This is an optimization exercise on Yosys and OpenROAD, whose aim is small area and few clock cycles per item, not a production implementation.
RTL that was checked went through simulation tests only; none was proved equivalent to the original.
Some runs may be left out. An edit can pass the tests and still lose a function that they never use.
No functional check of the RTL was part of runs 2 to 4.
The clock input has no modelled driver; a real chip could not lean on it and would need a root buffer or a full tree.
Treat power and IR drop as tool artefacts here; the default activity estimate runs too high for this design.

<file path="flow/config.mk">
export PLATFORM = sky130hd
export DESIGN_NAME = system
export DESIGN_NICKNAME = system
export VERILOG_FILES = /design/flow/design.v
export SDC_FILE = /design/flow/constraint.sdc
export NUM_CORES = 4
export LEC_CHECK = 0
export CAP_MARGIN = 20
export CORE_MARGIN = 2
export CORE_UTILIZATION = 40
export SLEW_MARGIN = 20
export SYNTH_HIERARCHICAL = 1
export SYNTH_MINIMUM_KEEP_SIZE = 0
</file>
<file path="flow/constraint.sdc">
create_clock -name core_clock -period 4.0 [get_ports {aclk}]
set_input_delay 0.8000 -clock core_clock [delete_from_list [all_inputs] [get_ports {aclk}]]
set_output_delay 0.8000 -clock core_clock [all_outputs]
set_load 0.01 [all_outputs]
</file>
<file path="flow/design.v">
`timescale 1ns / 1ps
module scrambler
 #(parameter WIDTH = 24)
  (input  [6:0]       lfsr,
   output [WIDTH-1:0] fb);
  genvar i;
  generate
    for (i = 0; i < WIDTH; i = i + 1) begin : gen_feedback
      if (i < 4)
        xor2 u_fb(.a(lfsr[i+3]), .b(lfsr[i]), .y(fb[i]));
      else if (i < 7)
        xor2 u_fb(.a(lfsr[i]), .b(fb[i-4]), .y(fb[i]));
      else
        xor2 u_fb(.a(fb[i-7]), .b(fb[i-4]), .y(fb[i]));
    end
  endgenerate
endmodule
`timescale 1ns / 1ps
module encoder
 #(parameter WIDTH = 24)
  (input  [WIDTH-1:0]   data,
   input  [5:0]         history,
   input  [3:0]         tuser,
   output reg [2*WIDTH-1:0] coded);
  wire [WIDTH-1:0] g0;
  wire [WIDTH-1:0] g1;
  wire [2*WIDTH-1:0] hr;
  wire [2*WIDTH-1:0] tfr;
  wire [2*WIDTH-1:0] ttr;
  wire [WIDTH+5:0] operand = {data, history};
  wire [WIDTH+5:0] a;
  wire [WIDTH+5:0] b;
  genvar i;
  generate
    for (i = 3; i < WIDTH + 6; i = i + 1) begin : gen_a
      xor2 u_a(.a(operand[i]), .b(operand[i-2]), .y(a[i]));
    end
    assign a[2:0] = 3'b000;
    for (i = 6; i < WIDTH + 6; i = i + 1) begin : gen_b
      xor2 u_b(.a(a[i]), .b(operand[i-6]), .y(b[i]));
    end
    assign b[5:0] = 6'b000000;
    for (i = 0; i < WIDTH; i = i + 1) begin : gen_poly
      xor2 u_g0(.a(b[i+6]), .b(a[i+3]), .y(g0[i]));
      xor2 u_g1(.a(b[i+6]), .b(a[i+5]), .y(g1[i]));
    end
    for (i = 0; i < 2*WIDTH-1; i = i + 2) begin : gen_half_rate
      assign hr[i]   = g0[i/2];
      assign hr[i+1] = g1[i/2];
    end
    for (i = 0; i < 3*WIDTH/2-2; i = i + 3) begin : gen_two_thirds
      assign ttr[i]   = g0[2*(i/3)];
      assign ttr[i+1] = g1[2*(i/3)];
      assign ttr[i+2] = g0[2*(i/3)+1];
    end
    for (i = 0; i < 4*WIDTH/3-3; i = i + 4) begin : gen_three_fourths
      assign tfr[i]   = g0[i-i/4];
      assign tfr[i+1] = g1[i-i/4];
      assign tfr[i+2] = g0[i-i/4+1];
      assign tfr[i+3] = g1[i-i/4+2];
    end
  endgenerate
  assign ttr[2*WIDTH-1:3*WIDTH/2] = 0;
  assign tfr[2*WIDTH-1:4*WIDTH/3] = 0;
  always @*
    case (tuser)
      4'b1111, 4'b0111, 4'b1011, 4'b0011:
        coded = tfr;
      4'b0001:
        coded = ttr;
      default:
        coded = hr;
    endcase
endmodule
module xor2
  (input a,
   input b,
   output y);
  assign y = a ^ b;
endmodule
`timescale 1ns / 1ps
module system
  #(parameter WIDTH = 24)
   (input aclk,
    input aresetn,
    input [WIDTH-1:0] s_axis_tdata,
    input s_axis_tvalid,
    output s_axis_tready,
    input s_axis_tlast,
    input [3:0] s_axis_tuser,
    output [2*WIDTH-1:0] m_axis_tdata,
    output m_axis_tvalid,
    input m_axis_tready,
    output m_axis_tlast,
    output [3:0] m_axis_tuser);
    localparam SEED = 7'b1011101;
    reg [6:0]       lfsr;      
    reg [WIDTH-1:0] sdata;     
    reg [3:0]       tuser;
    reg             tlast;
    reg             tvalid;
    reg [5:0]       history;   
    wire [WIDTH-1:0] fb;
    scrambler #(.WIDTH(WIDTH)) scrambler_i(.lfsr(lfsr), .fb(fb));
    wire [WIDTH-1:0] smask = {sdata[WIDTH-1:WIDTH-7] & {7{~tlast}}, sdata[WIDTH-8:0]};
    assign s_axis_tready = ~tvalid | m_axis_tready;
    wire accept = s_axis_tvalid & s_axis_tready;
    always @(posedge aclk)
      if (~aresetn) begin
        lfsr   <= SEED;
        tlast  <= 1'b1;
        tvalid <= 1'b0;
      end
      else begin
        if (accept) begin
          lfsr  <= fb[WIDTH-1:WIDTH-7];
          tlast <= s_axis_tlast;
        end
        tvalid <= accept | (tvalid & ~m_axis_tready);
      end
    always @(posedge aclk)
      if (accept) begin
        sdata   <= s_axis_tdata ^ fb;
        tuser   <= s_axis_tuser;
        history <= smask[WIDTH-1:WIDTH-6];
      end
    encoder #(.WIDTH(WIDTH)) encoder_i(
        .data(smask),
        .history(history),
        .tuser(tuser),
        .coded(m_axis_tdata)
    );
    assign m_axis_tvalid = tvalid;
    assign m_axis_tlast  = tlast;
    assign m_axis_tuser  = tuser;
endmodule
</file>
<file path="flow/run.sh">
#!/bin/bash
# synth_recipe.tcl (not shown) runs the flow's synth.tcl, then flattens the netlist and writes it again
# the make line also repeats each setting of config.mk as NAME=value (left out here)
make -C /OpenROAD-flow-scripts/flow DESIGN_CONFIG=/design/flow/config.mk WORK_HOME=/design/flow/orfs CLKGATE_MAP_FILE= SYNTH_SCRIPT=/design/flow/synth_recipe.tcl finish
</file>
Figure 1. Static IR drop (run 1).
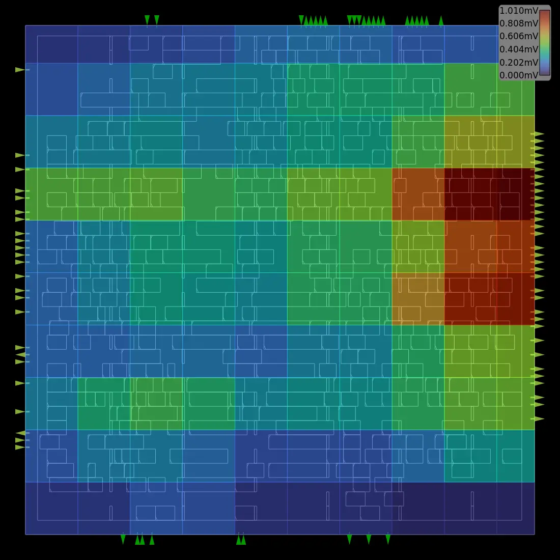

Figure 2. Signal wires on met3 (run 1).
Drawn at 4 px/um. Cells faint in the background.
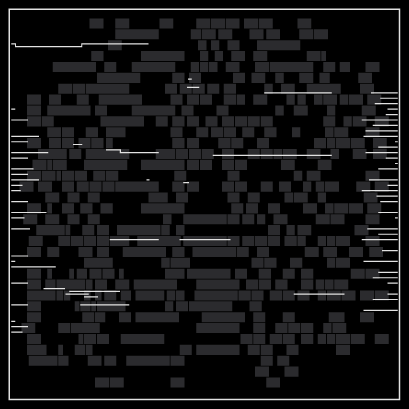
- longest straight run: 29.4 um
- share of all routed wire: 5.6%
- nets with wire on the layer: 68
- main direction: horizontal
- wire length on this layer: 442 um
via count: 2,552
routed wire length: 7.944 mm
met3 Use GR: 0.02950

==> results.toml, run 1 <==
[worst_setup_path]
rrSetupSlack_ns = 0.92
critPathLaunchType = "register"
cp-end-kind = "output port"
cp.arrival_ns = 2.85
required_ns = 3.20

[floorplan]
initial_core_util = 0.4064

[timing]
setup_tns_ns = 0
setup_viol = 0
hold_viol = 0

[synth]
ys_seq_area_frac = 0.3457
synthDistinctLibCells = 25
synth_area_leaders = "xor2_1 (37%), edfxtp_1 (29%), a221o_1 (8.1%)"
synth_edf_count = 34
synth_commonest_cells = "xor2_1 (147), edfxtp_1 (34), a221o_1 (28), and3_1 (28), and2_1 (12)"
synthMostInstantiatedCell = "xor2_1"
synth_top_area_share = 0.3705
synth_area_mm2 = 0.003475
synth_compound_area_frac = 0.1084
synthAdderAreaFrac = 0
synth_seq_cells = 43
yosys_warnings = 8

[job]
drv_cap = 0

[detailed_routing]
wl_per_cell_um = 15.67

[cts]
cts.sinks = 43
ctsResizeCount = 0
cts_hold_repair.buffers = 0
post_cts_buffers = 0
path_clk_slew_ns = 0.09
clk_latency_ns = 0.29

[status]
status = "finished clean"

[global_route]
grt_antenna_before_repair = 0
first_global_vias = 2580
grt_first_pass_wirelength_mm = 12.94
grt.total_usage = 0.1678

[min_path]
min_from = "lfsr[1]"
min_to = "lfsr[1]"
min_path_cells = 2

[place]
dp_hpwl_mm = 6.473

[layout]
syn_to_final_growth_pct = 27.69
fin_area_mm2 = 0.004437
diodes = 0
final_cells = 507
Testbench counts for the RTL of run 1, summed over its fixed seeds: cycles 12,472, items 12,464.
Figure 3. Gate-type map (run 1).
Drawn at 4 px/um.
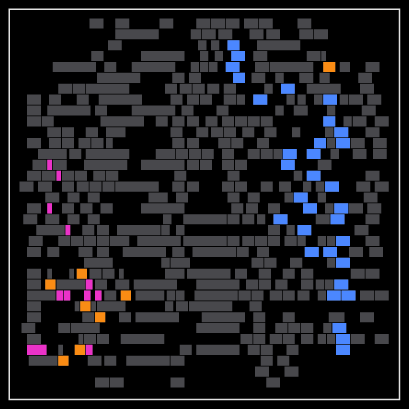
- nand cells: magenta (cells 11)
- aoi and oai cells: orange (cells 8)
- non-inverting ao/oa cells: blue (cells 32)

Figure 4. PDN straps and rails (run 1).
Drawn at 4 px/um. Pins as bars on the die edge. Tap cells in gray.
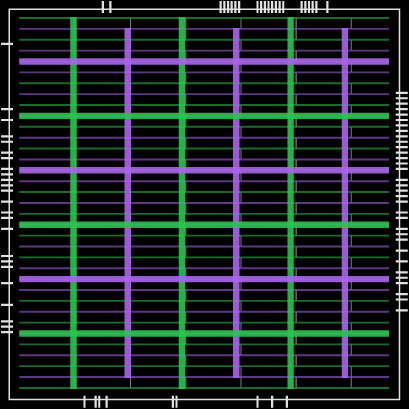
- VSS: green
- VDD: purple
- tap cells: 108
- met4 straps: 6
- met5 straps: 6
- met1 rails: 35
core footprint: 0.008551 mm^2
Die Wd: 97.20 um

## run 1: layer usage
metal | GRT usage | part of all wire
met3 | 0.02950 | 0.056
met1 | 0.2144 | 0.45
met2 | 0.2922 | 0.49
met4 | 0.04550 | 0.012
met5 | 0 | 0
## run 1: how the worst max path moves through the flow
stage	startpoint	end	slack, ns
after floorplan	tlast	m_axis_tdata[26]	1.38
after global placement	tlast	m_axis_tdata[30]	0.70
after detailed placement	tlast	m_axis_tdata[30]	0.68
after CTS	tlast	m_axis_tdata[30]	0.33
after global routing	tlast	m_axis_tdata[30]	0.18
final	tlast	m_axis_tdata[27]	0.35
## run 1: final cells by class
class | instances | area (um^2)
Clock buffer | 6 | 82.58
Clock inverter | 2 | 13.76
Fill cell | 781 | 4114
Inverter | 7 | 26.28
Multi-Input combinational cell | 251 | 2085
Sequential cell | 43 | 1201
Tap cell | 108 | 135.1
Timing Repair Buffer | 90 | 893.4
## run 1: kinds of logic after synthesis
family	after synthesis
compound gates	40
buf+inv	27
xor+xnor	147
mux	3
flops	43
simple gates	61
## run 1: layout by cell type (no fill, tap or decap)
cell / count
xor2_1: 147
clkdlybuf4s50_1: 87
edfxtp_1: 34
and3_1: 28
a221o_1: 28
and2_1: 12
dfxtp_1: 9
nor2b_1: 7
inv_1: 7
nand3_1: 6
o211ai_1: 6
clkbuf_8: 6
nand2_1: 4
a22o_1: 4
buf_4: 3
mux2i_1: 2
nand2b_4: 1
and2_4: 1
a21boi_0: 1
nor4b_4: 1
nor2_1: 1
o21ai_2: 1
mux2_1: 1
clkinv_2: 1
inv_6: 1
## run 1: worst max-delay path: stages, from the launching register on
cell and delay [ns]:
dfxtp_1 0.40, nor2b_1 0.34, xor2_1 0.39, xor2_1 0.27, xor2_1 0.30, and3_1 0.21
a221o_1 0.11, clkdlybuf4s50_1 0.54
## run 1: Yosys stat by module, one instance, submodules excluded, excerpt
module	times used	cells inside	flip-flops and latches	area, um^2
system	1	106	43	1653
xor2	123	1	0	8.758
## run 1: flip-flops by register name (all words and copies together) (netlist names)
register,flops
tlast,1
history,6
tuser,4
tvalid,1
lfsr,7
sdata,24
Figure 5. Sizing map (run 1).
Drawn at 4 px/um.
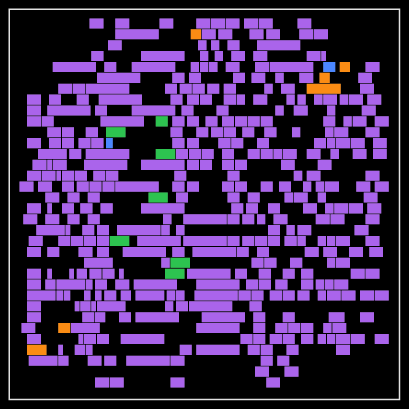

## Run 2: what changed since run 1
--- a/flow/design.v
+++ b/flow/design.v
@@ -8,9 +8,9 @@
     for (i = 0; i < WIDTH; i = i + 1) begin : gen_feedback
       if (i < 4)
-        xor2 u_fb(.a(lfsr[i+3]), .b(lfsr[i]), .y(fb[i]));
+        assign fb[i] = lfsr[i+3] ^ lfsr[i];
       else if (i < 7)
-        xor2 u_fb(.a(lfsr[i]), .b(fb[i-4]), .y(fb[i]));
+        assign fb[i] = lfsr[i] ^ fb[i-4];
       else
-        xor2 u_fb(.a(fb[i-7]), .b(fb[i-4]), .y(fb[i]));
+        assign fb[i] = fb[i-7] ^ fb[i-4];
     end
   endgenerate
@@ -34,14 +34,14 @@
   generate
     for (i = 3; i < WIDTH + 6; i = i + 1) begin : gen_a
-      xor2 u_a(.a(operand[i]), .b(operand[i-2]), .y(a[i]));
+      assign a[i] = operand[i] ^ operand[i-2];
     end
     assign a[2:0] = 3'b000;
     for (i = 6; i < WIDTH + 6; i = i + 1) begin : gen_b
-      xor2 u_b(.a(a[i]), .b(operand[i-6]), .y(b[i]));
+      assign b[i] = a[i] ^ operand[i-6];
     end
     assign b[5:0] = 6'b000000;
     for (i = 0; i < WIDTH; i = i + 1) begin : gen_poly
-      xor2 u_g0(.a(b[i+6]), .b(a[i+3]), .y(g0[i]));
-      xor2 u_g1(.a(b[i+6]), .b(a[i+5]), .y(g1[i]));
+      assign g0[i] = b[i+6] ^ a[i+3];
+      assign g1[i] = b[i+6] ^ a[i+5];
     end
     for (i = 0; i < 2*WIDTH-1; i = i + 2) begin : gen_half_rate
@@ -72,10 +72,4 @@
         coded = hr;
     endcase
-endmodule
-module xor2
-  (input a,
-   input b,
-   output y);
-  assign y = a ^ b;
 endmodule
 `timescale 1ns / 1ps
--- a/flow/config.mk
+++ b/flow/config.mk
@@ -10,4 +10,2 @@
 export CORE_UTILIZATION = 40
 export SLEW_MARGIN = 20
-export SYNTH_HIERARCHICAL = 1
-export SYNTH_MINIMUM_KEEP_SIZE = 0
Figure 6. Sizing map (run 2).
Drawn at 4 px/um.
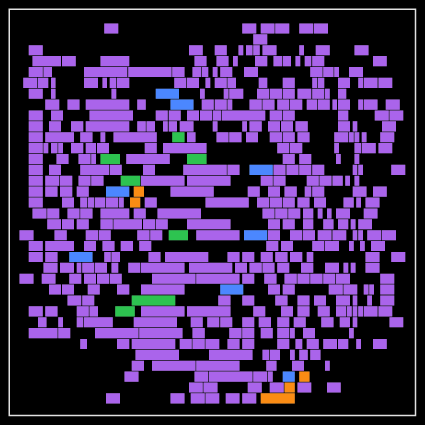
- x6 and larger: green (cells 7; share 1.5%; most used clkbuf_8)
- x1 and smaller: purple (cells 444; share 96%; most used xnor2_1)
- x2: blue (cells 8; share 1.7%; most used xor2_2)
- x3 and x4: orange (cells 5; share 1.1%; most used buf_4)

==> results.toml, run 2 <==
[synth]
asyncSetResetFlopFracSynth = 0
synth_cells = 394
synth_commonest_cells = "xnor2_1 (132), xor2_1 (44), edfxtp_1 (34)"
synthDistinctLibCells = 38
synth_area_leaders = "xnor2_1 (31%), edfxtp_1 (27%), xor2_1 (10%)"
synth_seq_cells = 43
synth_area_mm2 = 0.003777
synthMostInstantiatedCell = "xnor2_1"
ys_seq_area_frac = 0.3180
yosys_warnings = 2
synth_top_area_share = 0.3061
synth_edf_count = 34

[timing]
min_period_over_period = 0.8385
hold_viol = 0
setup_tns_ns = 0
setup_viol = 0
slew_violations = 0

[floorplan]
core_area_mm2 = 0.009196
initial_core_util = 0.4107
die_w_um = 101.2

[layout]
syn_to_final_growth_pct = 27.33
regMostFlops = "sdata"
layout_common_cells = "xnor2_1 (132), clkdlybuf4s50_1 (87), xor2_1 (44)"
top_regs = "sdata: 24 flops, lfsr: 7 flops, history: 6 flops"
diodes = 0
largest_reg_flops = 24
drive_gt1_frac = 0.04310
final_common_cell = "xnor2_1"
nFillCells = 882

[detailed_routing]
first_pass_iters = 7
wl_per_cell_um = 15.06
num_vias = 2818
routed_wirelength_mm = 8.657

[cts]
ctsResizeCount = 0
cts_hold_repair.buffers = 0
cts_tree = "yes"
path_clk_slew_ns = 0.08
cts.sinks = 43
post_cts_buffers = 0
clk_latency_ns = 0.29
max-clock-path-buffers = 2

[global_route]
grt.total_usage = 0.1730
grt_first_pass_wirelength_mm = 14.05
grt_antenna_before_repair = 0
first_global_vias = 2771

[worst_setup_path]
cp.arrival_ns = 2.55
critPathLaunchType = "register"
required_ns = 3.20
cp-end-kind = "output port"

[place]
dp_hpwl_mm = 7.238

[status]
status = "finished clean"

[job]
drv_cap = 0
Figure 7. Gate-type map (run 2).
Drawn at 4 px/um.
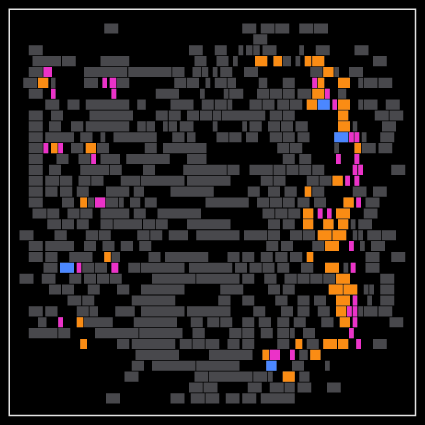
- nand cells: magenta (cells 36)
- aoi and oai cells: orange (cells 45; where spread over the die)
- non-inverting ao/oa cells: blue (cells 4)

run 2: changes by cell type after synthesis, sizes merged, moves of 6 or more:
cell	change
a221o	-27
a222oi	+10
a22oi	+12
and2	-9
and3	-27
clkbuf	+6
nand2	+27
nor2	+19
o21ai	+9
xnor2	+135
xor2	-99
run 2: cell type report:
cell class	count	area [um^2]	share of cell area
multi-input cells	310	2412	0.5016
repair buffers	91	900.9	0.1873
clock buffers	5	68.82	0.01431
flip-flops and latches	43	1201	0.2497
well taps	111	138.9	0.02888
inverters	12	45.04	0.009365
clock inverters	3	42.54	0.008845
run 2: worst max-delay path, cell delays in order (launching register included):
cell	delay, ns
edfxtp_1	0.56
xnor2_1	0.36
xor2_1	0.27
xor2_1	0.15
a222oi_1	0.38
inv_1	0.07
clkdlybuf4s50_1	0.48
run 2: kinds of logic (layout without fill, tap and decap cells):
group,Yosys count,in the layout,share of synthesized area
XOR/XNOR,183,183,0.4382
AND/OR/NAND/NOR,76,76,0.09308
AO/OA/AOI/OAI,49,49,0.09871
flip-flops,43,43,0.3180
buffers and inverters,41,111,0.04670
multiplexers,2,2,0.005300
run 2: metrics by stage:
| stage | utilization | worst slack (ns) | hold WS, ns | cell area [um^2] | std cells |
|---|---|---|---|---|---|
| floorplan | - | 1.363 | 0.5592 | 3777 | 394 |
| detailed placement | 0.5109 | 0.9726 | 0.5404 | 4698 | 567 |
| finish | 0.5230 | 0.6460 | 0.5449 | 4810 | 575 |
| global placement | 0.5109 | 0.9617 | 0.5291 | 4698 | 567 |
| global route | 0.5230 | 0.4406 | 0.5953 | 4810 | 575 |
| CTS | 0.5230 | 0.6338 | 0.5543 | 4810 | 575 |
run 2: worst paths after layout:
| check | slack (ns) | cells after the start | startpoint | to |
|---|---|---|---|---|
| setup / recovery | 0.65 | 6 | sdata[14] | m_axis_tdata[19] |
| hold / removal | 0.54 | 2 | tvalid | tvalid |
| setup reg to reg | 2.36 | 4 | lfsr[2] | sdata[17] |
| hold reg to reg | 0.54 | 2 | tvalid | tvalid |
run 2: per-layer routing:
layer,vias to the layer above,share of wire,global-route usage,wire [um]
met1,1276,0.48,0.2447,4170
met4,0,0.0095,0.03119,82
met5,-,0,0,0
met2,90,0.46,0.2858,4017
met3,9,0.045,0.02484,386
li1,1443,-,-,-
Figure 8. Signal wires on met3 (run 2).
Drawn at 4 px/um. Cells faint in the background.
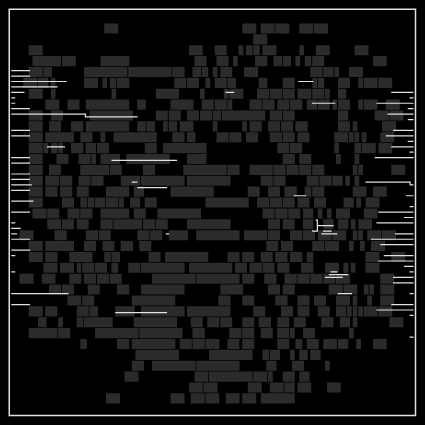

## Run 3: what changed since run 2
--- a/flow/design.v
+++ b/flow/design.v
@@ -29,19 +29,9 @@
   wire [2*WIDTH-1:0] ttr;
   wire [WIDTH+5:0] operand = {data, history};
-  wire [WIDTH+5:0] a;
-  wire [WIDTH+5:0] b;
   genvar i;
   generate
-    for (i = 3; i < WIDTH + 6; i = i + 1) begin : gen_a
-      assign a[i] = operand[i] ^ operand[i-2];
-    end
-    assign a[2:0] = 3'b000;
-    for (i = 6; i < WIDTH + 6; i = i + 1) begin : gen_b
-      assign b[i] = a[i] ^ operand[i-6];
-    end
-    assign b[5:0] = 6'b000000;
     for (i = 0; i < WIDTH; i = i + 1) begin : gen_poly
-      assign g0[i] = b[i+6] ^ a[i+3];
-      assign g1[i] = b[i+6] ^ a[i+5];
+      assign g0[i] = operand[i+6] ^ operand[i+4] ^ operand[i+3] ^ operand[i+1] ^ operand[i];
+      assign g1[i] = g0[i] ^ operand[i+5] ^ operand[i+1];
     end
     for (i = 0; i < 2*WIDTH-1; i = i + 2) begin : gen_half_rate
Figure 9. Signal wires on met3 (run 3).
Drawn at 4 px/um. Cells faint in the background.
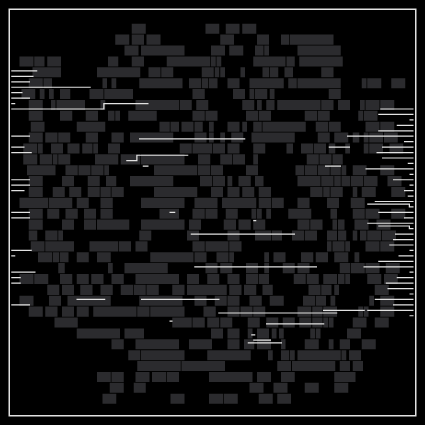
- main direction: horizontal
- share of all routed wire: 6.2%
- longest straight run: 30.4 um
- wire length on this layer: 566 um
- nets with wire on the layer: 75

Figure 10. PDN straps and rails (run 3).
Drawn at 4 px/um. Pins as bars on the die edge. Tap cells in gray.
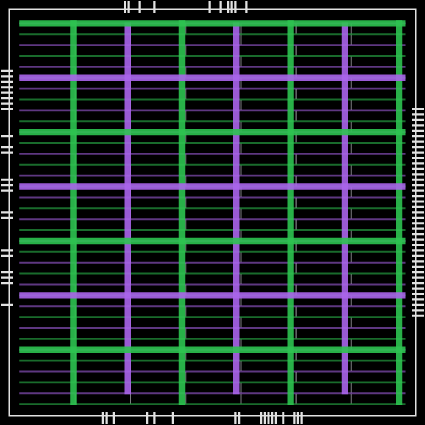
core footprint: 0.009196 mm^2
Die Wd: 101.3 um
DIE HEIGHT: 101.3 um

==> results.toml, run 3 <==
[status]
status = "finished clean"

[worst_setup_path]
cp.arrival_ns = 2.72
rr_startpoint = "lfsr[3]"
rrSetupSlack_ns = 1.99
crit_path_frequent_cell = "xnor2_1"
crit_family = "XOR/XNOR gates"
cp_num_buf_inv = 1
r2r-end = "sdata[19]"
slowest_stage = "clkdlybuf4s50_1"
critPathLaunchType = "register"
ff2ff_path_depth = 4
cp_cell_sequence = "xnor2_1 > xor3_1 > xnor2_1 > or2_0 > o221ai_1 > clkdlybuf4s50_1"
cp-end-kind = "output port"

[layout]
final_common_cell = "xnor2_1"
syn_to_final_growth_pct = 26.39
layout_common_cells = "xnor2_1 (124), clkdlybuf4s50_1 (87), xor2_1 (36)"
largest_reg_flops = 24
top_regs = "sdata: 24 flops, lfsr: 7 flops, history: 6 flops"
diodes = 0
drive_gt1_frac = 0.05960
nFillCells = 879
regMostFlops = "sdata"
multiInputGateArea_mm2 = 0.002405
regArea_mm2 = 0.001201

[job]
drv_cap = 0

[detailed_routing]
routed_wirelength_mm = 9.184
wl_per_cell_um = 16.28
first_pass_iters = 5

[synth]
synth_top_area_share = 0.2870
synth_seq_cells = 43
ys_seq_area_frac = 0.3175
synthMostInstantiatedCell = "xnor2_1"
asyncSetResetFlopFracSynth = 0
synth_area_leaders = "xnor2_1 (29%), edfxtp_1 (27%), xor2_1 (8.3%)"
yosys_warnings = 2
synth_edf_count = 34
synth_commonest_cells = "xnor2_1 (124), xor2_1 (36), edfxtp_1 (34)"

[floorplan]
initial_core_util = 0.4114

[cts]
cts_tree = "yes"
post_cts_buffers = 0
cts_hold_repair.buffers = 0
clk_latency_ns = 0.30
max-clock-path-buffers = 2
ctsResizeCount = 0

[min_path]
min_path_cells = 2
min_from = "tvalid"
min_to = "tvalid"

[timing]
hold_viol = 0
slew_violations = 0
min_period_over_period = 0.8795

[global_route]
grt.total_usage = 0.1842
use_met2 = 0.3199
grt_first_pass_wirelength_mm = 14.71
gr-usage-met1 = 0.2455
grt_busiest_layer = "met2"

[place]
dp_hpwl_mm = 7.509
## run 3: cells by family (layout without fill, tap and decap cells)
kind of cell              Yosys count  in the layout  share of synthesized area
buffers and inverters              42            109                    0.04861
and+or+nand+nor                    77             77                    0.09061
xor gates and xnor gates          174            174                     0.4428
DFF                                43             43                     0.3175
AOI/OAI and AO/OA                  50             50                     0.1005
## run 3: final cells by class
cell class / instances / area share
Multi-Input combinational cell: 301 / 0.5029
Sequential cell: 43 / 0.2512
Timing Repair Buffer: 92 / 0.1900
Tap cell: 111 / 0.02904
Clock buffer: 5 / 0.01439
Inverter: 9 / 0.007064
Clock inverter: 3 / 0.005495
## run 3: tightest hold or removal path, stage by stage, from the launching register on
cell and delay [ns]:
dfxtp_1 0.32, nand2b_1 0.10, a21boi_0 0.09
## run 3: metrics by stage
step                      setup slack, ns  cells    util  cell area [um^2]
after CTS                          0.4629    564  0.5200              4782
final                              0.4822    564  0.5200              4782
after floorplan                     1.363    386       -              3784
after global routing               0.2867    564  0.5200              4782
after detailed placement           0.8077    556  0.5097              4687
after global placement             0.8177    556  0.5097              4687
## run 3: per-layer routing
| layer | routed length [um] | vias up |
|---|---|---|
| li1 | - | 1402 |
| met1 | 4062 | 1323 |
| met2 | 4470 | 94 |
| met3 | 565 | 7 |
| met4 | 85 | 0 |
| met5 | 0 | - |
## run 3: worst max path at each step
| stage | cells after the start | end | slack [ns] | from |
|---|---|---|---|---|
| 2_1_floorplan | 5 | lfsr[4] | 1.36 | m_axis_tready |
| 3_3_place_gp | 6 | m_axis_tdata[19] | 0.82 | sdata[4] |
| 3_5_place_dp | 6 | m_axis_tdata[31] | 0.81 | sdata[15] |
| 4_1_cts | 6 | m_axis_tdata[31] | 0.46 | sdata[15] |
| 5_1_grt | 6 | m_axis_tdata[31] | 0.29 | sdata[15] |
| 6_report | 6 | m_axis_tdata[31] | 0.48 | sdata[15] |
Figure 11. Sizing map (run 3).
Drawn at 4 px/um.
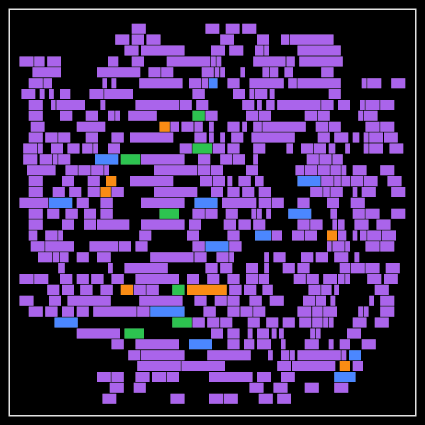

## Run 4: files that changed since run 3, shown whole
==> flow/design.v <==
`timescale 1ns / 1ps
module scrambler
 #(parameter WIDTH = 32,
   parameter SEED = 7'b1111111)
  (input aclk,
   input aresetn,
   input [WIDTH-1:0] s_axis_tdata,
   input [3:0] s_axis_tuser,
   input s_axis_tvalid,
   output s_axis_tready,
   input s_axis_tlast,
   output reg [WIDTH-1:0] m_axis_tdata,
   output reg [3:0] m_axis_tuser,
   output reg m_axis_tvalid,
   input m_axis_tready,
   output reg m_axis_tlast);
  localparam TAIL_MASK = {{7{1'b0}}, {(WIDTH-7){1'b1}}};
  wire axis_tready_int = m_axis_tready;
  assign s_axis_tready = axis_tready_int;
  wire m_handshake = m_axis_tvalid && axis_tready_int;
  wire s_handshake = s_axis_tvalid && axis_tready_int;
  reg [6:0] lfsr;
  wire [WIDTH-1:0] fb;
  genvar i;
  generate
    for (i = 0; i < WIDTH; i = i + 1) begin : gen_feedback
      if (i < 4)
        assign fb[i] = lfsr[i+3] ^ lfsr[i];
      else if (i < 7)
        assign fb[i] = lfsr[i] ^ fb[i-4];
      else
        assign fb[i] = fb[i-7] ^ fb[i-4];
    end
  endgenerate
  always @(posedge aclk)
    if (~aresetn) begin
      m_axis_tdata <= {WIDTH{1'b0}};
      m_axis_tuser <= 4'h0;
      m_axis_tlast <= 1'b0;
      m_axis_tvalid <= 1'b0;
    end
    else if (s_handshake) begin
      if (s_axis_tlast)
        m_axis_tdata <= (s_axis_tdata ^ fb) & TAIL_MASK;
      else
        m_axis_tdata <= s_axis_tdata ^ fb;
      m_axis_tuser <= s_axis_tuser;
      m_axis_tlast <= s_axis_tlast;
      m_axis_tvalid <= 1'b1;
    end
    else if (m_handshake)
      m_axis_tvalid <= 1'b0;
  always @(posedge aclk)
    if (~aresetn)
      lfsr <= SEED;
    else if (s_handshake)
      lfsr <= fb[WIDTH-1:WIDTH-7];
endmodule
`timescale 1ns / 1ps
module encoder
 #(parameter WIDTH = 24)
  (input aclk,
   input aresetn,
   input [WIDTH-1:0] s_axis_tdata,
   input [3:0] s_axis_tuser,
   input s_axis_tvalid,
   output s_axis_tready,
   input s_axis_tlast,
   output reg [2*WIDTH-1:0] m_axis_tdata,
   output reg [3:0] m_axis_tuser,
   output reg m_axis_tvalid,
   input m_axis_tready,
   output reg m_axis_tlast);
  localparam HISTSIZE = 6;
  wire axis_tready_int = m_axis_tready;
  assign s_axis_tready = axis_tready_int;
  wire m_handshake = m_axis_tvalid && axis_tready_int;
  wire s_handshake = s_axis_tvalid && axis_tready_int;
  reg [2*WIDTH-1:0] m_axis_tdata_int;
  wire [WIDTH-1:0] g0;
  wire [WIDTH-1:0] g1;
  wire [2*WIDTH-1:0] hr;
  wire [2*WIDTH-1:0] tfr;
  wire [2*WIDTH-1:0] ttr;
  reg [HISTSIZE-1:0] history;
  wire [WIDTH+HISTSIZE-1:0] operand = {s_axis_tdata, history};
  genvar i;
  generate
    for (i = 0; i < WIDTH; i = i + 1) begin : gen_poly
      assign g0[i] = operand[i+6] ^ operand[i+4] ^ operand[i+3] ^ operand[i+1] ^ operand[i];
      assign g1[i] = g0[i] ^ operand[i+5] ^ operand[i+1];
    end
    for (i = 0; i < 2*WIDTH-1; i = i + 2) begin : gen_half_rate
      assign hr[i]   = g0[i/2];
      assign hr[i+1] = g1[i/2];
    end
    for (i = 0; i < 3*WIDTH/2-2; i = i + 3) begin : gen_two_thirds
      assign ttr[i]   = g0[2*(i/3)];
      assign ttr[i+1] = g1[2*(i/3)];
      assign ttr[i+2] = g0[2*(i/3)+1];
    end
    for (i = 0; i < 4*WIDTH/3-3; i = i + 4) begin : gen_three_fourths
      assign tfr[i]   = g0[i-i/4];
      assign tfr[i+1] = g1[i-i/4];
      assign tfr[i+2] = g0[i-i/4+1];
      assign tfr[i+3] = g1[i-i/4+2];
    end
  endgenerate
  assign ttr[2*WIDTH-1:3*WIDTH/2] = 0;
  assign tfr[2*WIDTH-1:4*WIDTH/3] = 0;
  always @*
    case (s_axis_tuser)
      4'b1111, 4'b0111, 4'b1011, 4'b0011:
        m_axis_tdata_int = tfr;
      4'b0001:
        m_axis_tdata_int = ttr;
      default:
        m_axis_tdata_int = hr;
    endcase
  always @(posedge aclk)
    if (~aresetn) begin
      m_axis_tdata <= {2*WIDTH{1'b0}};
      m_axis_tuser <= 4'h0;
      m_axis_tlast <= 1'b0;
      m_axis_tvalid <= 1'b0;
    end
    else if (s_handshake) begin
      m_axis_tdata <= m_axis_tdata_int;
      m_axis_tuser <= s_axis_tuser;
      m_axis_tlast <= s_axis_tlast;
      m_axis_tvalid <= 1'b1;
    end
    else if (m_handshake)
      m_axis_tvalid <= 1'b0;
  always @(posedge aclk)
    if (~aresetn)
      history <= {HISTSIZE{1'b0}};
    else if (s_handshake)
      history <= s_axis_tdata[WIDTH-1:WIDTH-HISTSIZE];
endmodule
`timescale 1ns / 1ps
module system
  #(parameter WIDTH = 24)
   (input aclk,
    input aresetn,
    input [WIDTH-1:0] s_axis_tdata,
    input s_axis_tvalid,
    output s_axis_tready,
    input s_axis_tlast,
    input [3:0] s_axis_tuser,
    output [2*WIDTH-1:0] m_axis_tdata,
    output m_axis_tvalid,
    input m_axis_tready,
    output m_axis_tlast,
    output [3:0] m_axis_tuser);
    localparam SEED = 7'b1011101;
    wire [WIDTH-1:0] s2e_tdata;
    wire s2e_tvalid;
    wire s2e_tready;
    wire s2e_tlast;
    wire [3:0] s2e_tuser;
    scrambler #(.WIDTH(WIDTH), .SEED(SEED)) scrambler_i(
        .aclk(aclk),
        .aresetn(aresetn),
        .s_axis_tdata(s_axis_tdata),
        .s_axis_tvalid(s_axis_tvalid),
        .s_axis_tready(s_axis_tready),
        .s_axis_tuser(s_axis_tuser),
        .s_axis_tlast(s_axis_tlast),
        .m_axis_tdata(s2e_tdata),
        .m_axis_tvalid(s2e_tvalid),
        .m_axis_tready(s2e_tready),
        .m_axis_tuser(s2e_tuser),
        .m_axis_tlast(s2e_tlast)
    );
    encoder #(.WIDTH(WIDTH)) encoder_i(
        .aclk(aclk),
        .aresetn(aresetn),
        .s_axis_tdata(s2e_tdata),
        .s_axis_tvalid(s2e_tvalid),
        .s_axis_tready(s2e_tready),
        .s_axis_tuser(s2e_tuser),
        .s_axis_tlast(s2e_tlast),
        .m_axis_tdata(m_axis_tdata),
        .m_axis_tvalid(m_axis_tvalid),
        .m_axis_tready(m_axis_tready),
        .m_axis_tuser(m_axis_tuser),
        .m_axis_tlast(m_axis_tlast)
    );
endmodule
Figure 12. Sizing map (run 4).
Drawn at 4 px/um.
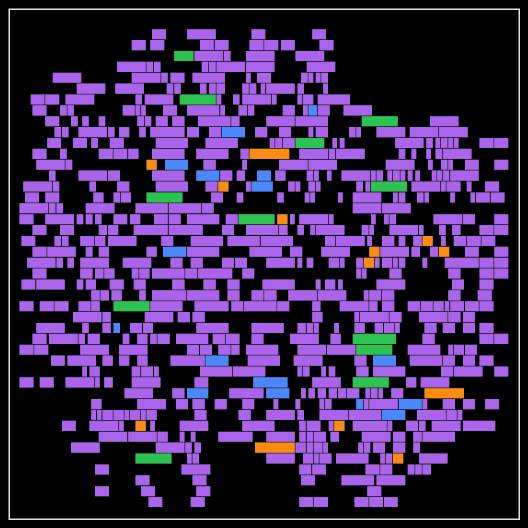
- x6 and larger: green (cells 12; share 1.8%; most used clkbuf_16)
- x3 and x4: orange (cells 13; share 2.0%; most used buf_4)
- x1 and smaller: purple (cells 614; share 94%; most used dfxtp_1)
- x2: blue (cells 16; share 2.4%; most used xnor2_2)
area grow syn2layout: 19.03%
Signal buffers: 96
Final WS setup: 1.230 ns
Final Instance Area: 0.007214 mm^2

==> results.toml, run 4 <==
[cts]
ctsResizeCount = 0
post_cts_buffers = 0
clk_latency_ns = 0.35
cts_tree = "yes"
max-clock-path-buffers = 2

[timing]
hold_viol = 0
slew_violations = 0
min_period_over_period = 0.6925

[floorplan]
initial_core_util = 0.4139
core_area_mm2 = 0.01464
die_h_um = 127.1

[layout]
top_regs = "encoder_i.m_axis_tdata: 48 flops, scrambler_i.m_axis_tdata: 24 flops, scrambler_i.lfsr: 7 flops"
regMostFlops = "encoder_i.m_axis_tdata"
layout_common_cells = "dfxtp_1 (97), clkdlybuf4s50_1 (87), nand2_1 (76)"
diodes = 0
multiInputGateArea_mm2 = 0.003790
largest_reg_flops = 48
regArea_mm2 = 0.001942
drive_gt1_frac = 0.06260
nFillCells = 1362

[worst_setup_path]
cp-end-kind = "output port"
cp_cell_sequence = "clkdlybuf4s50_1 > clkdlybuf4s50_1"
cp.arrival_ns = 1.97
slowest_stage = "clkdlybuf4s50_1"
cp_num_buf_inv = 2
crit_family = "buffers and inverters"
crit_path_frequent_cell = "clkdlybuf4s50_1"
critPathLaunchType = "primary input"
path_max_fanout = 8

[global_route]
grt_first_pass_wirelength_mm = 25.82
grt.total_usage = 0.2051
grt_antenna_before_repair = 0

[synth]
ys_seq_area_frac = 0.3204
asyncSetResetFlopFracSynth = 0
synth_commonest_cells = "dfxtp_1 (97), nand2_1 (76), a21oi_1 (56)"
yosys_warnings = 2
synthMostInstantiatedCell = "dfxtp_1"
synth_seq_cells = 97
synth_top_area_share = 0.3204
synth_top_area_cell = "dfxtp_1"
synth_edf_count = 0
synth_area_leaders = "dfxtp_1 (32%), xnor3_1 (15%), xnor2_1 (6.9%)"

[place]
numPortBuffers = 87
dp_hpwl_mm = 11.56
placed_cell_area_mm2 = 0.006917
place_ws_ns = 1.202

[detailed_routing]
wl_per_cell_um = 19.39
first_pass_iters = 5
drt-initial-drc-count = 384
routed_wirelength_mm = 16.27

[status]
status = "finished clean"

[job]
drv_cap = 0
Figure 13. Static IR drop (run 4).
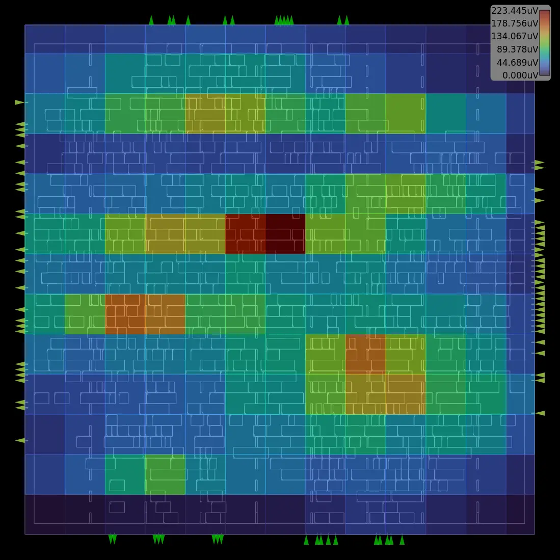

## run 4: cell types whose count changed after synthesis, sizes merged, moves of 14 or more
cell    delta
dfxtp     +88
xnor2     -75
a21oi     +54
nand2     +43
xnor3     +39
edfxtp    -34
buf       +20
o21ai     +20
clkbuf    +17
a22oi     +14
## run 4: worst paths after layout
| path | cells past startpoint | start | slack [ns] | endpoint |
|---|---|---|---|---|
| worst max-delay path | 2 | m_axis_tready | 1.23 | s_axis_tready |
| worst min-delay path | 2 | encoder_i.m_axis_tdata[0] | 0.46 | encoder_i.m_axis_tdata[0] |
| worst max register to register | 4 | scrambler_i.m_axis_tuser[1] | 1.89 | encoder_i.m_axis_tdata[29] |
| worst min register to register | 2 | encoder_i.m_axis_tdata[0] | 0.46 | encoder_i.m_axis_tdata[0] |
## run 4: per-layer routing
metal,vias to the layer above,part of all wire,routed length (um),global-route usage
met3,18,0.059,952,0.03057
met2,190,0.45,7267,0.3131
met1,2284,0.48,7789,0.2956
met4,0,0.016,257,0.07692
met5,-,0,0,0
li1,2240,-,-,-
## run 4: through the flow
step / utilization / instances / hold WS [ns]
4_1_cts: 0.4927 / 839 / 0.4615
3_3_place_gp: 0.4723 / 823 / 0.4476
5_1_grt: 0.4927 / 839 / 0.4803
6_report: 0.4927 / 839 / 0.4571
2_1_floorplan: - / 613 / 0.4321
3_5_place_dp: 0.4723 / 823 / 0.4484
## run 4: logic make-up after synthesis
group	after synthesis	synth area share
flip-flops	97	0.3204
buffers and inverters	71	0.05533
AND/OR/NAND/NOR	139	0.1018
XOR/XNOR	138	0.3427
multiplexers	1	0.001652
AO/OA/AOI/OAI	167	0.1782
## run 4: final cells by class
type,instances,area share
clock buffer,11,0.03365
clock inverter,5,0.007631
inverter,1,0.0005203
multi-input combinational,445,0.5253
sequential,97,0.2692
tap,184,0.03191
timing repair buffer,96,0.1318
Figure 14. PDN straps and rails (run 4).
Drawn at 4 px/um. Pins as bars on the die edge. Tap cells in gray.
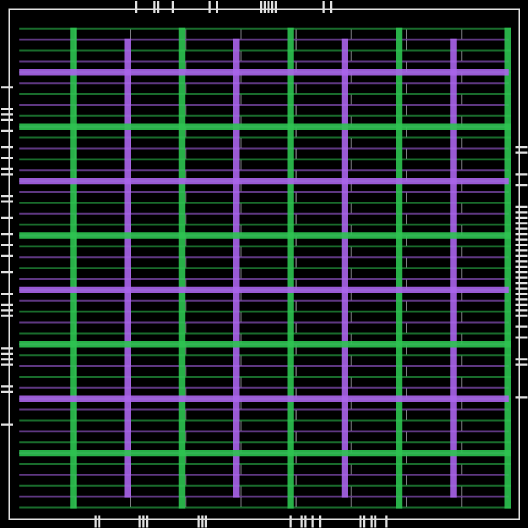

--- run 5 (changed files replaced; the others as in run 4) ---
removed: flow/run.sh
==> flow/design.v <==
`timescale 1ns / 1ps
module scrambler
 #(parameter WIDTH = 24)
  (input  [6:0]       lfsr,
   output [WIDTH-1:0] fb);
  genvar i;
  generate
    for (i = 0; i < WIDTH; i = i + 1) begin : gen_feedback
      if (i < 4)
        xor2 u_fb(.a(lfsr[i+3]), .b(lfsr[i]), .y(fb[i]));
      else if (i < 7)
        xor2 u_fb(.a(lfsr[i]), .b(fb[i-4]), .y(fb[i]));
      else
        xor2 u_fb(.a(fb[i-7]), .b(fb[i-4]), .y(fb[i]));
    end
  endgenerate
endmodule
`timescale 1ns / 1ps
module encoder
  (input  [23:0] data,
   input  [5:0]  history,
   input         sh,
   input         st,
   input         sf,
   input         shn,
   input         stn,
   output [47:0] coded);
  wire [29:0] op = {data, history};
  wire [29:0] a;
  wire [29:0] b;
  wire [23:0] g0;
  wire [23:0] g1;
  xor2 u_a3 (.a(op[3]), .b(op[1]), .y(a[3]));
  xor2 u_a4 (.a(op[4]), .b(op[2]), .y(a[4]));
  xor2 u_a5 (.a(op[5]), .b(op[3]), .y(a[5]));
  xor2 u_a6 (.a(op[6]), .b(op[4]), .y(a[6]));
  xor2 u_a7 (.a(op[7]), .b(op[5]), .y(a[7]));
  xor2 u_a8 (.a(op[8]), .b(op[6]), .y(a[8]));
  xor2 u_a9 (.a(op[9]), .b(op[7]), .y(a[9]));
  xor2 u_a10 (.a(op[10]), .b(op[8]), .y(a[10]));
  xor2 u_a11 (.a(op[11]), .b(op[9]), .y(a[11]));
  xor2 u_a12 (.a(op[12]), .b(op[10]), .y(a[12]));
  xor2 u_a13 (.a(op[13]), .b(op[11]), .y(a[13]));
  xor2 u_a14 (.a(op[14]), .b(op[12]), .y(a[14]));
  xor2 u_a15 (.a(op[15]), .b(op[13]), .y(a[15]));
  xor2 u_a16 (.a(op[16]), .b(op[14]), .y(a[16]));
  xor2 u_a17 (.a(op[17]), .b(op[15]), .y(a[17]));
  xor2 u_a18 (.a(op[18]), .b(op[16]), .y(a[18]));
  xor2 u_a19 (.a(op[19]), .b(op[17]), .y(a[19]));
  xor2 u_a20 (.a(op[20]), .b(op[18]), .y(a[20]));
  xor2 u_a21 (.a(op[21]), .b(op[19]), .y(a[21]));
  xor2 u_a22 (.a(op[22]), .b(op[20]), .y(a[22]));
  xor2 u_a23 (.a(op[23]), .b(op[21]), .y(a[23]));
  xor2 u_a24 (.a(op[24]), .b(op[22]), .y(a[24]));
  xor2 u_a25 (.a(op[25]), .b(op[23]), .y(a[25]));
  xor2 u_a26 (.a(op[26]), .b(op[24]), .y(a[26]));
  xor2 u_a27 (.a(op[27]), .b(op[25]), .y(a[27]));
  xor2 u_a28 (.a(op[28]), .b(op[26]), .y(a[28]));
  xor2 u_a29 (.a(op[29]), .b(op[27]), .y(a[29]));
  assign a[2:0] = 3'b000;
  xor2 u_b6 (.a(a[6]), .b(op[0]), .y(b[6]));
  xor2 u_b7 (.a(a[7]), .b(op[1]), .y(b[7]));
  xor2 u_b8 (.a(a[8]), .b(op[2]), .y(b[8]));
  xor2 u_b9 (.a(a[9]), .b(op[3]), .y(b[9]));
  xor2 u_b10 (.a(a[10]), .b(op[4]), .y(b[10]));
  xor2 u_b11 (.a(a[11]), .b(op[5]), .y(b[11]));
  xor2 u_b12 (.a(a[12]), .b(op[6]), .y(b[12]));
  xor2 u_b13 (.a(a[13]), .b(op[7]), .y(b[13]));
  xor2 u_b14 (.a(a[14]), .b(op[8]), .y(b[14]));
  xor2 u_b15 (.a(a[15]), .b(op[9]), .y(b[15]));
  xor2 u_b16 (.a(a[16]), .b(op[10]), .y(b[16]));
  xor2 u_b17 (.a(a[17]), .b(op[11]), .y(b[17]));
  xor2 u_b18 (.a(a[18]), .b(op[12]), .y(b[18]));
  xor2 u_b19 (.a(a[19]), .b(op[13]), .y(b[19]));
  xor2 u_b20 (.a(a[20]), .b(op[14]), .y(b[20]));
  xor2 u_b21 (.a(a[21]), .b(op[15]), .y(b[21]));
  xor2 u_b22 (.a(a[22]), .b(op[16]), .y(b[22]));
  xor2 u_b23 (.a(a[23]), .b(op[17]), .y(b[23]));
  xor2 u_b24 (.a(a[24]), .b(op[18]), .y(b[24]));
  xor2 u_b25 (.a(a[25]), .b(op[19]), .y(b[25]));
  xor2 u_b26 (.a(a[26]), .b(op[20]), .y(b[26]));
  xor2 u_b27 (.a(a[27]), .b(op[21]), .y(b[27]));
  xor2 u_b28 (.a(a[28]), .b(op[22]), .y(b[28]));
  xor2 u_b29 (.a(a[29]), .b(op[23]), .y(b[29]));
  assign b[5:0] = 6'b000000;
  xor2 u_g0_0 (.a(b[6]), .b(a[3]), .y(g0[0]));
  xor2 u_g1_0 (.a(b[6]), .b(a[5]), .y(g1[0]));
  xor2 u_g0_1 (.a(b[7]), .b(a[4]), .y(g0[1]));
  xnor2 u_g1_1 (.a(b[7]), .b(a[6]), .y(g1[1]));
  xnor2 u_g0_2 (.a(b[8]), .b(a[5]), .y(g0[2]));
  xnor2 u_g1_2 (.a(b[8]), .b(a[7]), .y(g1[2]));
  xnor2 u_g0_3 (.a(b[9]), .b(a[6]), .y(g0[3]));
  xnor2 u_g1_3 (.a(b[9]), .b(a[8]), .y(g1[3]));
  xnor2 u_g0_4 (.a(b[10]), .b(a[7]), .y(g0[4]));
  xnor2 u_g1_4 (.a(b[10]), .b(a[9]), .y(g1[4]));
  xnor2 u_g0_5 (.a(b[11]), .b(a[8]), .y(g0[5]));
  xnor2 u_g1_5 (.a(b[11]), .b(a[10]), .y(g1[5]));
  xnor2 u_g0_6 (.a(b[12]), .b(a[9]), .y(g0[6]));
  xnor2 u_g1_6 (.a(b[12]), .b(a[11]), .y(g1[6]));
  xnor2 u_g0_7 (.a(b[13]), .b(a[10]), .y(g0[7]));
  xnor2 u_g1_7 (.a(b[13]), .b(a[12]), .y(g1[7]));
  xnor2 u_g0_8 (.a(b[14]), .b(a[11]), .y(g0[8]));
  xnor2 u_g1_8 (.a(b[14]), .b(a[13]), .y(g1[8]));
  xnor2 u_g0_9 (.a(b[15]), .b(a[12]), .y(g0[9]));
  xnor2 u_g1_9 (.a(b[15]), .b(a[14]), .y(g1[9]));
  xnor2 u_g0_10 (.a(b[16]), .b(a[13]), .y(g0[10]));
  xnor2 u_g1_10 (.a(b[16]), .b(a[15]), .y(g1[10]));
  xnor2 u_g0_11 (.a(b[17]), .b(a[14]), .y(g0[11]));
  xnor2 u_g1_11 (.a(b[17]), .b(a[16]), .y(g1[11]));
  xnor2 u_g0_12 (.a(b[18]), .b(a[15]), .y(g0[12]));
  xnor2 u_g1_12 (.a(b[18]), .b(a[17]), .y(g1[12]));
  xnor2 u_g0_13 (.a(b[19]), .b(a[16]), .y(g0[13]));
  xnor2 u_g1_13 (.a(b[19]), .b(a[18]), .y(g1[13]));
  xnor2 u_g0_14 (.a(b[20]), .b(a[17]), .y(g0[14]));
  xnor2 u_g1_14 (.a(b[20]), .b(a[19]), .y(g1[14]));
  xnor2 u_g0_15 (.a(b[21]), .b(a[18]), .y(g0[15]));
  xnor2 u_g1_15 (.a(b[21]), .b(a[20]), .y(g1[15]));
  xnor2 u_g0_16 (.a(b[22]), .b(a[19]), .y(g0[16]));
  xnor2 u_g1_16 (.a(b[22]), .b(a[21]), .y(g1[16]));
  xnor2 u_g0_17 (.a(b[23]), .b(a[20]), .y(g0[17]));
  xnor2 u_g1_17 (.a(b[23]), .b(a[22]), .y(g1[17]));
  xnor2 u_g0_18 (.a(b[24]), .b(a[21]), .y(g0[18]));
  xnor2 u_g1_18 (.a(b[24]), .b(a[23]), .y(g1[18]));
  xnor2 u_g0_19 (.a(b[25]), .b(a[22]), .y(g0[19]));
  xnor2 u_g1_19 (.a(b[25]), .b(a[24]), .y(g1[19]));
  xnor2 u_g0_20 (.a(b[26]), .b(a[23]), .y(g0[20]));
  xnor2 u_g1_20 (.a(b[26]), .b(a[25]), .y(g1[20]));
  xnor2 u_g0_21 (.a(b[27]), .b(a[24]), .y(g0[21]));
  xnor2 u_g1_21 (.a(b[27]), .b(a[26]), .y(g1[21]));
  xnor2 u_g0_22 (.a(b[28]), .b(a[25]), .y(g0[22]));
  xnor2 u_g1_22 (.a(b[28]), .b(a[27]), .y(g1[22]));
  xnor2 u_g0_23 (.a(b[29]), .b(a[26]), .y(g0[23]));
  xnor2 u_g1_23 (.a(b[29]), .b(a[28]), .y(g1[23]));
  assign coded[0] = g0[0];
  assign coded[1] = g1[0];
  assign coded[2] = g0[1];
  aoi222 u_o3 (.a0(g1[1]), .b0(sh), .a1(g0[2]), .b1(st), .a2(g1[2]), .b2(sf), .y(coded[3]));
  aoi222 u_o4 (.a0(g0[2]), .b0(sh), .a1(g1[2]), .b1(st), .a2(g0[3]), .b2(sf), .y(coded[4]));
  aoi222 u_o5 (.a0(g1[2]), .b0(sh), .a1(g0[3]), .b1(st), .a2(g1[3]), .b2(sf), .y(coded[5]));
  mux2i u_o6 (.a0(g0[4]), .a1(g0[3]), .s(sh), .y(coded[6]));
  aoi222 u_o7 (.a0(g1[3]), .b0(sh), .a1(g1[4]), .b1(st), .a2(g1[5]), .b2(sf), .y(coded[7]));
  aoi222 u_o8 (.a0(g0[4]), .b0(sh), .a1(g0[5]), .b1(st), .a2(g0[6]), .b2(sf), .y(coded[8]));
  aoi222 u_o9 (.a0(g1[4]), .b0(sh), .a1(g0[6]), .b1(st), .a2(g1[6]), .b2(sf), .y(coded[9]));
  aoi222 u_o10 (.a0(g0[5]), .b0(sh), .a1(g1[6]), .b1(st), .a2(g0[7]), .b2(sf), .y(coded[10]));
  aoi222 u_o11 (.a0(g1[5]), .b0(sh), .a1(g0[7]), .b1(st), .a2(g1[8]), .b2(sf), .y(coded[11]));
  aoi222 u_o12 (.a0(g0[6]), .b0(sh), .a1(g0[8]), .b1(st), .a2(g0[9]), .b2(sf), .y(coded[12]));
  aoi222 u_o13 (.a0(g1[6]), .b0(sh), .a1(g1[8]), .b1(st), .a2(g1[9]), .b2(sf), .y(coded[13]));
  aoi222 u_o14 (.a0(g0[7]), .b0(sh), .a1(g0[9]), .b1(st), .a2(g0[10]), .b2(sf), .y(coded[14]));
  aoi222 u_o15 (.a0(g1[7]), .b0(sh), .a1(g0[10]), .b1(st), .a2(g1[11]), .b2(sf), .y(coded[15]));
  aoi222 u_o16 (.a0(g0[8]), .b0(sh), .a1(g1[10]), .b1(st), .a2(g0[12]), .b2(sf), .y(coded[16]));
  aoi222 u_o17 (.a0(g1[8]), .b0(sh), .a1(g0[11]), .b1(st), .a2(g1[12]), .b2(sf), .y(coded[17]));
  aoi222 u_o18 (.a0(g0[9]), .b0(sh), .a1(g0[12]), .b1(st), .a2(g0[13]), .b2(sf), .y(coded[18]));
  aoi222 u_o19 (.a0(g1[9]), .b0(sh), .a1(g1[12]), .b1(st), .a2(g1[14]), .b2(sf), .y(coded[19]));
  aoi222 u_o20 (.a0(g0[10]), .b0(sh), .a1(g0[13]), .b1(st), .a2(g0[15]), .b2(sf), .y(coded[20]));
  aoi222 u_o21 (.a0(g1[10]), .b0(sh), .a1(g0[14]), .b1(st), .a2(g1[15]), .b2(sf), .y(coded[21]));
  aoi222 u_o22 (.a0(g0[11]), .b0(sh), .a1(g1[14]), .b1(st), .a2(g0[16]), .b2(sf), .y(coded[22]));
  aoi222 u_o23 (.a0(g1[11]), .b0(sh), .a1(g0[15]), .b1(st), .a2(g1[17]), .b2(sf), .y(coded[23]));
  aoi222 u_o24 (.a0(g0[12]), .b0(sh), .a1(g0[16]), .b1(st), .a2(g0[18]), .b2(sf), .y(coded[24]));
  aoi222 u_o25 (.a0(g1[12]), .b0(sh), .a1(g1[16]), .b1(st), .a2(g1[18]), .b2(sf), .y(coded[25]));
  aoi222 u_o26 (.a0(g0[13]), .b0(sh), .a1(g0[17]), .b1(st), .a2(g0[19]), .b2(sf), .y(coded[26]));
  aoi222 u_o27 (.a0(g1[13]), .b0(sh), .a1(g0[18]), .b1(st), .a2(g1[20]), .b2(sf), .y(coded[27]));
  aoi222 u_o28 (.a0(g0[14]), .b0(sh), .a1(g1[18]), .b1(st), .a2(g0[21]), .b2(sf), .y(coded[28]));
  aoi222 u_o29 (.a0(g1[14]), .b0(sh), .a1(g0[19]), .b1(st), .a2(g1[21]), .b2(sf), .y(coded[29]));
  aoi222 u_o30 (.a0(g0[15]), .b0(sh), .a1(g0[20]), .b1(st), .a2(g0[22]), .b2(sf), .y(coded[30]));
  aoi222 u_o31 (.a0(g1[15]), .b0(sh), .a1(g1[20]), .b1(st), .a2(g1[23]), .b2(sf), .y(coded[31]));
  oai22 u_o32 (.a0(g0[16]), .b0(shn), .a1(g0[21]), .b1(stn), .y(coded[32]));
  oai22 u_o33 (.a0(g1[16]), .b0(shn), .a1(g0[22]), .b1(stn), .y(coded[33]));
  oai22 u_o34 (.a0(g0[17]), .b0(shn), .a1(g1[22]), .b1(stn), .y(coded[34]));
  oai22 u_o35 (.a0(g1[17]), .b0(shn), .a1(g0[23]), .b1(stn), .y(coded[35]));
  nor2 u_o36 (.a(g0[18]), .b(shn), .y(coded[36]));
  nor2 u_o37 (.a(g1[18]), .b(shn), .y(coded[37]));
  nor2 u_o38 (.a(g0[19]), .b(shn), .y(coded[38]));
  nor2 u_o39 (.a(g1[19]), .b(shn), .y(coded[39]));
  nor2 u_o40 (.a(g0[20]), .b(shn), .y(coded[40]));
  nor2 u_o41 (.a(g1[20]), .b(shn), .y(coded[41]));
  nor2 u_o42 (.a(g0[21]), .b(shn), .y(coded[42]));
  nor2 u_o43 (.a(g1[21]), .b(shn), .y(coded[43]));
  nor2 u_o44 (.a(g0[22]), .b(shn), .y(coded[44]));
  nor2 u_o45 (.a(g1[22]), .b(shn), .y(coded[45]));
  nor2 u_o46 (.a(g0[23]), .b(shn), .y(coded[46]));
  nor2 u_o47 (.a(g1[23]), .b(shn), .y(coded[47]));
endmodule
module xor2 (input a, input b, output y);
  assign y = a ^ b;
endmodule
module xnor2 (input a, input b, output y);
  assign y = ~(a ^ b);
endmodule
module nor2 (input a, input b, output y);
  assign y = ~(a | b);
endmodule
module oai22 (input a0, input b0, input a1, input b1, output y);
  assign y = ~((a0 | b0) & (a1 | b1));
endmodule
module aoi222 (input a0, input b0, input a1, input b1, input a2, input b2, output y);
  assign y = ~((a0 & b0) | (a1 & b1) | (a2 & b2));
endmodule
module mux2i (input a0, input a1, input s, output y);
  assign y = ~(s ? a1 : a0);
endmodule
`timescale 1ns / 1ps
module system
  #(parameter WIDTH = 24)
   (input aclk,
    input aresetn,
    input [WIDTH-1:0] s_axis_tdata,
    input s_axis_tvalid,
    output s_axis_tready,
    input s_axis_tlast,
    input [3:0] s_axis_tuser,
    output [2*WIDTH-1:0] m_axis_tdata,
    output m_axis_tvalid,
    input m_axis_tready,
    output m_axis_tlast,
    output [3:0] m_axis_tuser);
    localparam SEED = 7'b1011101;
    localparam [WIDTH-1:0] INV = {{7{1'b1}}, {(WIDTH-7){1'b0}}};
    reg [6:0]       lfsr;      
    reg [WIDTH-1:0] sdata;     
    reg [3:0]       tuser;
    reg             tlast;
    reg             tvalid;
    reg [5:0]       history;   
    wire [WIDTH-1:0] fb;
    scrambler #(.WIDTH(WIDTH)) scrambler_i(.lfsr(lfsr), .fb(fb));
    wire [WIDTH-1:0] smask;
    assign smask[WIDTH-8:0] = sdata[WIDTH-8:0];
    genvar i;
    generate
      for (i = WIDTH-7; i < WIDTH; i = i + 1) begin : gen_mask
        nor2 u_mask(.a(sdata[i]), .b(tlast), .y(smask[i]));
      end
    endgenerate
    assign s_axis_tready = ~tvalid | m_axis_tready;
    wire accept = s_axis_tvalid & s_axis_tready;
    always @(posedge aclk)
      if (~aresetn) begin
        lfsr   <= SEED;
        tlast  <= 1'b1;
        tvalid <= 1'b0;
      end
      else begin
        if (accept) begin
          lfsr  <= fb[WIDTH-1:WIDTH-7];
          tlast <= s_axis_tlast;
        end
        tvalid <= accept | (tvalid & ~m_axis_tready);
      end
    always @(posedge aclk)
      if (accept) begin
        sdata   <= s_axis_tdata ^ fb ^ INV;
        tuser   <= s_axis_tuser;
        history <= smask[WIDTH-1:WIDTH-6];
      end
    reg r34, r23;
    always @*
      case (tuser)
        4'b1111, 4'b0111, 4'b1011, 4'b0011: {r34, r23} = 2'b10;
        4'b0001:                                 {r34, r23} = 2'b01;
        default:                                   {r34, r23} = 2'b00;
      endcase
    wire r12 = ~(r34 | r23);
    encoder encoder_i(
        .data(smask),
        .history(history),
        .sh(r12),
        .st(r23),
        .sf(r34),
        .shn(~r12),
        .stn(~r23),
        .coded(m_axis_tdata)
    );
    assign m_axis_tvalid = tvalid;
    assign m_axis_tlast  = tlast;
    assign m_axis_tuser  = tuser;
endmodule
==> flow/flow/run.sh <==
#!/bin/bash
# The standard layout, except that the port buffers buffer_ports inserts are
# the smallest buffer, sky130_fd_sc_hd__buf_1, instead of the cell it picks
# by default. Everything else (synthesis, floorplan, power grid, tap cells,
# CTS, routing) is standard.sh unchanged.
set -euo pipefail
export BUFFER_PORTS_ARGS="-buffer_cell sky130_fd_sc_hd__buf_1"
bash standard.sh > standard.log 2>&1
==> flow/standard.sh <==
#!/bin/bash
# synth_recipe.tcl (not shown) runs the flow's synth.tcl, then flattens the netlist and writes it again
# the make line also repeats each setting of config.mk as NAME=value (left out here)
make -C /OpenROAD-flow-scripts/flow DESIGN_CONFIG=/design/flow/config.mk WORK_HOME=/design/flow/orfs CLKGATE_MAP_FILE= SYNTH_SCRIPT=/design/flow/synth_recipe.tcl "${@:-finish}"
==> flow/config.mk <==
export PLATFORM = sky130hd
export DESIGN_NAME = system
export DESIGN_NICKNAME = system
export VERILOG_FILES = /design/flow/design.v
export SDC_FILE = /design/flow/constraint.sdc
export NUM_CORES = 4
export LEC_CHECK = 0
export CAP_MARGIN = 20
export CORE_MARGIN = 2
export CORE_UTILIZATION = 40
export SLEW_MARGIN = 20
export SYNTH_HIERARCHICAL = 1
export SYNTH_MINIMUM_KEEP_SIZE = 0
Figure 15. PDN straps and rails (run 5).
Drawn at 4 px/um. Pins as bars on the die edge. Tap cells in gray.
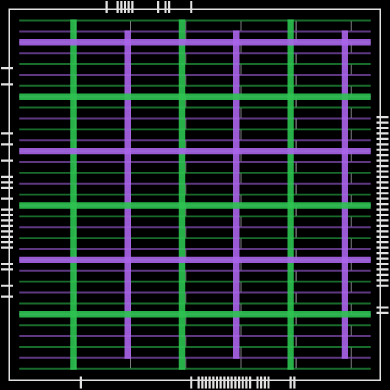
core footprint: 0.007647 mm^2

==> results.toml, run 5 <==
[floorplan]
ioPinCount = 88
die_area_mm2 = 0.008537
rows = 32
die_w_um = 92.40
initial_core_util = 0.4087
die_h_um = 92.40

[timing]
period_minus_slack_ns = 3.287
setup_tns_ns = 0
hold_viol = 0
tightest_slew_ns = 0.9532
fmax_mhz = 304.3
slew_violations = 0
skew_ns = 0.006406
min_period_over_period = 0.8216
slew_headroom = 0.3646
rsz0062_at_grt = "false"
setup_viol = 0

[worst_setup_path]
rr_startpoint = "lfsr[4]"
crit_start = "tlast"
crit_path_frequent_cell = "xor2_1"
required_ns = 3.20
cp.arrival_ns = 2.49
critPathKind = "register to output port"
cp_cell_sequence = "nor2_1 > xor2_1 > xor2_1 > xnor2_1 > a222oi_1 > buf_1"
crit_family = "XOR/XNOR gates"
cp-end-kind = "output port"
path_max_fanout = 9
max_stage_delay_ns = 0.48
slowest_stage = "a222oi_1"
cp_num_buf_inv = 1
critPathLaunchType = "register"

[global_route]
grt_first_pass_wirelength_mm = 11.72
grt.total_usage = 0.1765
overflow = 0
grt_max_degree = 43
grt_antenna_before_repair = 0
first_global_vias = 2330

[synth]
synth_seq_cells = 43
synth_edf_count = 34
synthMostInstantiatedCell = "xor2_1"
synth_nets = 316
synth_top_area_share = 0.3267
synth_mux_area_frac = 0.009608
asyncSetResetFlopFracSynth = 0
synth_top_area_cell = "edfxtp_1"
synth_compound_area_frac = 0.1161
synth_ff_type = "edfxtp_1"
synth_xor_area_frac = 0.4119
synth_area_mm2 = 0.003125
yosys_warnings = 7
avgSynthCellArea_um2 = 11.04
ys_seq_area_frac = 0.3843
synth_cells = 283
synthSimpleGateAreaFrac = 0.05004
synth_commonest_cells = "xor2_1 (95), xnor2_1 (52), edfxtp_1 (34)"
synth_area_leaders = "edfxtp_1 (33%), xor2_1 (27%), xnor2_1 (15%)"
synthAdderAreaFrac = 0
synthDistinctLibCells = 22
synth_top_family_by_area = "XOR/XNOR gates"

[detailed_routing]
drt-initial-drc-count = 199
wl_per_cell_um = 16.08
first_pass_iters = 14
post-route-drc-count = 0
num_vias = 2463
viasPerCell = 5.196
ant_nets = 0
routed_wirelength_mm = 7.622

[layout]
nets = 404
fin_area_mm2 = 0.003674
top_regs = "sdata: 24 flops, lfsr: 7 flops, history: 6 flops"
drive_gt1_frac = 0.03226
final_cells = 474
final_common_cell = "xor2_1"
largest_reg_flops = 24
final_core_util = 0.4804
regMostFlops = "sdata"
layout_common_cells = "xor2_1 (95), buf_1 (87), xnor2_1 (52)"
diodes = 0
syn_to_final_growth_pct = 17.53

[min_path]
hold_path_class = "register to register"
min_from = "lfsr[1]"

[place]
gp_congestion = 0.8559
numPortBuffers = 87
placed_cell_area_mm2 = 0.003537
dp_hpwl_mm = 6.105
place_inst = 466

[cts]
post_cts_buffers = 0
cts_hold_repair.buffers = 0
cts.sinks = 43
cts_tree = "yes"
clk_latency_ns = 0.30
ctsResizeCount = 0
h-tree-depth = 2
numCtsBuffers = 5
max-clock-path-buffers = 2
path_clk_slew_ns = 0.08
cts-root-buf = "clkbuf_8"

[status]
status = "finished clean"

[job]
drv_cap = 0
Testbench counts for the RTL of run 5, summed over its fixed seeds: cycles 12,472, items 12,464.
Figure 16. Static IR drop (run 5).
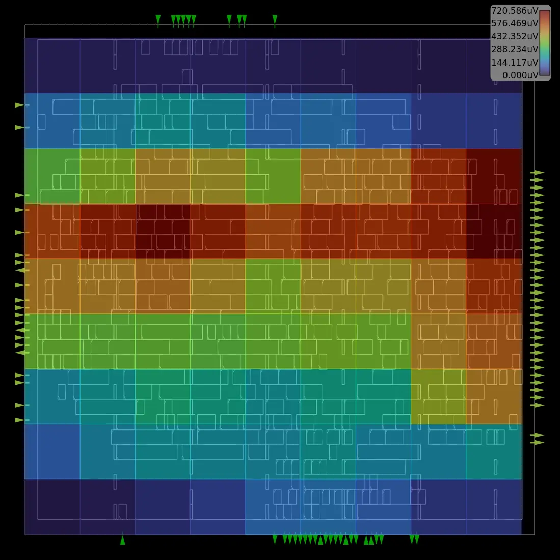

[run 5: final timing paths]
| path | endpoint | slack (ns) | cells past startpoint |
|---|---|---|---|
| setup / recovery | m_axis_tdata[27] | 0.71 | 6 |
| hold / removal | lfsr[1] | 0.48 | 2 |
| setup reg to reg | sdata[21] | 0.97 | 7 |
| hold reg to reg | lfsr[1] | 0.48 | 2 |
[run 5: stage by stage]
step	worst slack, ns	hold WS [ns]
2_1_floorplan	0.2028	0.4465
3_3_place_gp	0.9903	0.4636
3_5_place_dp	0.9837	0.4693
4_1_cts	0.7276	0.4814
5_1_grt	0.5285	0.5149
6_report	0.7135	0.4758
[run 5: logic make-up after synthesis]
logic type	Yosys count
AO/OA/AOI/OAI	40
XOR/XNOR	147
buffers and inverters	16
flip-flops	43
multiplexers	3
AND/OR/NAND/NOR	34
[run 5: per-module statistics from Yosys (local to each module, per instance), a selection]
module | copies in the design | flip-flops and latches | area (um^2)
system | 1 | 43 | 1639
oai22 | 4 | 0 | 6.256
mux2i | 1 | 0 | 10.01
encoder | 1 | 0 | 22.52
xnor2 | 45 | 0 | 8.758
nor2 | 19 | 0 | 3.754
aoi222 | 28 | 0 | 10.01
[run 5: area by class of cell]
type	count	area [um^2]
Fill cell	768	3974
Multi-Input combinational cell	224	1841
Sequential cell	43	1201
Timing Repair Buffer	88	334.1
Tap cell	102	127.6
Clock buffer	5	68.82
Clock inverter	3	67.56
Inverter	9	33.78
[run 5: routing by layer]
| metal | global-route usage | vias up | routed length [um] |
|---|---|---|---|
| li1 | - | 1194 | - |
| met1 | 0.2314 | 1154 | 3270 |
| met2 | 0.2987 | 110 | 3693 |
| met3 | 0.03255 | 5 | 589 |
| met4 | 0.04851 | 0 | 68 |
| met5 | 0 | - | 0 |
[run 5: worst min-delay path, delay by kind of cell (launching register included)]
family,cells,cell delay [ns]
mux,1,0.05
flops,1,0.32
simple gates,1,0.05
Figure 17. Signal wires on met3 (run 5).
Drawn at 4 px/um. Cells faint in the background.
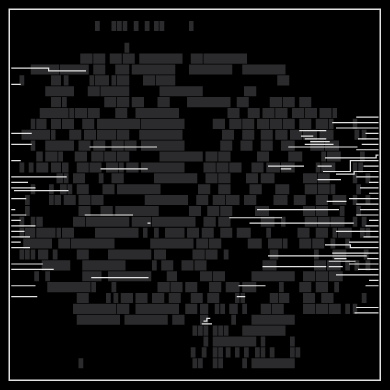

## Run 6: what changed since run 5
==> flow/run.sh (new file) <==
#!/bin/bash
# synth_recipe.tcl (not shown) runs the flow's synth.tcl, then flattens the netlist and writes it again
# the make line also repeats each setting of config.mk as NAME=value (left out here)
make -C /OpenROAD-flow-scripts/flow DESIGN_CONFIG=/design/flow/config.mk WORK_HOME=/design/flow/orfs CLKGATE_MAP_FILE= SYNTH_SCRIPT=/design/flow/synth_recipe.tcl finish
removed: flow/flow/run.sh
removed: flow/standard.sh
Figure 18. Signal wires on met3 (run 6).
Drawn at 4 px/um. Cells faint in the background.
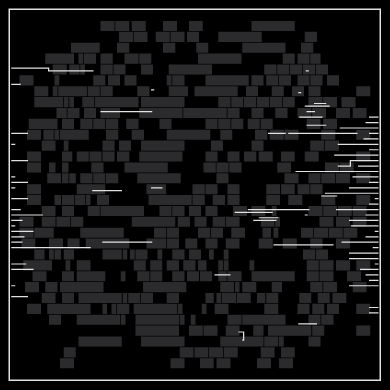
met3 Use GR: 0.02848
routed wire length: 7.744 mm

==> results.toml, run 6 <==
[layout]
top_regs = "sdata: 24 flops, lfsr: 7 flops, history: 6 flops"
regMostFlops = "sdata"
syn_to_final_growth_pct = 34.23
final_common_cell = "xor2_1"
regArea_mm2 = 0.001201
layout_common_cells = "xor2_1 (95), clkdlybuf4s50_1 (87), xnor2_1 (52)"
largest_reg_flops = 24
drive_gt1_frac = 0.02949
nets = 405

[worst_setup_path]
crit_path_frequent_cell = "xor2_1"
r2r-end = "sdata[23]"
rrSetupSlack_ns = 0.95
ff2ff_path_depth = 7
cp-end-kind = "output port"
rr_startpoint = "lfsr[3]"
critPathKind = "register to output port"
cp.arrival_ns = 2.79
critPathLaunchType = "register"
crit_start = "tlast"
required_ns = 3.20
path_max_fanout = 9

[timing]
hold_viol = 0
skew_ns = 0.003472
tightest_slew_ns = 0.9613
fmax_mhz = 278.3

[place]
placed_cell_area_mm2 = 0.004089
gp_congestion = 0.8885

[global_route]
first_global_vias = 2414
grt_max_degree = 43
grt.total_usage = 0.1831
grt_first_pass_wirelength_mm = 12.21

[cts]
cts-root-buf = "clkbuf_8"
h-tree-depth = 2
numCtsBuffers = 5
cts_hold_repair.buffers = 0
max-clock-path-buffers = 2

[synth]
synthMostInstantiatedCell = "xor2_1"
asyncSetResetFlopFracSynth = 0
synth_area_mm2 = 0.003125
synth_seq_cells = 43
synth_cells = 283
synth_area_leaders = "edfxtp_1 (33%), xor2_1 (27%), xnor2_1 (15%)"

[min_path]
hold_path_class = "register to register"

[floorplan]
initial_core_util = 0.4087
rows = 32
die_h_um = 92.40
ioPinCount = 88
die_area_mm2 = 0.008537

[detailed_routing]
ant_nets = 0
first_pass_iters = 10
num_vias = 2435
post-route-drc-count = 0
drt-initial-drc-count = 145

[status]
status = "finished clean"
Figure 19. Static IR drop (run 6).
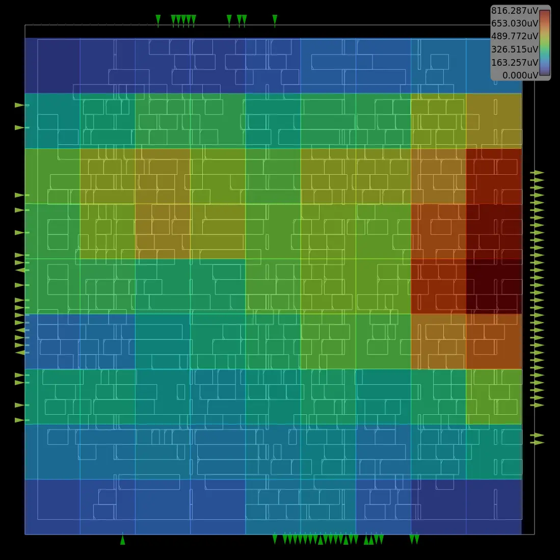

[run 6: cell counts after synthesis]
Identical to the previous run, type by type.
[run 6: area by class of cell]
type                            count  share of cell area
Clock buffer                        7             0.01819
Tap cell                          102             0.03042
Timing Repair Buffer               89              0.2112
Sequential cell                    43              0.2863
Multi-Input combinational cell    224              0.4387
Inverter                            9            0.008052
Clock inverter                      1            0.007158
[run 6: metal layers]
metal,up-vias,track usage,wire (um),part of all wire
met5,-,0,0,0
met4,0,0.05846,161,0.021
met3,10,0.02848,425,0.055
met2,95,0.3315,3907,0.50
met1,1132,0.2218,3249,0.42
li1,1198,-,-,-
[run 6: logic make-up (layout without fill, tap and decap cells)]
group                     count (synthesis)  after routing  share of synthesized area
xor gates and xnor gates                147            147                     0.4119
muxes                                     3              3                   0.009608
AOI/OAI and AO/OA                        40             40                     0.1161
DFF                                      43             43                     0.3843
buffers and inverters                    16            106                    0.02802
and+or+nand+nor                          34             34                    0.05004
[run 6: per-stage QoR]
step	setup slack, ns	hold slack [ns]	instances
final	0.4074	0.4804	475
after global routing	0.1675	0.4899	475
after CTS	0.3651	0.4795	475
after detailed placement	0.7185	0.4692	467
after global placement	0.7784	0.4604	467
after floorplan	0.2028	0.4465	283
[run 6: worst reg2reg max path, cell delays in order, from the launching register on]
cell and delay (ns):
dfxtp_1 0.38, xor2_1 0.46, xor2_1 0.40, xor2_1 0.37, xor2_1 0.39, xor2_1 0.39
xor2_1 0.31, xnor2_1 0.12
[run 6: worst min-delay path by stage]
stage                  from  endpoint  slack (ns)  depth (start not counted)
detailed placement  lfsr[1]   lfsr[1]        0.47                          2
global route        lfsr[1]   lfsr[1]        0.49                          2
CTS                 lfsr[1]   lfsr[1]        0.48                          2
global placement    lfsr[1]   lfsr[1]        0.46                          2
finish              lfsr[1]   lfsr[1]        0.48                          2
floorplan           lfsr[1]   lfsr[1]        0.45                          2
[run 6: modules after synthesis, one instance, submodules excluded, excerpt]
module | copies in the design | cells inside | area (um^2) | flip-flops and latches
xnor2 | 45 | 1 | 8.758 | 0
xor2 | 78 | 1 | 8.758 | 0
oai22 | 4 | 1 | 6.256 | 0
nor2 | 19 | 1 | 3.754 | 0
system | 1 | 105 | 1639 | 43
aoi222 | 28 | 1 | 10.01 | 0
Figure 20. Sizing map (run 6).
Drawn at 4 px/um.
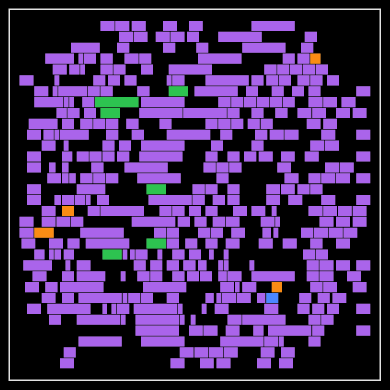

## Run 7: what changed since run 6
--- a/flow/design.v
+++ b/flow/design.v
@@ -232,5 +232,5 @@
       end
     endgenerate
-    assign s_axis_tready = ~tvalid | m_axis_tready;
+    assign s_axis_tready = m_axis_tready;
     wire accept = s_axis_tvalid & s_axis_tready;
     always @(posedge aclk)
==> flow/flow/run.sh (new file) <==
#!/bin/bash
# The standard layout (standard.sh, unchanged) with two settings:
# - the port buffers that buffer_ports inserts are the smallest buffer,
#   sky130_fd_sc_hd__buf_1, instead of the cell it picks by default;
# - clock tree synthesis uses sky130_fd_sc_hd__clkbuf_8 and inserts no dummy
#   loads. The tree is otherwise TritonCTS's own (H-tree, balanced).
set -euo pipefail
export BUFFER_PORTS_ARGS="-buffer_cell sky130_fd_sc_hd__buf_1"
export CTS_ARGS="-sink_clustering_enable -repair_clock_nets -dont_use_dummy_load -buf_list sky130_fd_sc_hd__clkbuf_8"
bash standard.sh > standard.log 2>&1
==> flow/standard.sh (new file) <==
#!/bin/bash
# synth_recipe.tcl (not shown) runs the flow's synth.tcl, then flattens the netlist and writes it again
# the make line also repeats each setting of config.mk as NAME=value (left out here)
make -C /OpenROAD-flow-scripts/flow DESIGN_CONFIG=/design/flow/config.mk WORK_HOME=/design/flow/orfs CLKGATE_MAP_FILE= SYNTH_SCRIPT=/design/flow/synth_recipe.tcl "${@:-finish}"
removed: flow/run.sh
Figure 21. Sizing map (run 7).
Drawn at 4 px/um.
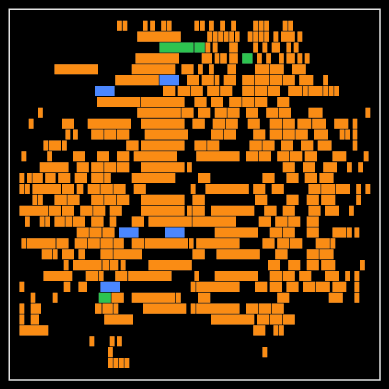
Signal buffers: 89
Final Instance Area: 0.003613 mm^2

Figure 22. Static IR drop (run 7).
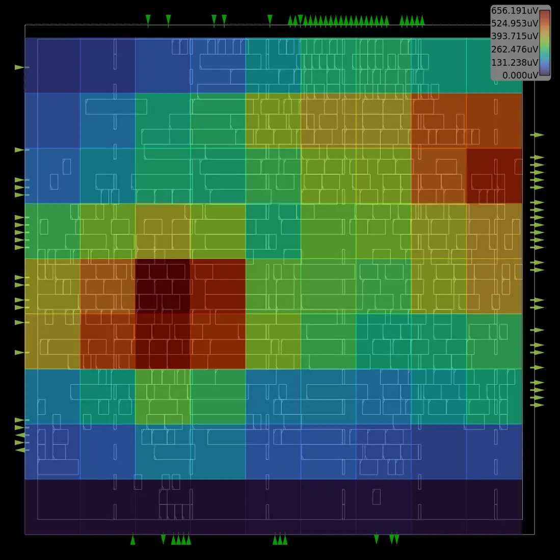

==> results.toml, run 7 <==
[timing]
skew_ns = 0.02591
hold_viol = 0
tightest_slew_ns = 0.9165
fmax_mhz = 305.7

[cts]
path_clk_slew_ns = 0.08
cts_hold_repair.buffers = 0
max-clock-path-buffers = 2
cts-root-buf = "clkbuf_8"
h-tree-depth = 2
numCtsBuffers = 5

[synth]
synthMostInstantiatedCell = "xor2_1"
synth_area_leaders = "edfxtp_1 (33%), xor2_1 (27%), xnor2_1 (15%)"
synth_nets = 316
ys_seq_area_frac = 0.3848
synth_cells = 283
yosys_warnings = 7
synth_area_mm2 = 0.003122
synth_seq_cells = 43
asyncSetResetFlopFracSynth = 0

[layout]
nets = 404
syn_to_final_growth_pct = 15.75
top_regs = "sdata: 24 flops, lfsr: 7 flops, history: 6 flops"
final_core_util = 0.4725
regMostFlops = "sdata"
largest_reg_flops = 24
layout_common_cells = "xor2_1 (95), buf_1 (87), xnor2_1 (52)"
diodes = 0
final_common_cell = "xor2_1"
drive_gt1_frac = 0.02439
final_cells = 471
regArea_mm2 = 0.001201

[detailed_routing]
first_pass_iters = 8
ant_nets = 0
drt-initial-drc-count = 261
num_vias = 2439
post-route-drc-count = 0
routed_wirelength_mm = 7.433

[global_route]
grt_first_pass_wirelength_mm = 11.63
first_global_vias = 2338
grt_max_degree = 44
grt.total_usage = 0.1731

[floorplan]
rows = 32
initial_core_util = 0.4082
die_area_mm2 = 0.008527
die_w_um = 92.34
ioPinCount = 88
die_h_um = 92.34
core_area_mm2 = 0.007647

[worst_setup_path]
critPathKind = "register to output port"
required_ns = 3.20
critPathLaunchType = "register"
ff2ff_path_depth = 7
cp.arrival_ns = 2.47
crit_path_frequent_cell = "xor2_1"
cp-end-kind = "output port"
slowest_stage = "dfxtp_1"
path_max_fanout = 9

[status]
status = "finished clean"

[place]
place_inst = 466
gp_congestion = 0.8529

[min_path]
min_path_cells = 2
hold_path_class = "register to register"

[pwr]
Testbench counts for the RTL of run 7, summed over its fixed seeds: cycles 12,472, items 12,464.
[run 7: cell types whose count changed in the layout (fill, tap and decap cells not counted), sizes merged, moves of 2 or more]
cell | before | now
clkdlybuf4s50 | 87 | 0
inv | 9 | 7
buf | 2 | 89
o21ai | 1 | 3
clkbuf | 7 | 5
mux2i | 3 | 1
nand4 | 0 | 2
nand2 | 4 | 2
o21a | 0 | 2
[run 7: worst paths after layout]
check	start	endpoint	slack, ns
worst min register to register	lfsr[1]	lfsr[1]	0.47
worst min-delay path	lfsr[1]	lfsr[1]	0.47
worst max-delay path	tlast	m_axis_tdata[27]	0.73
worst max register to register	lfsr[5]	sdata[22]	1.08
[run 7: logic make-up after synthesis]
kind of cell | share of synthesized area
XOR/XNOR | 0.4124
flip-flops | 0.3848
multiplexers | 0.003207
AO/OA/AOI/OAI | 0.1218
AND/OR/NAND/NOR | 0.04970
buffers and inverters | 0.02805
[run 7: layer usage]
layer	vias up	track usage	wire, um	part of all wire
met5	-	0	0	0
met4	0	0.06095	105	0.014
met3	7	0.02360	368	0.050
met2	89	0.2877	3544	0.48
met1	1147	0.2318	3415	0.46
li1	1196	-	-	-
[run 7: stage by stage]
step	setup slack, ns	hold slack, ns	area (um^2)
after floorplan	0.7766	0.4401	3128
after global placement	1.014	0.4576	3545
after detailed placement	1.048	0.4649	3545
after CTS	0.7038	0.4762	3613
after global routing	0.5615	0.5102	3613
final	0.7292	0.4689	3613
[run 7: area by class of cell]
cell class,count,area share
Tap cell,102,0.03532
Clock buffer,5,0.01904
Sequential cell,43,0.3324
Timing Repair Buffer,89,0.09453
Inverter,7,0.007271
Multi-Input combinational cell,225,0.5114
[run 7: worst max-delay path: cells and delay by family (launching register included)]
family | cells | cell delay (ns)
xor gates and xnor gates | 3 | 0.84
DFF | 1 | 0.40
AOI/OAI and AO/OA | 1 | 0.38
and+or+nand+nor | 1 | 0.37
buffers and inverters | 1 | 0.20
[run 7: per-module statistics from Yosys (local to each module, per instance), excerpt]
| module | flops+latches | area [um^2] | copies in the design |
|---|---|---|---|
| mux2i | 0 | 10.01 | 1 |
| xor2 | 0 | 8.758 | 78 |
| system | 43 | 1635 | 1 |
| nor2 | 0 | 3.754 | 19 |
| xnor2 | 0 | 8.758 | 45 |
| encoder | 0 | 22.52 | 1 |
| oai22 | 0 | 6.256 | 4 |
| aoi222 | 0 | 10.01 | 28 |
Figure 23. Gate-type map (run 7).
Drawn at 4 px/um.
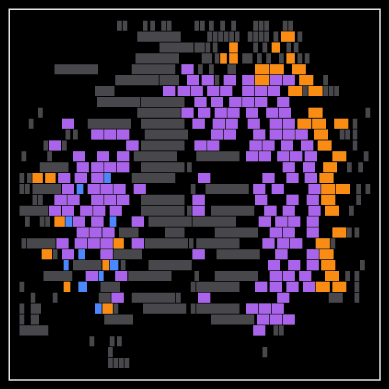

## Run 8: what changed since run 7
--- a/flow/design.v
+++ b/flow/design.v
@@ -190,4 +190,16 @@
   assign y = ~(a | b);
 endmodule
+module inv (input a, output y);
+  assign y = ~a;
+endmodule
+module and2 (input a, input b, output y);
+  assign y = a & b;
+endmodule
+module one_of_four (input a, input b, input c, input d, output y);
+  assign y = a & ~b & ~c & ~d;
+endmodule
+module nand2 (input a, input b, output y);
+  assign y = ~(a & b);
+endmodule
 module oai22 (input a0, input b0, input a1, input b1, output y);
   assign y = ~((a0 | b0) & (a1 | b1));
@@ -234,17 +246,25 @@
     assign s_axis_tready = m_axis_tready;
     wire accept = s_axis_tvalid & s_axis_tready;
-    always @(posedge aclk)
-      if (~aresetn) begin
-        lfsr   <= SEED;
-        tlast  <= 1'b1;
-        tvalid <= 1'b0;
+    wire rst = ~aresetn;
+    wire [6:0] lfsr_m, lfsr_d;
+    wire tlast_m, tlast_d, tvalid_m, tvalid_d;
+    generate
+      for (i = 0; i < 7; i = i + 1) begin : gen_lfsr
+        mux2i u_m(.a0(lfsr[i]), .a1(fb[WIDTH-7+i]), .s(accept), .y(lfsr_m[i]));
+        if (SEED[i])
+          nand2 u_r(.a(lfsr_m[i]), .b(aresetn), .y(lfsr_d[i]));
+        else
+          nor2 u_r(.a(lfsr_m[i]), .b(rst), .y(lfsr_d[i]));
       end
-      else begin
-        if (accept) begin
-          lfsr  <= fb[WIDTH-1:WIDTH-7];
-          tlast <= s_axis_tlast;
-        end
-        tvalid <= accept | (tvalid & ~m_axis_tready);
-      end
+    endgenerate
+    mux2i u_tlast_m(.a0(tlast), .a1(s_axis_tlast), .s(accept), .y(tlast_m));
+    nand2 u_tlast_r(.a(tlast_m), .b(aresetn), .y(tlast_d));
+    mux2i u_tvalid_m(.a0(tvalid), .a1(s_axis_tvalid), .s(m_axis_tready), .y(tvalid_m));
+    nor2 u_tvalid_r(.a(tvalid_m), .b(rst), .y(tvalid_d));
+    always @(posedge aclk) begin
+      lfsr   <= lfsr_d;
+      tlast  <= tlast_d;
+      tvalid <= tvalid_d;
+    end
     always @(posedge aclk)
       if (accept) begin
@@ -253,12 +273,10 @@
         history <= smask[WIDTH-1:WIDTH-6];
       end
-    reg r34, r23;
-    always @*
-      case (tuser)
-        4'b1111, 4'b0111, 4'b1011, 4'b0011: {r34, r23} = 2'b10;
-        4'b0001:                                 {r34, r23} = 2'b01;
-        default:                                   {r34, r23} = 2'b00;
-      endcase
-    wire r12 = ~(r34 | r23);
+    wire r34, r23, r12, r23n, r12n;
+    and2        u_r34 (.a(tuser[0]), .b(tuser[1]), .y(r34));
+    one_of_four u_r23 (.a(tuser[0]), .b(tuser[1]), .c(tuser[2]), .d(tuser[3]), .y(r23));
+    inv         u_r23n(.a(r23), .y(r23n));
+    nor2        u_r12 (.a(r34), .b(r23), .y(r12));
+    inv         u_r12n(.a(r12), .y(r12n));
     encoder encoder_i(
         .data(smask),
@@ -267,6 +285,6 @@
         .st(r23),
         .sf(r34),
-        .shn(~r12),
-        .stn(~r23),
+        .shn(r12n),
+        .stn(r23n),
         .coded(m_axis_tdata)
     );
Figure 24. Gate-type map (run 8).
Drawn at 4 px/um.
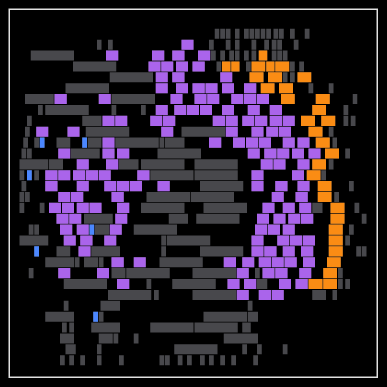
- nand cells: blue (cells 6; where left middle)
- aoi and oai cells: orange (cells 32)
- xor and xnor cells: purple (cells 147)

Figure 25. Static IR drop (run 8).
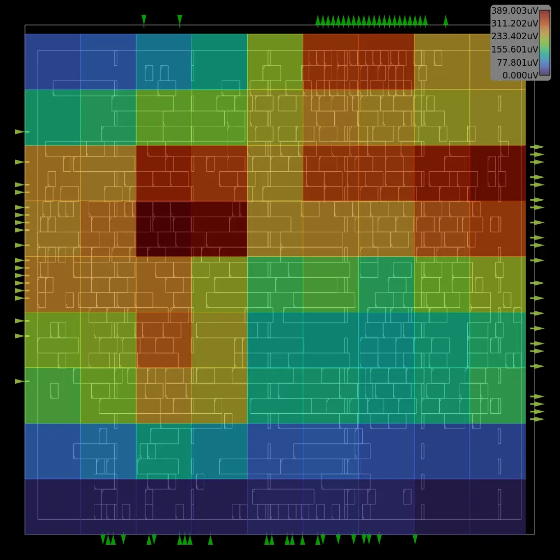

==> results.toml, run 8 <==
[worst_setup_path]
cp.arrival_ns = 2.58
cp_num_buf_inv = 3
slowest_stage = "nor2_1"
crit_family = "buffers and inverters"
cp_cell_sequence = "and2_1 > buf_4 > nor2_1 > inv_1 > o22ai_1 > buf_1"
critPathLaunchType = "register"
path_max_fanout = 29
required_ns = 3.20
critPathKind = "register to output port"
cp-end-kind = "output port"
max_stage_delay_ns = 0.59

[place]
gp_congestion = 0.8699
dp_hpwl_mm = 5.719
place_inst = 456
place_ws_ns = 1.030
placed_cell_area_mm2 = 0.003525
numPortBuffers = 87

[detailed_routing]
drt-initial-drc-count = 163
first_pass_iters = 8
num_vias = 2353
viasPerCell = 5.104
routed_wirelength_mm = 7.054
post-route-drc-count = 0
wl_per_cell_um = 15.30
ant_nets = 0

[cts]
max-clock-path-buffers = 2
cts_tree = "yes"
cts_hold_repair.buffers = 0
h-tree-depth = 2
path_clk_slew_ns = 0.08
cts-root-buf = "clkbuf_8"
numCtsBuffers = 5
ctsResizeCount = 0
post_cts_buffers = 0
clk_latency_ns = 0.29
cts.sinks = 43

[layout]
nets = 397
regMostFlops = "sdata"
drive_gt1_frac = 0.02762
fin_area_mm2 = 0.003593
layout_common_cells = "xor2_1 (95), buf_1 (87), xnor2_1 (52)"
diodes = 0
syn_to_final_growth_pct = 16.99
final_common_cell = "xor2_1"
largest_reg_flops = 24
top_regs = "sdata: 24 flops, lfsr: 7 flops, history: 6 flops"
final_cells = 461

[floorplan]
die_w_um = 91.63
ioPinCount = 88
core_area_mm2 = 0.007331
die_h_um = 91.63
rows = 31
initial_core_util = 0.4190
die_area_mm2 = 0.008396

[timing]
skew_ns = 0.02799
setup_tns_ns = 0
hold_viol = 0
setup_viol = 0
slew_headroom = 0.3260
rsz0062_at_grt = "false"
fmax_mhz = 295.7
tightest_slew_ns = 1.011
setup_ws_ns = 0.6180
min_period_over_period = 0.8455
slew_violations = 0
period_minus_slack_ns = 3.382

[min_path]
hold_path_class = "register to register"

[synth]
synthDistinctLibCells = 13
synth_area_leaders = "edfxtp_1 (33%), xor2_1 (27%), xnor2_1 (15%)"
synth_cells = 271
synth_nets = 304
ys_seq_area_frac = 0.3910
synth_edf_count = 34
synth_commonest_cells = "xor2_1 (95), xnor2_1 (52), edfxtp_1 (34)"
synth_top_area_cell = "edfxtp_1"
synthMostInstantiatedCell = "xor2_1"
yosys_warnings = 7
synth_ff_type = "edfxtp_1"
synth_top_area_share = 0.3324
synth_seq_cells = 43
synth_area_mm2 = 0.003072
avgSynthCellArea_um2 = 11.33
asyncSetResetFlopFracSynth = 0

[global_route]
grt_first_pass_wirelength_mm = 11.44
grt_max_degree = 43
grt_antenna_before_repair = 0
overflow = 0
first_global_vias = 2268
grt.total_usage = 0.1686

[job]
drv_cap = 0

[status]
status = "finished clean"
Testbench counts for the RTL of run 8, summed over its fixed seeds: cycles 12,472, items 12,464.
==> run 8: worst paths after layout <==
path,startpoint,to,slack (ns),cells after the start
hold reg to reg,lfsr[0],lfsr[0],0.51,2
hold / removal,lfsr[0],lfsr[0],0.51,2
setup / recovery,tuser[1],m_axis_tdata[34],0.62,6
setup reg to reg,lfsr[6],sdata[23],1.10,7
==> run 8: layout make-up <==
type	count	area [um^2]
clock buffers	5	68.82
repair buffers	90	349.1
multi-input cells	221	1839
flip-flops and latches	43	1201
fillers	708	3737
inverters	3	11.26
well taps	99	123.9
==> run 8: modules after synthesis, one instance, submodules excluded, excerpt <==
module	flip-flops and latches	cells inside	times used	cell area (um^2)
and2	0	1	1	6.256
encoder	0	3	1	22.52
mux2i	0	1	10	10.01
nand2	0	1	6	3.754
nor2	0	1	23	3.754
oai22	0	1	4	6.256
one_of_four	0	1	1	15.01
==> run 8: per-layer routing <==
layer / share of wire / up-vias / routed length (um) / global-route usage
met4: 0.012 / 0 / 83 / 0.04293
met1: 0.45 / 1093 / 3199 / 0.2232
met5: 0 / - / 0 / 0
met3: 0.055 / 10 / 387 / 0.02547
met2: 0.48 / 92 / 3383 / 0.2880
li1: - / 1158 / - / -
==> run 8: cell families (layout without fill, tap and decap cells) <==
| group | Yosys count | after routing | synth area share |
|---|---|---|---|
| xor+xnor | 147 | 147 | 0.4191 |
| flops | 43 | 43 | 0.3910 |
| compound gates | 32 | 32 | 0.09939 |
| simple gates | 32 | 32 | 0.04440 |
| mux | 10 | 10 | 0.03259 |
| buf+inv | 7 | 98 | 0.01344 |
==> run 8: worst reg2reg max path, stage by stage, from the launching register on <==
cell	delay, ns
dfxtp_1	0.39
xor2_1	0.37
xor2_1	0.34
xor2_1	0.35
xor2_1	0.42
xor2_1	0.38
xor2_1	0.28
xnor2_1	0.12
==> run 8: per-stage QoR <==
step                      hold slack (ns)    util
after floorplan                    0.4618       -
after global placement             0.4781  0.4808
after global routing               0.5125  0.4902
final                              0.5056  0.4902
after CTS                          0.5035  0.4902
after detailed placement           0.4822  0.4808
Figure 26. Sizing map (run 8).
Drawn at 4 px/um.
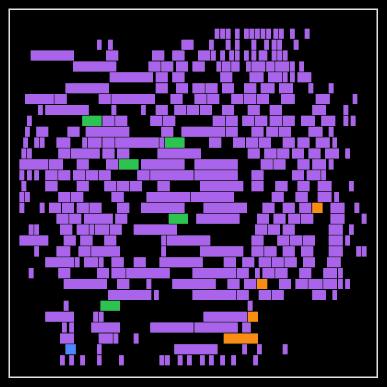

## Run 9: what changed since run 8
--- a/flow/design.v
+++ b/flow/design.v
@@ -196,6 +196,6 @@
   assign y = a & b;
 endmodule
-module one_of_four (input a, input b, input c, input d, output y);
-  assign y = a & ~b & ~c & ~d;
+module nor3 (input a, input b, input c, output y);
+  assign y = ~(a | b | c);
 endmodule
 module nand2 (input a, input b, output y);
@@ -275,5 +275,7 @@
     wire r34, r23, r12, r23n, r12n;
     and2        u_r34 (.a(tuser[0]), .b(tuser[1]), .y(r34));
-    one_of_four u_r23 (.a(tuser[0]), .b(tuser[1]), .c(tuser[2]), .d(tuser[3]), .y(r23));
+    wire        hi_zero;
+    nor3        u_hiz (.a(tuser[1]), .b(tuser[2]), .c(tuser[3]), .y(hi_zero));
+    and2        u_r23 (.a(tuser[0]), .b(hi_zero), .y(r23));
     inv         u_r23n(.a(r23), .y(r23n));
     nor2        u_r12 (.a(r34), .b(r23), .y(r12));
==> flow/flow/run.sh (replaced) <==
#!/bin/bash
# The standard layout (standard.sh, unchanged) with these settings:
# - the port buffers that buffer_ports inserts are the smallest buffer,
#   sky130_fd_sc_hd__buf_1, instead of the cell it picks by default;
# - clock tree synthesis uses sky130_fd_sc_hd__clkbuf_8 and inserts no dummy
#   loads;
# - flow/post_cts.tcl, run at the end of the CTS step, removes the H-tree's
#   root buffer so the clock port drives the (four) leaf clock buffers
#   directly. Every register still gets its clock through one leaf buffer.
# ORFS's own logs are in orfs/logs/; make's output is in standard.log.
set -euo pipefail
export BUFFER_PORTS_ARGS="-buffer_cell sky130_fd_sc_hd__buf_1"
export CTS_ARGS="-sink_clustering_enable -repair_clock_nets -dont_use_dummy_load -buf_list sky130_fd_sc_hd__clkbuf_8"
export POST_CTS_TCL="$PWD/flow/post_cts.tcl"
bash standard.sh > standard.log 2>&1
==> flow/flow/post_cts.tcl (new file) <==
set block [ord::get_db_block]
set clk_net [$block findNet aclk]
set roots {}
foreach it [$clk_net getITerms] {
  set inst [$it getInst]
  if {[string match "sky130_fd_sc_hd__clkbuf_*" [[$inst getMaster] getName]]} {
    lappend roots $inst
  }
}
puts "post_cts: clock port drives [llength [$clk_net getITerms]] pins"
if {[llength $roots] == 1 && [llength [$clk_net getITerms]] == 1} {
  set root [lindex $roots 0]
  set out_net [[$root findITerm X] getNet]
  set leaves {}
  foreach it [$out_net getITerms] {
    if {[$it getInst] ne $root && [$it isInputSignal]} { lappend leaves $it }
  }
  set leaf_buffers 1
  foreach it $leaves {
    if {![string match "sky130_fd_sc_hd__clkbuf_*" [[[$it getInst] getMaster] getName]]} {
      set leaf_buffers 0
    }
  }
  if {[llength $leaves] <= 4 && $leaf_buffers} {
    puts "post_cts: removing root buffer [$root getName], port now drives [llength $leaves] leaf buffers"
    foreach it $leaves {
      $it disconnect
      $it connect $clk_net
    }
    odb::dbInst_destroy $root
    odb::dbNet_destroy $out_net
  } else {
    puts "post_cts: root buffer kept"
  }
}

proc clk_slew_max {} {
  set mx 0
  foreach p [get_pins -hierarchical */CLK] {
    set s [get_property $p slew_max]
    if {$s > $mx} { set mx $s }
  }
  return $mx
}

detailed_placement
check_placement -verbose
estimate_parasitics -placement
puts "post_cts: final clock-pin slew [clk_slew_max]"
report_worst_slack -max
report_worst_slack -min
--- a/flow/config.mk
+++ b/flow/config.mk
@@ -6,8 +6,8 @@
 export NUM_CORES = 4
 export LEC_CHECK = 0
-export CAP_MARGIN = 20
+export CAP_MARGIN = 5
 export CORE_MARGIN = 2
 export CORE_UTILIZATION = 40
-export SLEW_MARGIN = 20
+export SLEW_MARGIN = 5
 export SYNTH_HIERARCHICAL = 1
 export SYNTH_MINIMUM_KEEP_SIZE = 0
Figure 27. Sizing map (run 9).
Drawn at 4 px/um.
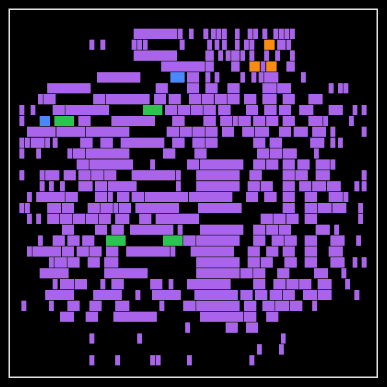
- x3 and x4: orange (cells 3; share 0.83%; most used buf_4)
- x6 and larger: green (cells 4; share 1.1%; most used clkbuf_8)
- x2: blue (cells 2; share 0.55%)
- x1 and smaller: purple (cells 353; share 98%; most used xor2_1)

Figure 28. Static IR drop (run 9).
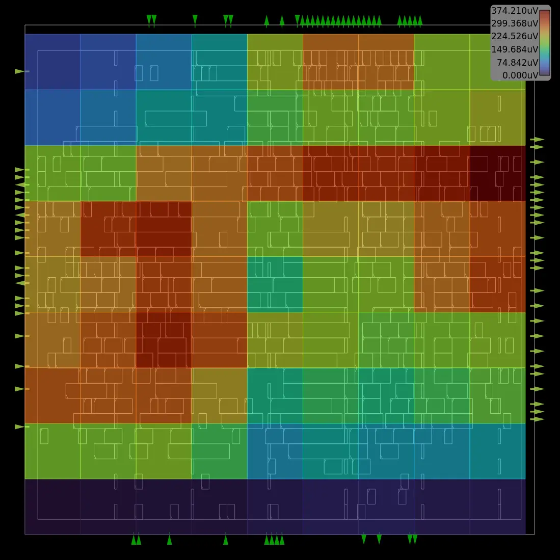

==> results.toml, run 9 <==
[worst_setup_path]
cp_cell_sequence = "nor2_1 > xor2_1 > xor2_1 > xnor2_1 > a222oi_1 > buf_1"
crit_family = "XOR/XNOR gates"
slowest_stage = "xor2_1"
rrSetupSlack_ns = 0.91
cp_num_buf_inv = 1
ff2ff_path_depth = 7
path_max_fanout = 9
cp.arrival_ns = 2.33
critPathKind = "register to output port"
cp-end-kind = "output port"
r2r-end = "sdata[20]"
rr_startpoint = "lfsr[3]"
required_ns = 3.20
critPathLaunchType = "register"
max_stage_delay_ns = 0.43

[global_route]
overflow = 0
grt.total_usage = 0.1723
grt_max_degree = 43
first_global_vias = 2340
grt_antenna_before_repair = 0
grt_first_pass_wirelength_mm = 11.62

[min_path]
min_to = "tvalid"
min_path_cells = 2

[synth]
yosys_warnings = 7
synth_xor_area_frac = 0.4190
synth_top_area_cell = "edfxtp_1"
synth_nets = 305
synth_seq_cells = 43
synth_area_leaders = "edfxtp_1 (33%), xor2_1 (27%), xnor2_1 (15%)"
synth_edf_count = 34
synth_top_family_by_area = "XOR/XNOR gates"
synth_area_mm2 = 0.003073
synth_compound_area_frac = 0.09935
asyncSetResetFlopFracSynth = 0
synth_cells = 272
synthAdderAreaFrac = 0
synth_ff_type = "edfxtp_1"
synthDistinctLibCells = 13
synthSimpleGateAreaFrac = 0.04479
synthMostInstantiatedCell = "xor2_1"
ys_seq_area_frac = 0.3909
synth_commonest_cells = "xor2_1 (95), xnor2_1 (52), edfxtp_1 (34)"
synth_top_area_share = 0.3322

[timing]
fmax_mhz = 319.9
setup_tns_ns = 0
rsz0062_at_grt = "false"
period_minus_slack_ns = 3.126
slew_headroom = 0.3506
skew_ns = 0.02148
tightest_slew_ns = 0.9740
hold_viol = 0
slew_violations = 0
setup_viol = 0

[detailed_routing]
wl_per_cell_um = 15.73
post-route-drc-count = 0
routed_wirelength_mm = 7.251
ant_nets = 0
num_vias = 2390
first_pass_iters = 10

[place]
numPortBuffers = 87
place_inst = 457
placed_cell_area_mm2 = 0.003517
gp_congestion = 0.8636

[floorplan]
rows = 31
die_h_um = 91.65
die_w_um = 91.65
die_area_mm2 = 0.008400
core_area_mm2 = 0.007331
initial_core_util = 0.4192
ioPinCount = 88

[cts]
path_clk_slew_ns = 0.08
clk_latency_ns = 0.14

[status]
status = "finished clean"

[job]
drv_cap = 0

[layout]
final_common_cell = "xor2_1"
drive_gt1_frac = 0.02486
final_core_util = 0.4873
top_regs = "sdata: 24 flops, lfsr: 7 flops, history: 6 flops"
layout_common_cells = "xor2_1 (95), buf_1 (87), xnor2_1 (52)"
syn_to_final_growth_pct = 16.25
largest_reg_flops = 24
nets = 397
regMostFlops = "sdata"
Testbench counts for the RTL of run 9, summed over its fixed seeds: cycles 12,472, items 12,464.
==> run 9: changes by cell type after synthesis, sizes merged <==
| cell | before | now |
|---|---|---|
| and2 | 2 | 3 |
| nor3 | 0 | 1 |
| nor4b | 1 | 0 |
==> run 9: kinds of logic after synthesis <==
family,after synthesis
AOI/OAI and AO/OA,32
xor gates and xnor gates,147
buffers and inverters,7
DFF,43
muxes,10
and+or+nand+nor,33
==> run 9: tightest hold or removal path: stages, from the launching register on <==
cell	delay (ns)
dfxtp_1	0.33
mux2i_1	0.07
nor2_1	0.08
==> run 9: worst max-delay path by stage <==
stage	slack, ns	from	end
2_1_floorplan	0.56	tuser[0]	m_axis_tdata[32]
6_report	0.87	tlast	m_axis_tdata[26]
3_3_place_gp	0.91	lfsr[3]	sdata[20]
5_1_grt	0.72	lfsr[3]	sdata[20]
3_5_place_dp	0.92	lfsr[3]	sdata[20]
==> run 9: cell type report <==
cell class                 instances  area [um^2]
timing repair buffer              90        349.1
tap                               99        123.9
inverter                           3        11.26
clock buffer                       4        55.05
fill                             733         3759
multi-input combinational        222         1832
sequential                        43         1201
==> run 9: per-stage QoR <==
stage / setup WS, ns
6_report: 0.8744
5_1_grt: 0.7186
3_5_place_dp: 0.9170
3_3_place_gp: 0.9146
2_1_floorplan: 0.5586
==> run 9: per-module statistics from Yosys, one instance, submodules excluded, a selection <==
| module | flip-flops and latches | copies in the design | area (um^2) | cells inside |
|---|---|---|---|---|
| nor2 | 0 | 23 | 3.754 | 1 |
| system | 43 | 1 | 1429 | 70 |
| xnor2 | 0 | 45 | 8.758 | 1 |
| nor3 | 0 | 1 | 10.01 | 1 |
| nand2 | 0 | 6 | 3.754 | 1 |
| aoi222 | 0 | 28 | 10.01 | 1 |
| xor2 | 0 | 78 | 8.758 | 1 |
| encoder | 0 | 1 | 22.52 | 3 |
| mux2i | 0 | 10 | 10.01 | 1 |
| oai22 | 0 | 4 | 6.256 | 1 |
| inv | 0 | 2 | 3.754 | 1 |
| and2 | 0 | 2 | 6.256 | 1 |
==> run 9: routing by layer <==
metal,part of all wire,global-route usage
met2,0.49,0.2978
met4,0.0099,0.03788
met5,0,0
met1,0.44,0.2274
met3,0.058,0.02712
## Run 10: what changed since run 9
--- a/flow/config.mk
+++ b/flow/config.mk
@@ -6,8 +6,8 @@
 export NUM_CORES = 4
 export LEC_CHECK = 0
-export CAP_MARGIN = 5
+export CAP_MARGIN = 20
 export CORE_MARGIN = 2
 export CORE_UTILIZATION = 40
-export SLEW_MARGIN = 5
+export SLEW_MARGIN = 20
 export SYNTH_HIERARCHICAL = 1
 export SYNTH_MINIMUM_KEEP_SIZE = 0
Figure 29. Gate-type map (run 10).
Drawn at 4 px/um.
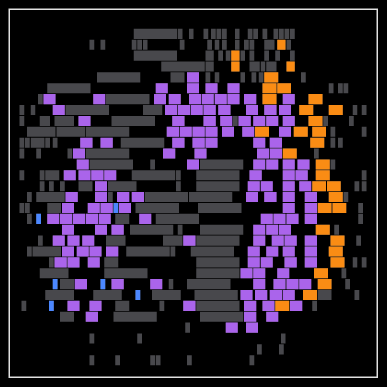
- nand cells: blue (cells 6; where bottom left)
- aoi and oai cells: orange (cells 32)
- xor and xnor cells: purple (cells 147)
fraction of area in multi-input gates: 0.5128
final non-filler cell total: 461
most common cell after layout, fill and taps aside: xor2_1

==> results.toml, run 10 <==
[synth]
synth_cells = 272
synth_area_leaders = "edfxtp_1 (33%), xor2_1 (27%), xnor2_1 (15%)"
yosys_warnings = 7
synth_nets = 305
synth_seq_cells = 43
synth_top_area_share = 0.3322
avgSynthCellArea_um2 = 11.30
synthDistinctLibCells = 13
synth_edf_count = 34
synth_commonest_cells = "xor2_1 (95), xnor2_1 (52), edfxtp_1 (34)"
asyncSetResetFlopFracSynth = 0
synth_ff_type = "edfxtp_1"
synth_top_area_cell = "edfxtp_1"

[layout]
nFillCells = 733
top_regs = "sdata: 24 flops, lfsr: 7 flops, history: 6 flops"
final_core_util = 0.4873
nets = 397
drive_gt1_frac = 0.02486
largest_reg_flops = 24
syn_to_final_growth_pct = 16.25
regMostFlops = "sdata"

[worst_setup_path]
r2r-end = "sdata[20]"
rrSetupSlack_ns = 0.91
critPathKind = "register to output port"
ff2ff_path_depth = 7
critPathLaunchType = "register"
cp.arrival_ns = 2.33
path_max_fanout = 9
max_stage_delay_ns = 0.43
cp_cell_sequence = "nor2_1 > xor2_1 > xor2_1 > xnor2_1 > a222oi_1 > buf_1"
cp-end-kind = "output port"
required_ns = 3.20

[detailed_routing]
post-route-drc-count = 0
first_pass_iters = 10
ant_nets = 0
wl_per_cell_um = 15.73

[status]
status = "finished clean"

[floorplan]
ioPinCount = 88
die_area_mm2 = 0.008400
rows = 31
core_area_mm2 = 0.007331
initial_core_util = 0.4192
die_h_um = 91.65

[timing]
tightest_slew_ns = 0.9740
period_minus_slack_ns = 3.126
fmax_mhz = 319.9
setup_tns_ns = 0
rsz0062_at_grt = "false"
slew_headroom = 0.3506
setup_viol = 0
skew_ns = 0.02148
slew_violations = 0

[place]
gp_congestion = 0.8636
place_inst = 457
numPortBuffers = 87
placed_cell_area_mm2 = 0.003517

[min_path]
min_path_cells = 2
min_to = "tvalid"

[global_route]
grt_antenna_before_repair = 0
grt.total_usage = 0.1723
grt_first_pass_wirelength_mm = 11.62
first_global_vias = 2340

[job]
drv_cap = 0

[cts]
path_clk_slew_ns = 0.08
clk_latency_ns = 0.14
Figure 30. Signal wires on met3 (run 10).
Drawn at 4 px/um. Cells faint in the background.
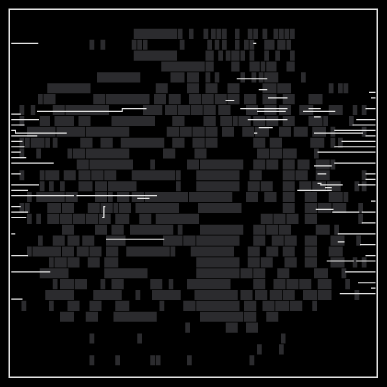
- main direction: horizontal
- nets with wire on the layer: 70
- wire length on this layer: 419 um
- share of all routed wire: 5.8%
met3 Use GR: 0.02712
via count: 2,390
routed wire length: 7.251 mm

run 10: cell counts after synthesis:
No cell type changed its count.
run 10: Yosys stat by module (local to each module, per instance), excerpt:
module | times used | flip-flops and latches | cell area [um^2]
system | 1 | 43 | 1429
encoder | 1 | 0 | 22.52
aoi222 | 28 | 0 | 10.01
mux2i | 10 | 0 | 10.01
nor3 | 1 | 0 | 10.01
xnor2 | 45 | 0 | 8.758
xor2 | 78 | 0 | 8.758
and2 | 2 | 0 | 6.256
oai22 | 4 | 0 | 6.256
inv | 2 | 0 | 3.754
nand2 | 6 | 0 | 3.754
nor2 | 23 | 0 | 3.754
run 10: through the flow:
step	setup slack, ns
after floorplan	0.5586
after detailed placement	0.9170
after global placement	0.9146
final	0.8744
after global routing	0.7186
run 10: worst max-delay path by stage:
stage | from | to | slack (ns) | depth (start not counted)
after floorplan | tuser[0] | m_axis_tdata[32] | 0.56 | 4
after global placement | lfsr[3] | sdata[20] | 0.91 | 7
after detailed placement | lfsr[3] | sdata[20] | 0.92 | 7
after global routing | lfsr[3] | sdata[20] | 0.72 | 7
final | tlast | m_axis_tdata[26] | 0.87 | 6
run 10: logic make-up (layout without fill, tap and decap cells):
logic type                Yosys count  in the layout  share of synthesized area
xor gates and xnor gates          147            147                     0.4190
DFF                                43             43                     0.3909
AOI/OAI and AO/OA                  32             32                    0.09935
muxes                              10             10                    0.03257
buffers and inverters               7             97                    0.01344
and+or+nand+nor                    33             33                    0.04479
run 10: cell type report:
| type | count | area, um^2 | area share |
|---|---|---|---|
| clock buffers | 4 | 55.05 | 0.01541 |
| multi-input cells | 222 | 1832 | 0.5128 |
| inverters | 3 | 11.26 | 0.003152 |
| flip-flops and latches | 43 | 1201 | 0.3363 |
| well taps | 99 | 123.9 | 0.03468 |
| repair buffers | 90 | 349.1 | 0.09772 |
run 10: layer usage:
metal,GRT usage,share of wire,up-vias
met5,0,0,-
met3,0.02712,0.058,6
li1,-,-,1164
met4,0.03788,0.0099,0
met2,0.2978,0.49,102
met1,0.2274,0.44,1118
run 10: critical path: cells and delay by family (launching register included):
kind | cells | cell delay (ns)
compound gates | 1 | 0.33
xor+xnor | 3 | 0.89
simple gates | 1 | 0.36
buf+inv | 1 | 0.20
flops | 1 | 0.42
Figure 31. PDN straps and rails (run 10).
Drawn at 4 px/um. Pins as bars on the die edge. Tap cells in gray.
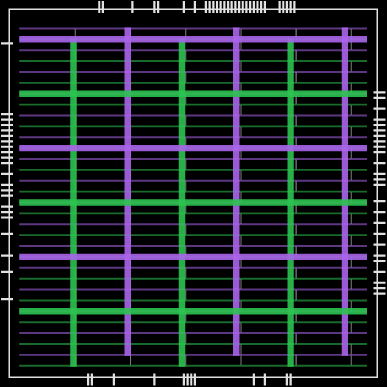

## Run 11: what changed since run 10
--- a/flow/config.mk
+++ b/flow/config.mk
@@ -8,5 +8,5 @@
 export CAP_MARGIN = 20
 export CORE_MARGIN = 2
-export CORE_UTILIZATION = 40
+export CORE_UTILIZATION = 60
 export SLEW_MARGIN = 20
 export SYNTH_HIERARCHICAL = 1
Figure 32. PDN straps and rails (run 11).
Drawn at 6 px/um. Pins as bars on the die edge. Tap cells in gray.
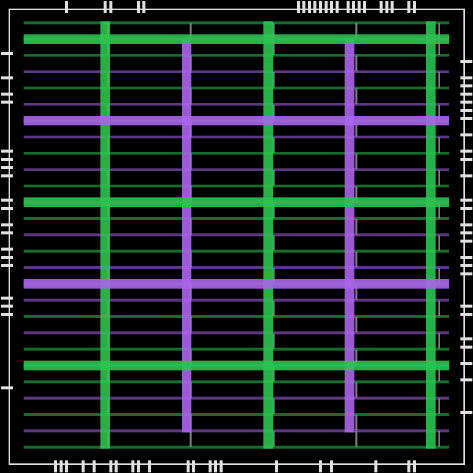
- VDD: purple
- VSS: green
- met1 rails: 27
- met5 straps: 5
- met4 straps: 5
- rows: 26
DIE HEIGHT: 75.57 um
Die Wd: 75.57 um
core footprint: 0.005010 mm^2

==> results.toml, run 11 <==
[status]
status = "finished clean"

[detailed_routing]
post-route-drc-count = 0
wl_per_cell_um = 15.41
first_pass_iters = 8
routed_wirelength_mm = 6.657
num_vias = 2346
viasPerCell = 5.431
ant_nets = 0
drt-initial-drc-count = 245

[global_route]
grt.total_usage = 0.2339
grt_first_pass_wirelength_mm = 9.853
overflow = 0
grt_busiest_layer = "met2"
grt_max_degree = 43
use_met3 = 0.03175
use_met2 = 0.4164
gr-usage-met1 = 0.3062
first_global_vias = 1971
grt_antenna_before_repair = 0

[synth]
yosys_warnings = 7
synth_seq_cells = 43
synth_area_leaders = "edfxtp_1 (33%), xor2_1 (27%), xnor2_1 (15%)"
synth_area_mm2 = 0.003073
asyncSetResetFlopFracSynth = 0
synth_top_area_cell = "edfxtp_1"
avgSynthCellArea_um2 = 11.30
synthDistinctLibCells = 13
synth_cells = 272
synth_commonest_cells = "xor2_1 (95), xnor2_1 (52), edfxtp_1 (34)"
synth_ff_type = "edfxtp_1"
synth_nets = 305
synth_top_area_share = 0.3322
synth_edf_count = 34
synthMostInstantiatedCell = "xor2_1"

[worst_setup_path]
critPathKind = "register to output port"
crit_path_frequent_cell = "xor2_1"
cp-end-kind = "output port"
cp.arrival_ns = 2.24
required_ns = 3.20
max_stage_delay_ns = 0.41
crit_family = "XOR/XNOR gates"
cp_cell_sequence = "nor2_1 > xor2_1 > xor2_1 > xnor2_1 > a222oi_1 > buf_1"
slowest_stage = "xor2_1"
path_max_fanout = 9
critPathLaunchType = "register"
cp_num_buf_inv = 1

[layout]
nets = 397
top_regs = "sdata: 24 flops, lfsr: 7 flops, history: 6 flops"
drive_gt1_frac = 0.02486
diodes = 0
layout_common_cells = "xor2_1 (95), buf_1 (87), xnor2_1 (52)"
syn_to_final_growth_pct = 15.07
largest_reg_flops = 24
regMostFlops = "sdata"
final_common_cell = "xor2_1"
final_core_util = 0.7058

[timing]
fmax_mhz = 329.1
tightest_slew_ns = 0.9733
hold_ws_ns = 0.4956
rsz0062_at_grt = "false"
setup_viol = 0
period_minus_slack_ns = 3.038
setup_tns_ns = 0
slew_violations = 0
skew_ns = 0.01173
slew_headroom = 0.3511

[floorplan]
ioPinCount = 88
die_area_mm2 = 0.005710
initial_core_util = 0.6134
rows = 26

[place]
numPortBuffers = 87
dp_hpwl_mm = 5.360
gp_congestion = 0.8661

[job]
drv_cap = 0

[cts]
clk_latency_ns = 0.14
path_clk_slew_ns = 0.07

[min_path]
hold_path_class = "register to register"
Figure 33. Gate-type map (run 11).
Drawn at 6 px/um.
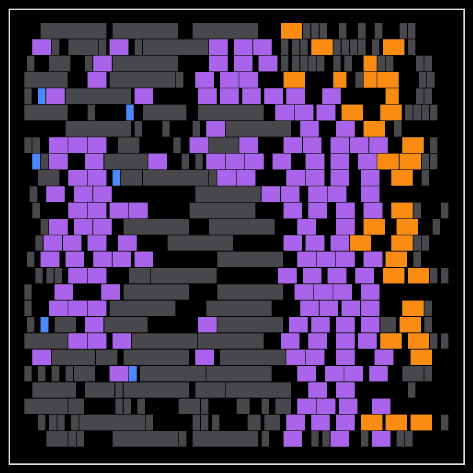
- xor and xnor cells: purple (cells 147; where spread over the die)
- aoi and oai cells: orange (cells 32; where a column on the right)
- nand cells: blue (cells 6)

run 11: cell counts after synthesis:
Identical to the previous run, type by type.
run 11: modules after synthesis (local to each module, per instance), excerpt:
| module | cell area (um^2) | flops+latches | cells inside | copies in the design |
|---|---|---|---|---|
| encoder | 22.52 | 0 | 3 | 1 |
| inv | 3.754 | 0 | 1 | 2 |
| mux2i | 10.01 | 0 | 1 | 10 |
| nand2 | 3.754 | 0 | 1 | 6 |
| nor2 | 3.754 | 0 | 1 | 23 |
| oai22 | 6.256 | 0 | 1 | 4 |
| xnor2 | 8.758 | 0 | 1 | 45 |
run 11: final cells by class:
type	count	area (um^2)
Multi-Input combinational cell	222	1832
Fill cell	444	1474
Sequential cell	43	1201
Tap cell	70	87.58
Clock buffer	4	55.05
Inverter	3	11.26
Timing Repair Buffer	90	349.1
run 11: final timing paths:
check | cells past startpoint | slack, ns | start | end
setup / recovery | 6 | 0.96 | tlast | m_axis_tdata[23]
hold / removal | 2 | 0.50 | tvalid | tvalid
setup reg to reg | 7 | 1.09 | lfsr[5] | sdata[22]
hold reg to reg | 2 | 0.50 | tvalid | tvalid
run 11: metrics by stage:
stage / setup slack, ns / cells / cell area [um^2]
floorplan: 0.5586 / 272 / 3073
global placement: 1.056 / 428 / 3481
detailed placement: 1.092 / 428 / 3481
global route: 0.7793 / 432 / 3536
finish: 0.9616 / 432 / 3536
run 11: worst reg2reg max path: cells and delay by family, from the launching register on:
kind	cells	cell delay [ns]
xor gates and xnor gates	7	2.29
DFF	1	0.37
run 11: per-layer routing:
layer	part of all wire	wire length, um
met5	0	0
met3	0.058	384
met4	0.0083	55
met1	0.42	2818
met2	0.51	3399
run 11: logic make-up (layout without fill, tap and decap cells):
logic type | after synthesis | in the layout | share of synthesized area
xor+xnor | 147 | 147 | 0.4190
mux | 10 | 10 | 0.03257
simple gates | 33 | 33 | 0.04479
buf+inv | 7 | 97 | 0.01344
compound gates | 32 | 32 | 0.09935
flops | 43 | 43 | 0.3909

==> notes/layouts.md <==
Pictures saved along the way, in no particular order.

Static IR drop.
panel A
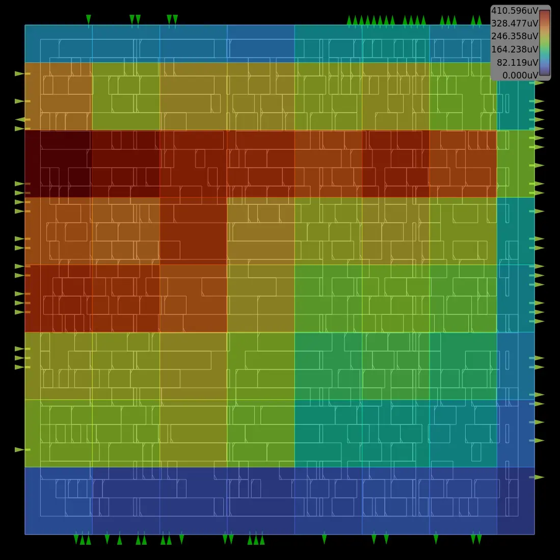
panel B
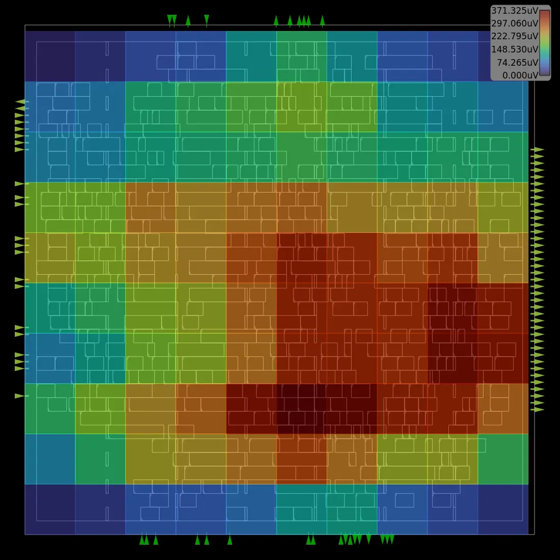
panel C
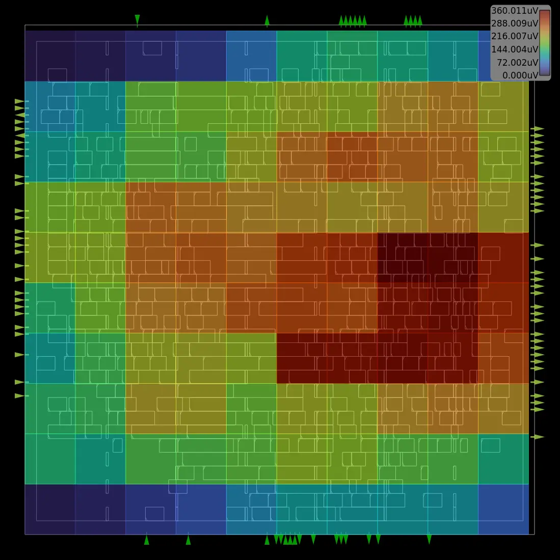
panel A -> run 11
panel C -> run 2
panel B -> run 3


==> screenshots <==
Signal wires on met3.
Drawn at 4 px/um. Cells faint in the background.
shot_01.png
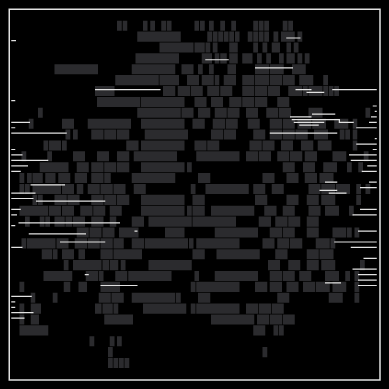
shot_02.png
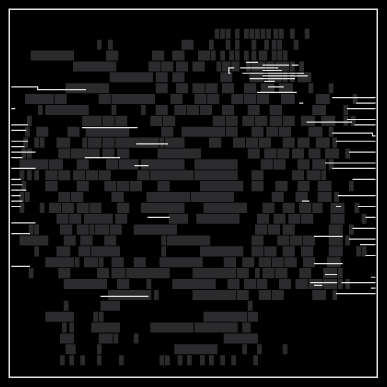
shot_03.png
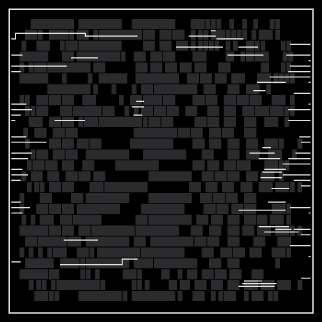
The one with the smallest die is shot_03.png.
- shot_01.png = run 7
- shot_03.png = run 11
- shot_02.png = run 8

Key to shot_03.png:
- nets with wire on the layer: 70
- share of all routed wire: 5.8%
- main direction: horizontal

[re-timing with driven ports]
Ports are ideal in the flow. The routed layouts listed here were re-timed in OpenROAD.
Step 1, drivers: a clkbuf_16 drives aclk and a buf_2 each remaining input, both assumed.
Step 2, shift: input delay + t, output delay - t, t = (earliest + latest rising clock arrival at the registers) / 2. This alone moves slack from input paths to output paths.
Three values: ideal ports, drivers, drivers and shift; two values: the first two.
run	t, ns	setup WS [ns]	worst data-port slew with drivers (ns)
run 1	0.315	0.350 / 0.322 / 0.637	0.05
run 2	0.315	0.646 / 0.621 / 0.935	0.04
run 3	0.324	0.482 / 0.455 / 0.778	0.04
run 4	0.386	1.230 / 1.205 / 1.201	0.04
run 5	0.326	0.713 / 0.684 / 0.967	0.04
run 6	0.313	0.407 / 0.380 / 0.693	0.04
run 7	0.316	0.729 / 0.700 / 1.016	0.04
run 8	0.304	0.618 / 0.594 / 0.898	0.03
run 9	0.178	0.874 / 0.826 / 0.913	0.04
run 10	0.178	0.874 / 0.826 / 0.913	0.04
run 11	0.186	0.962 / 0.907 / 1.091	0.04
After both steps setup and hold are still met in every run listed. The setup slack of run 4, which loses most, moves by -0.025 ns with the drivers and by -0.029 ns with both steps.
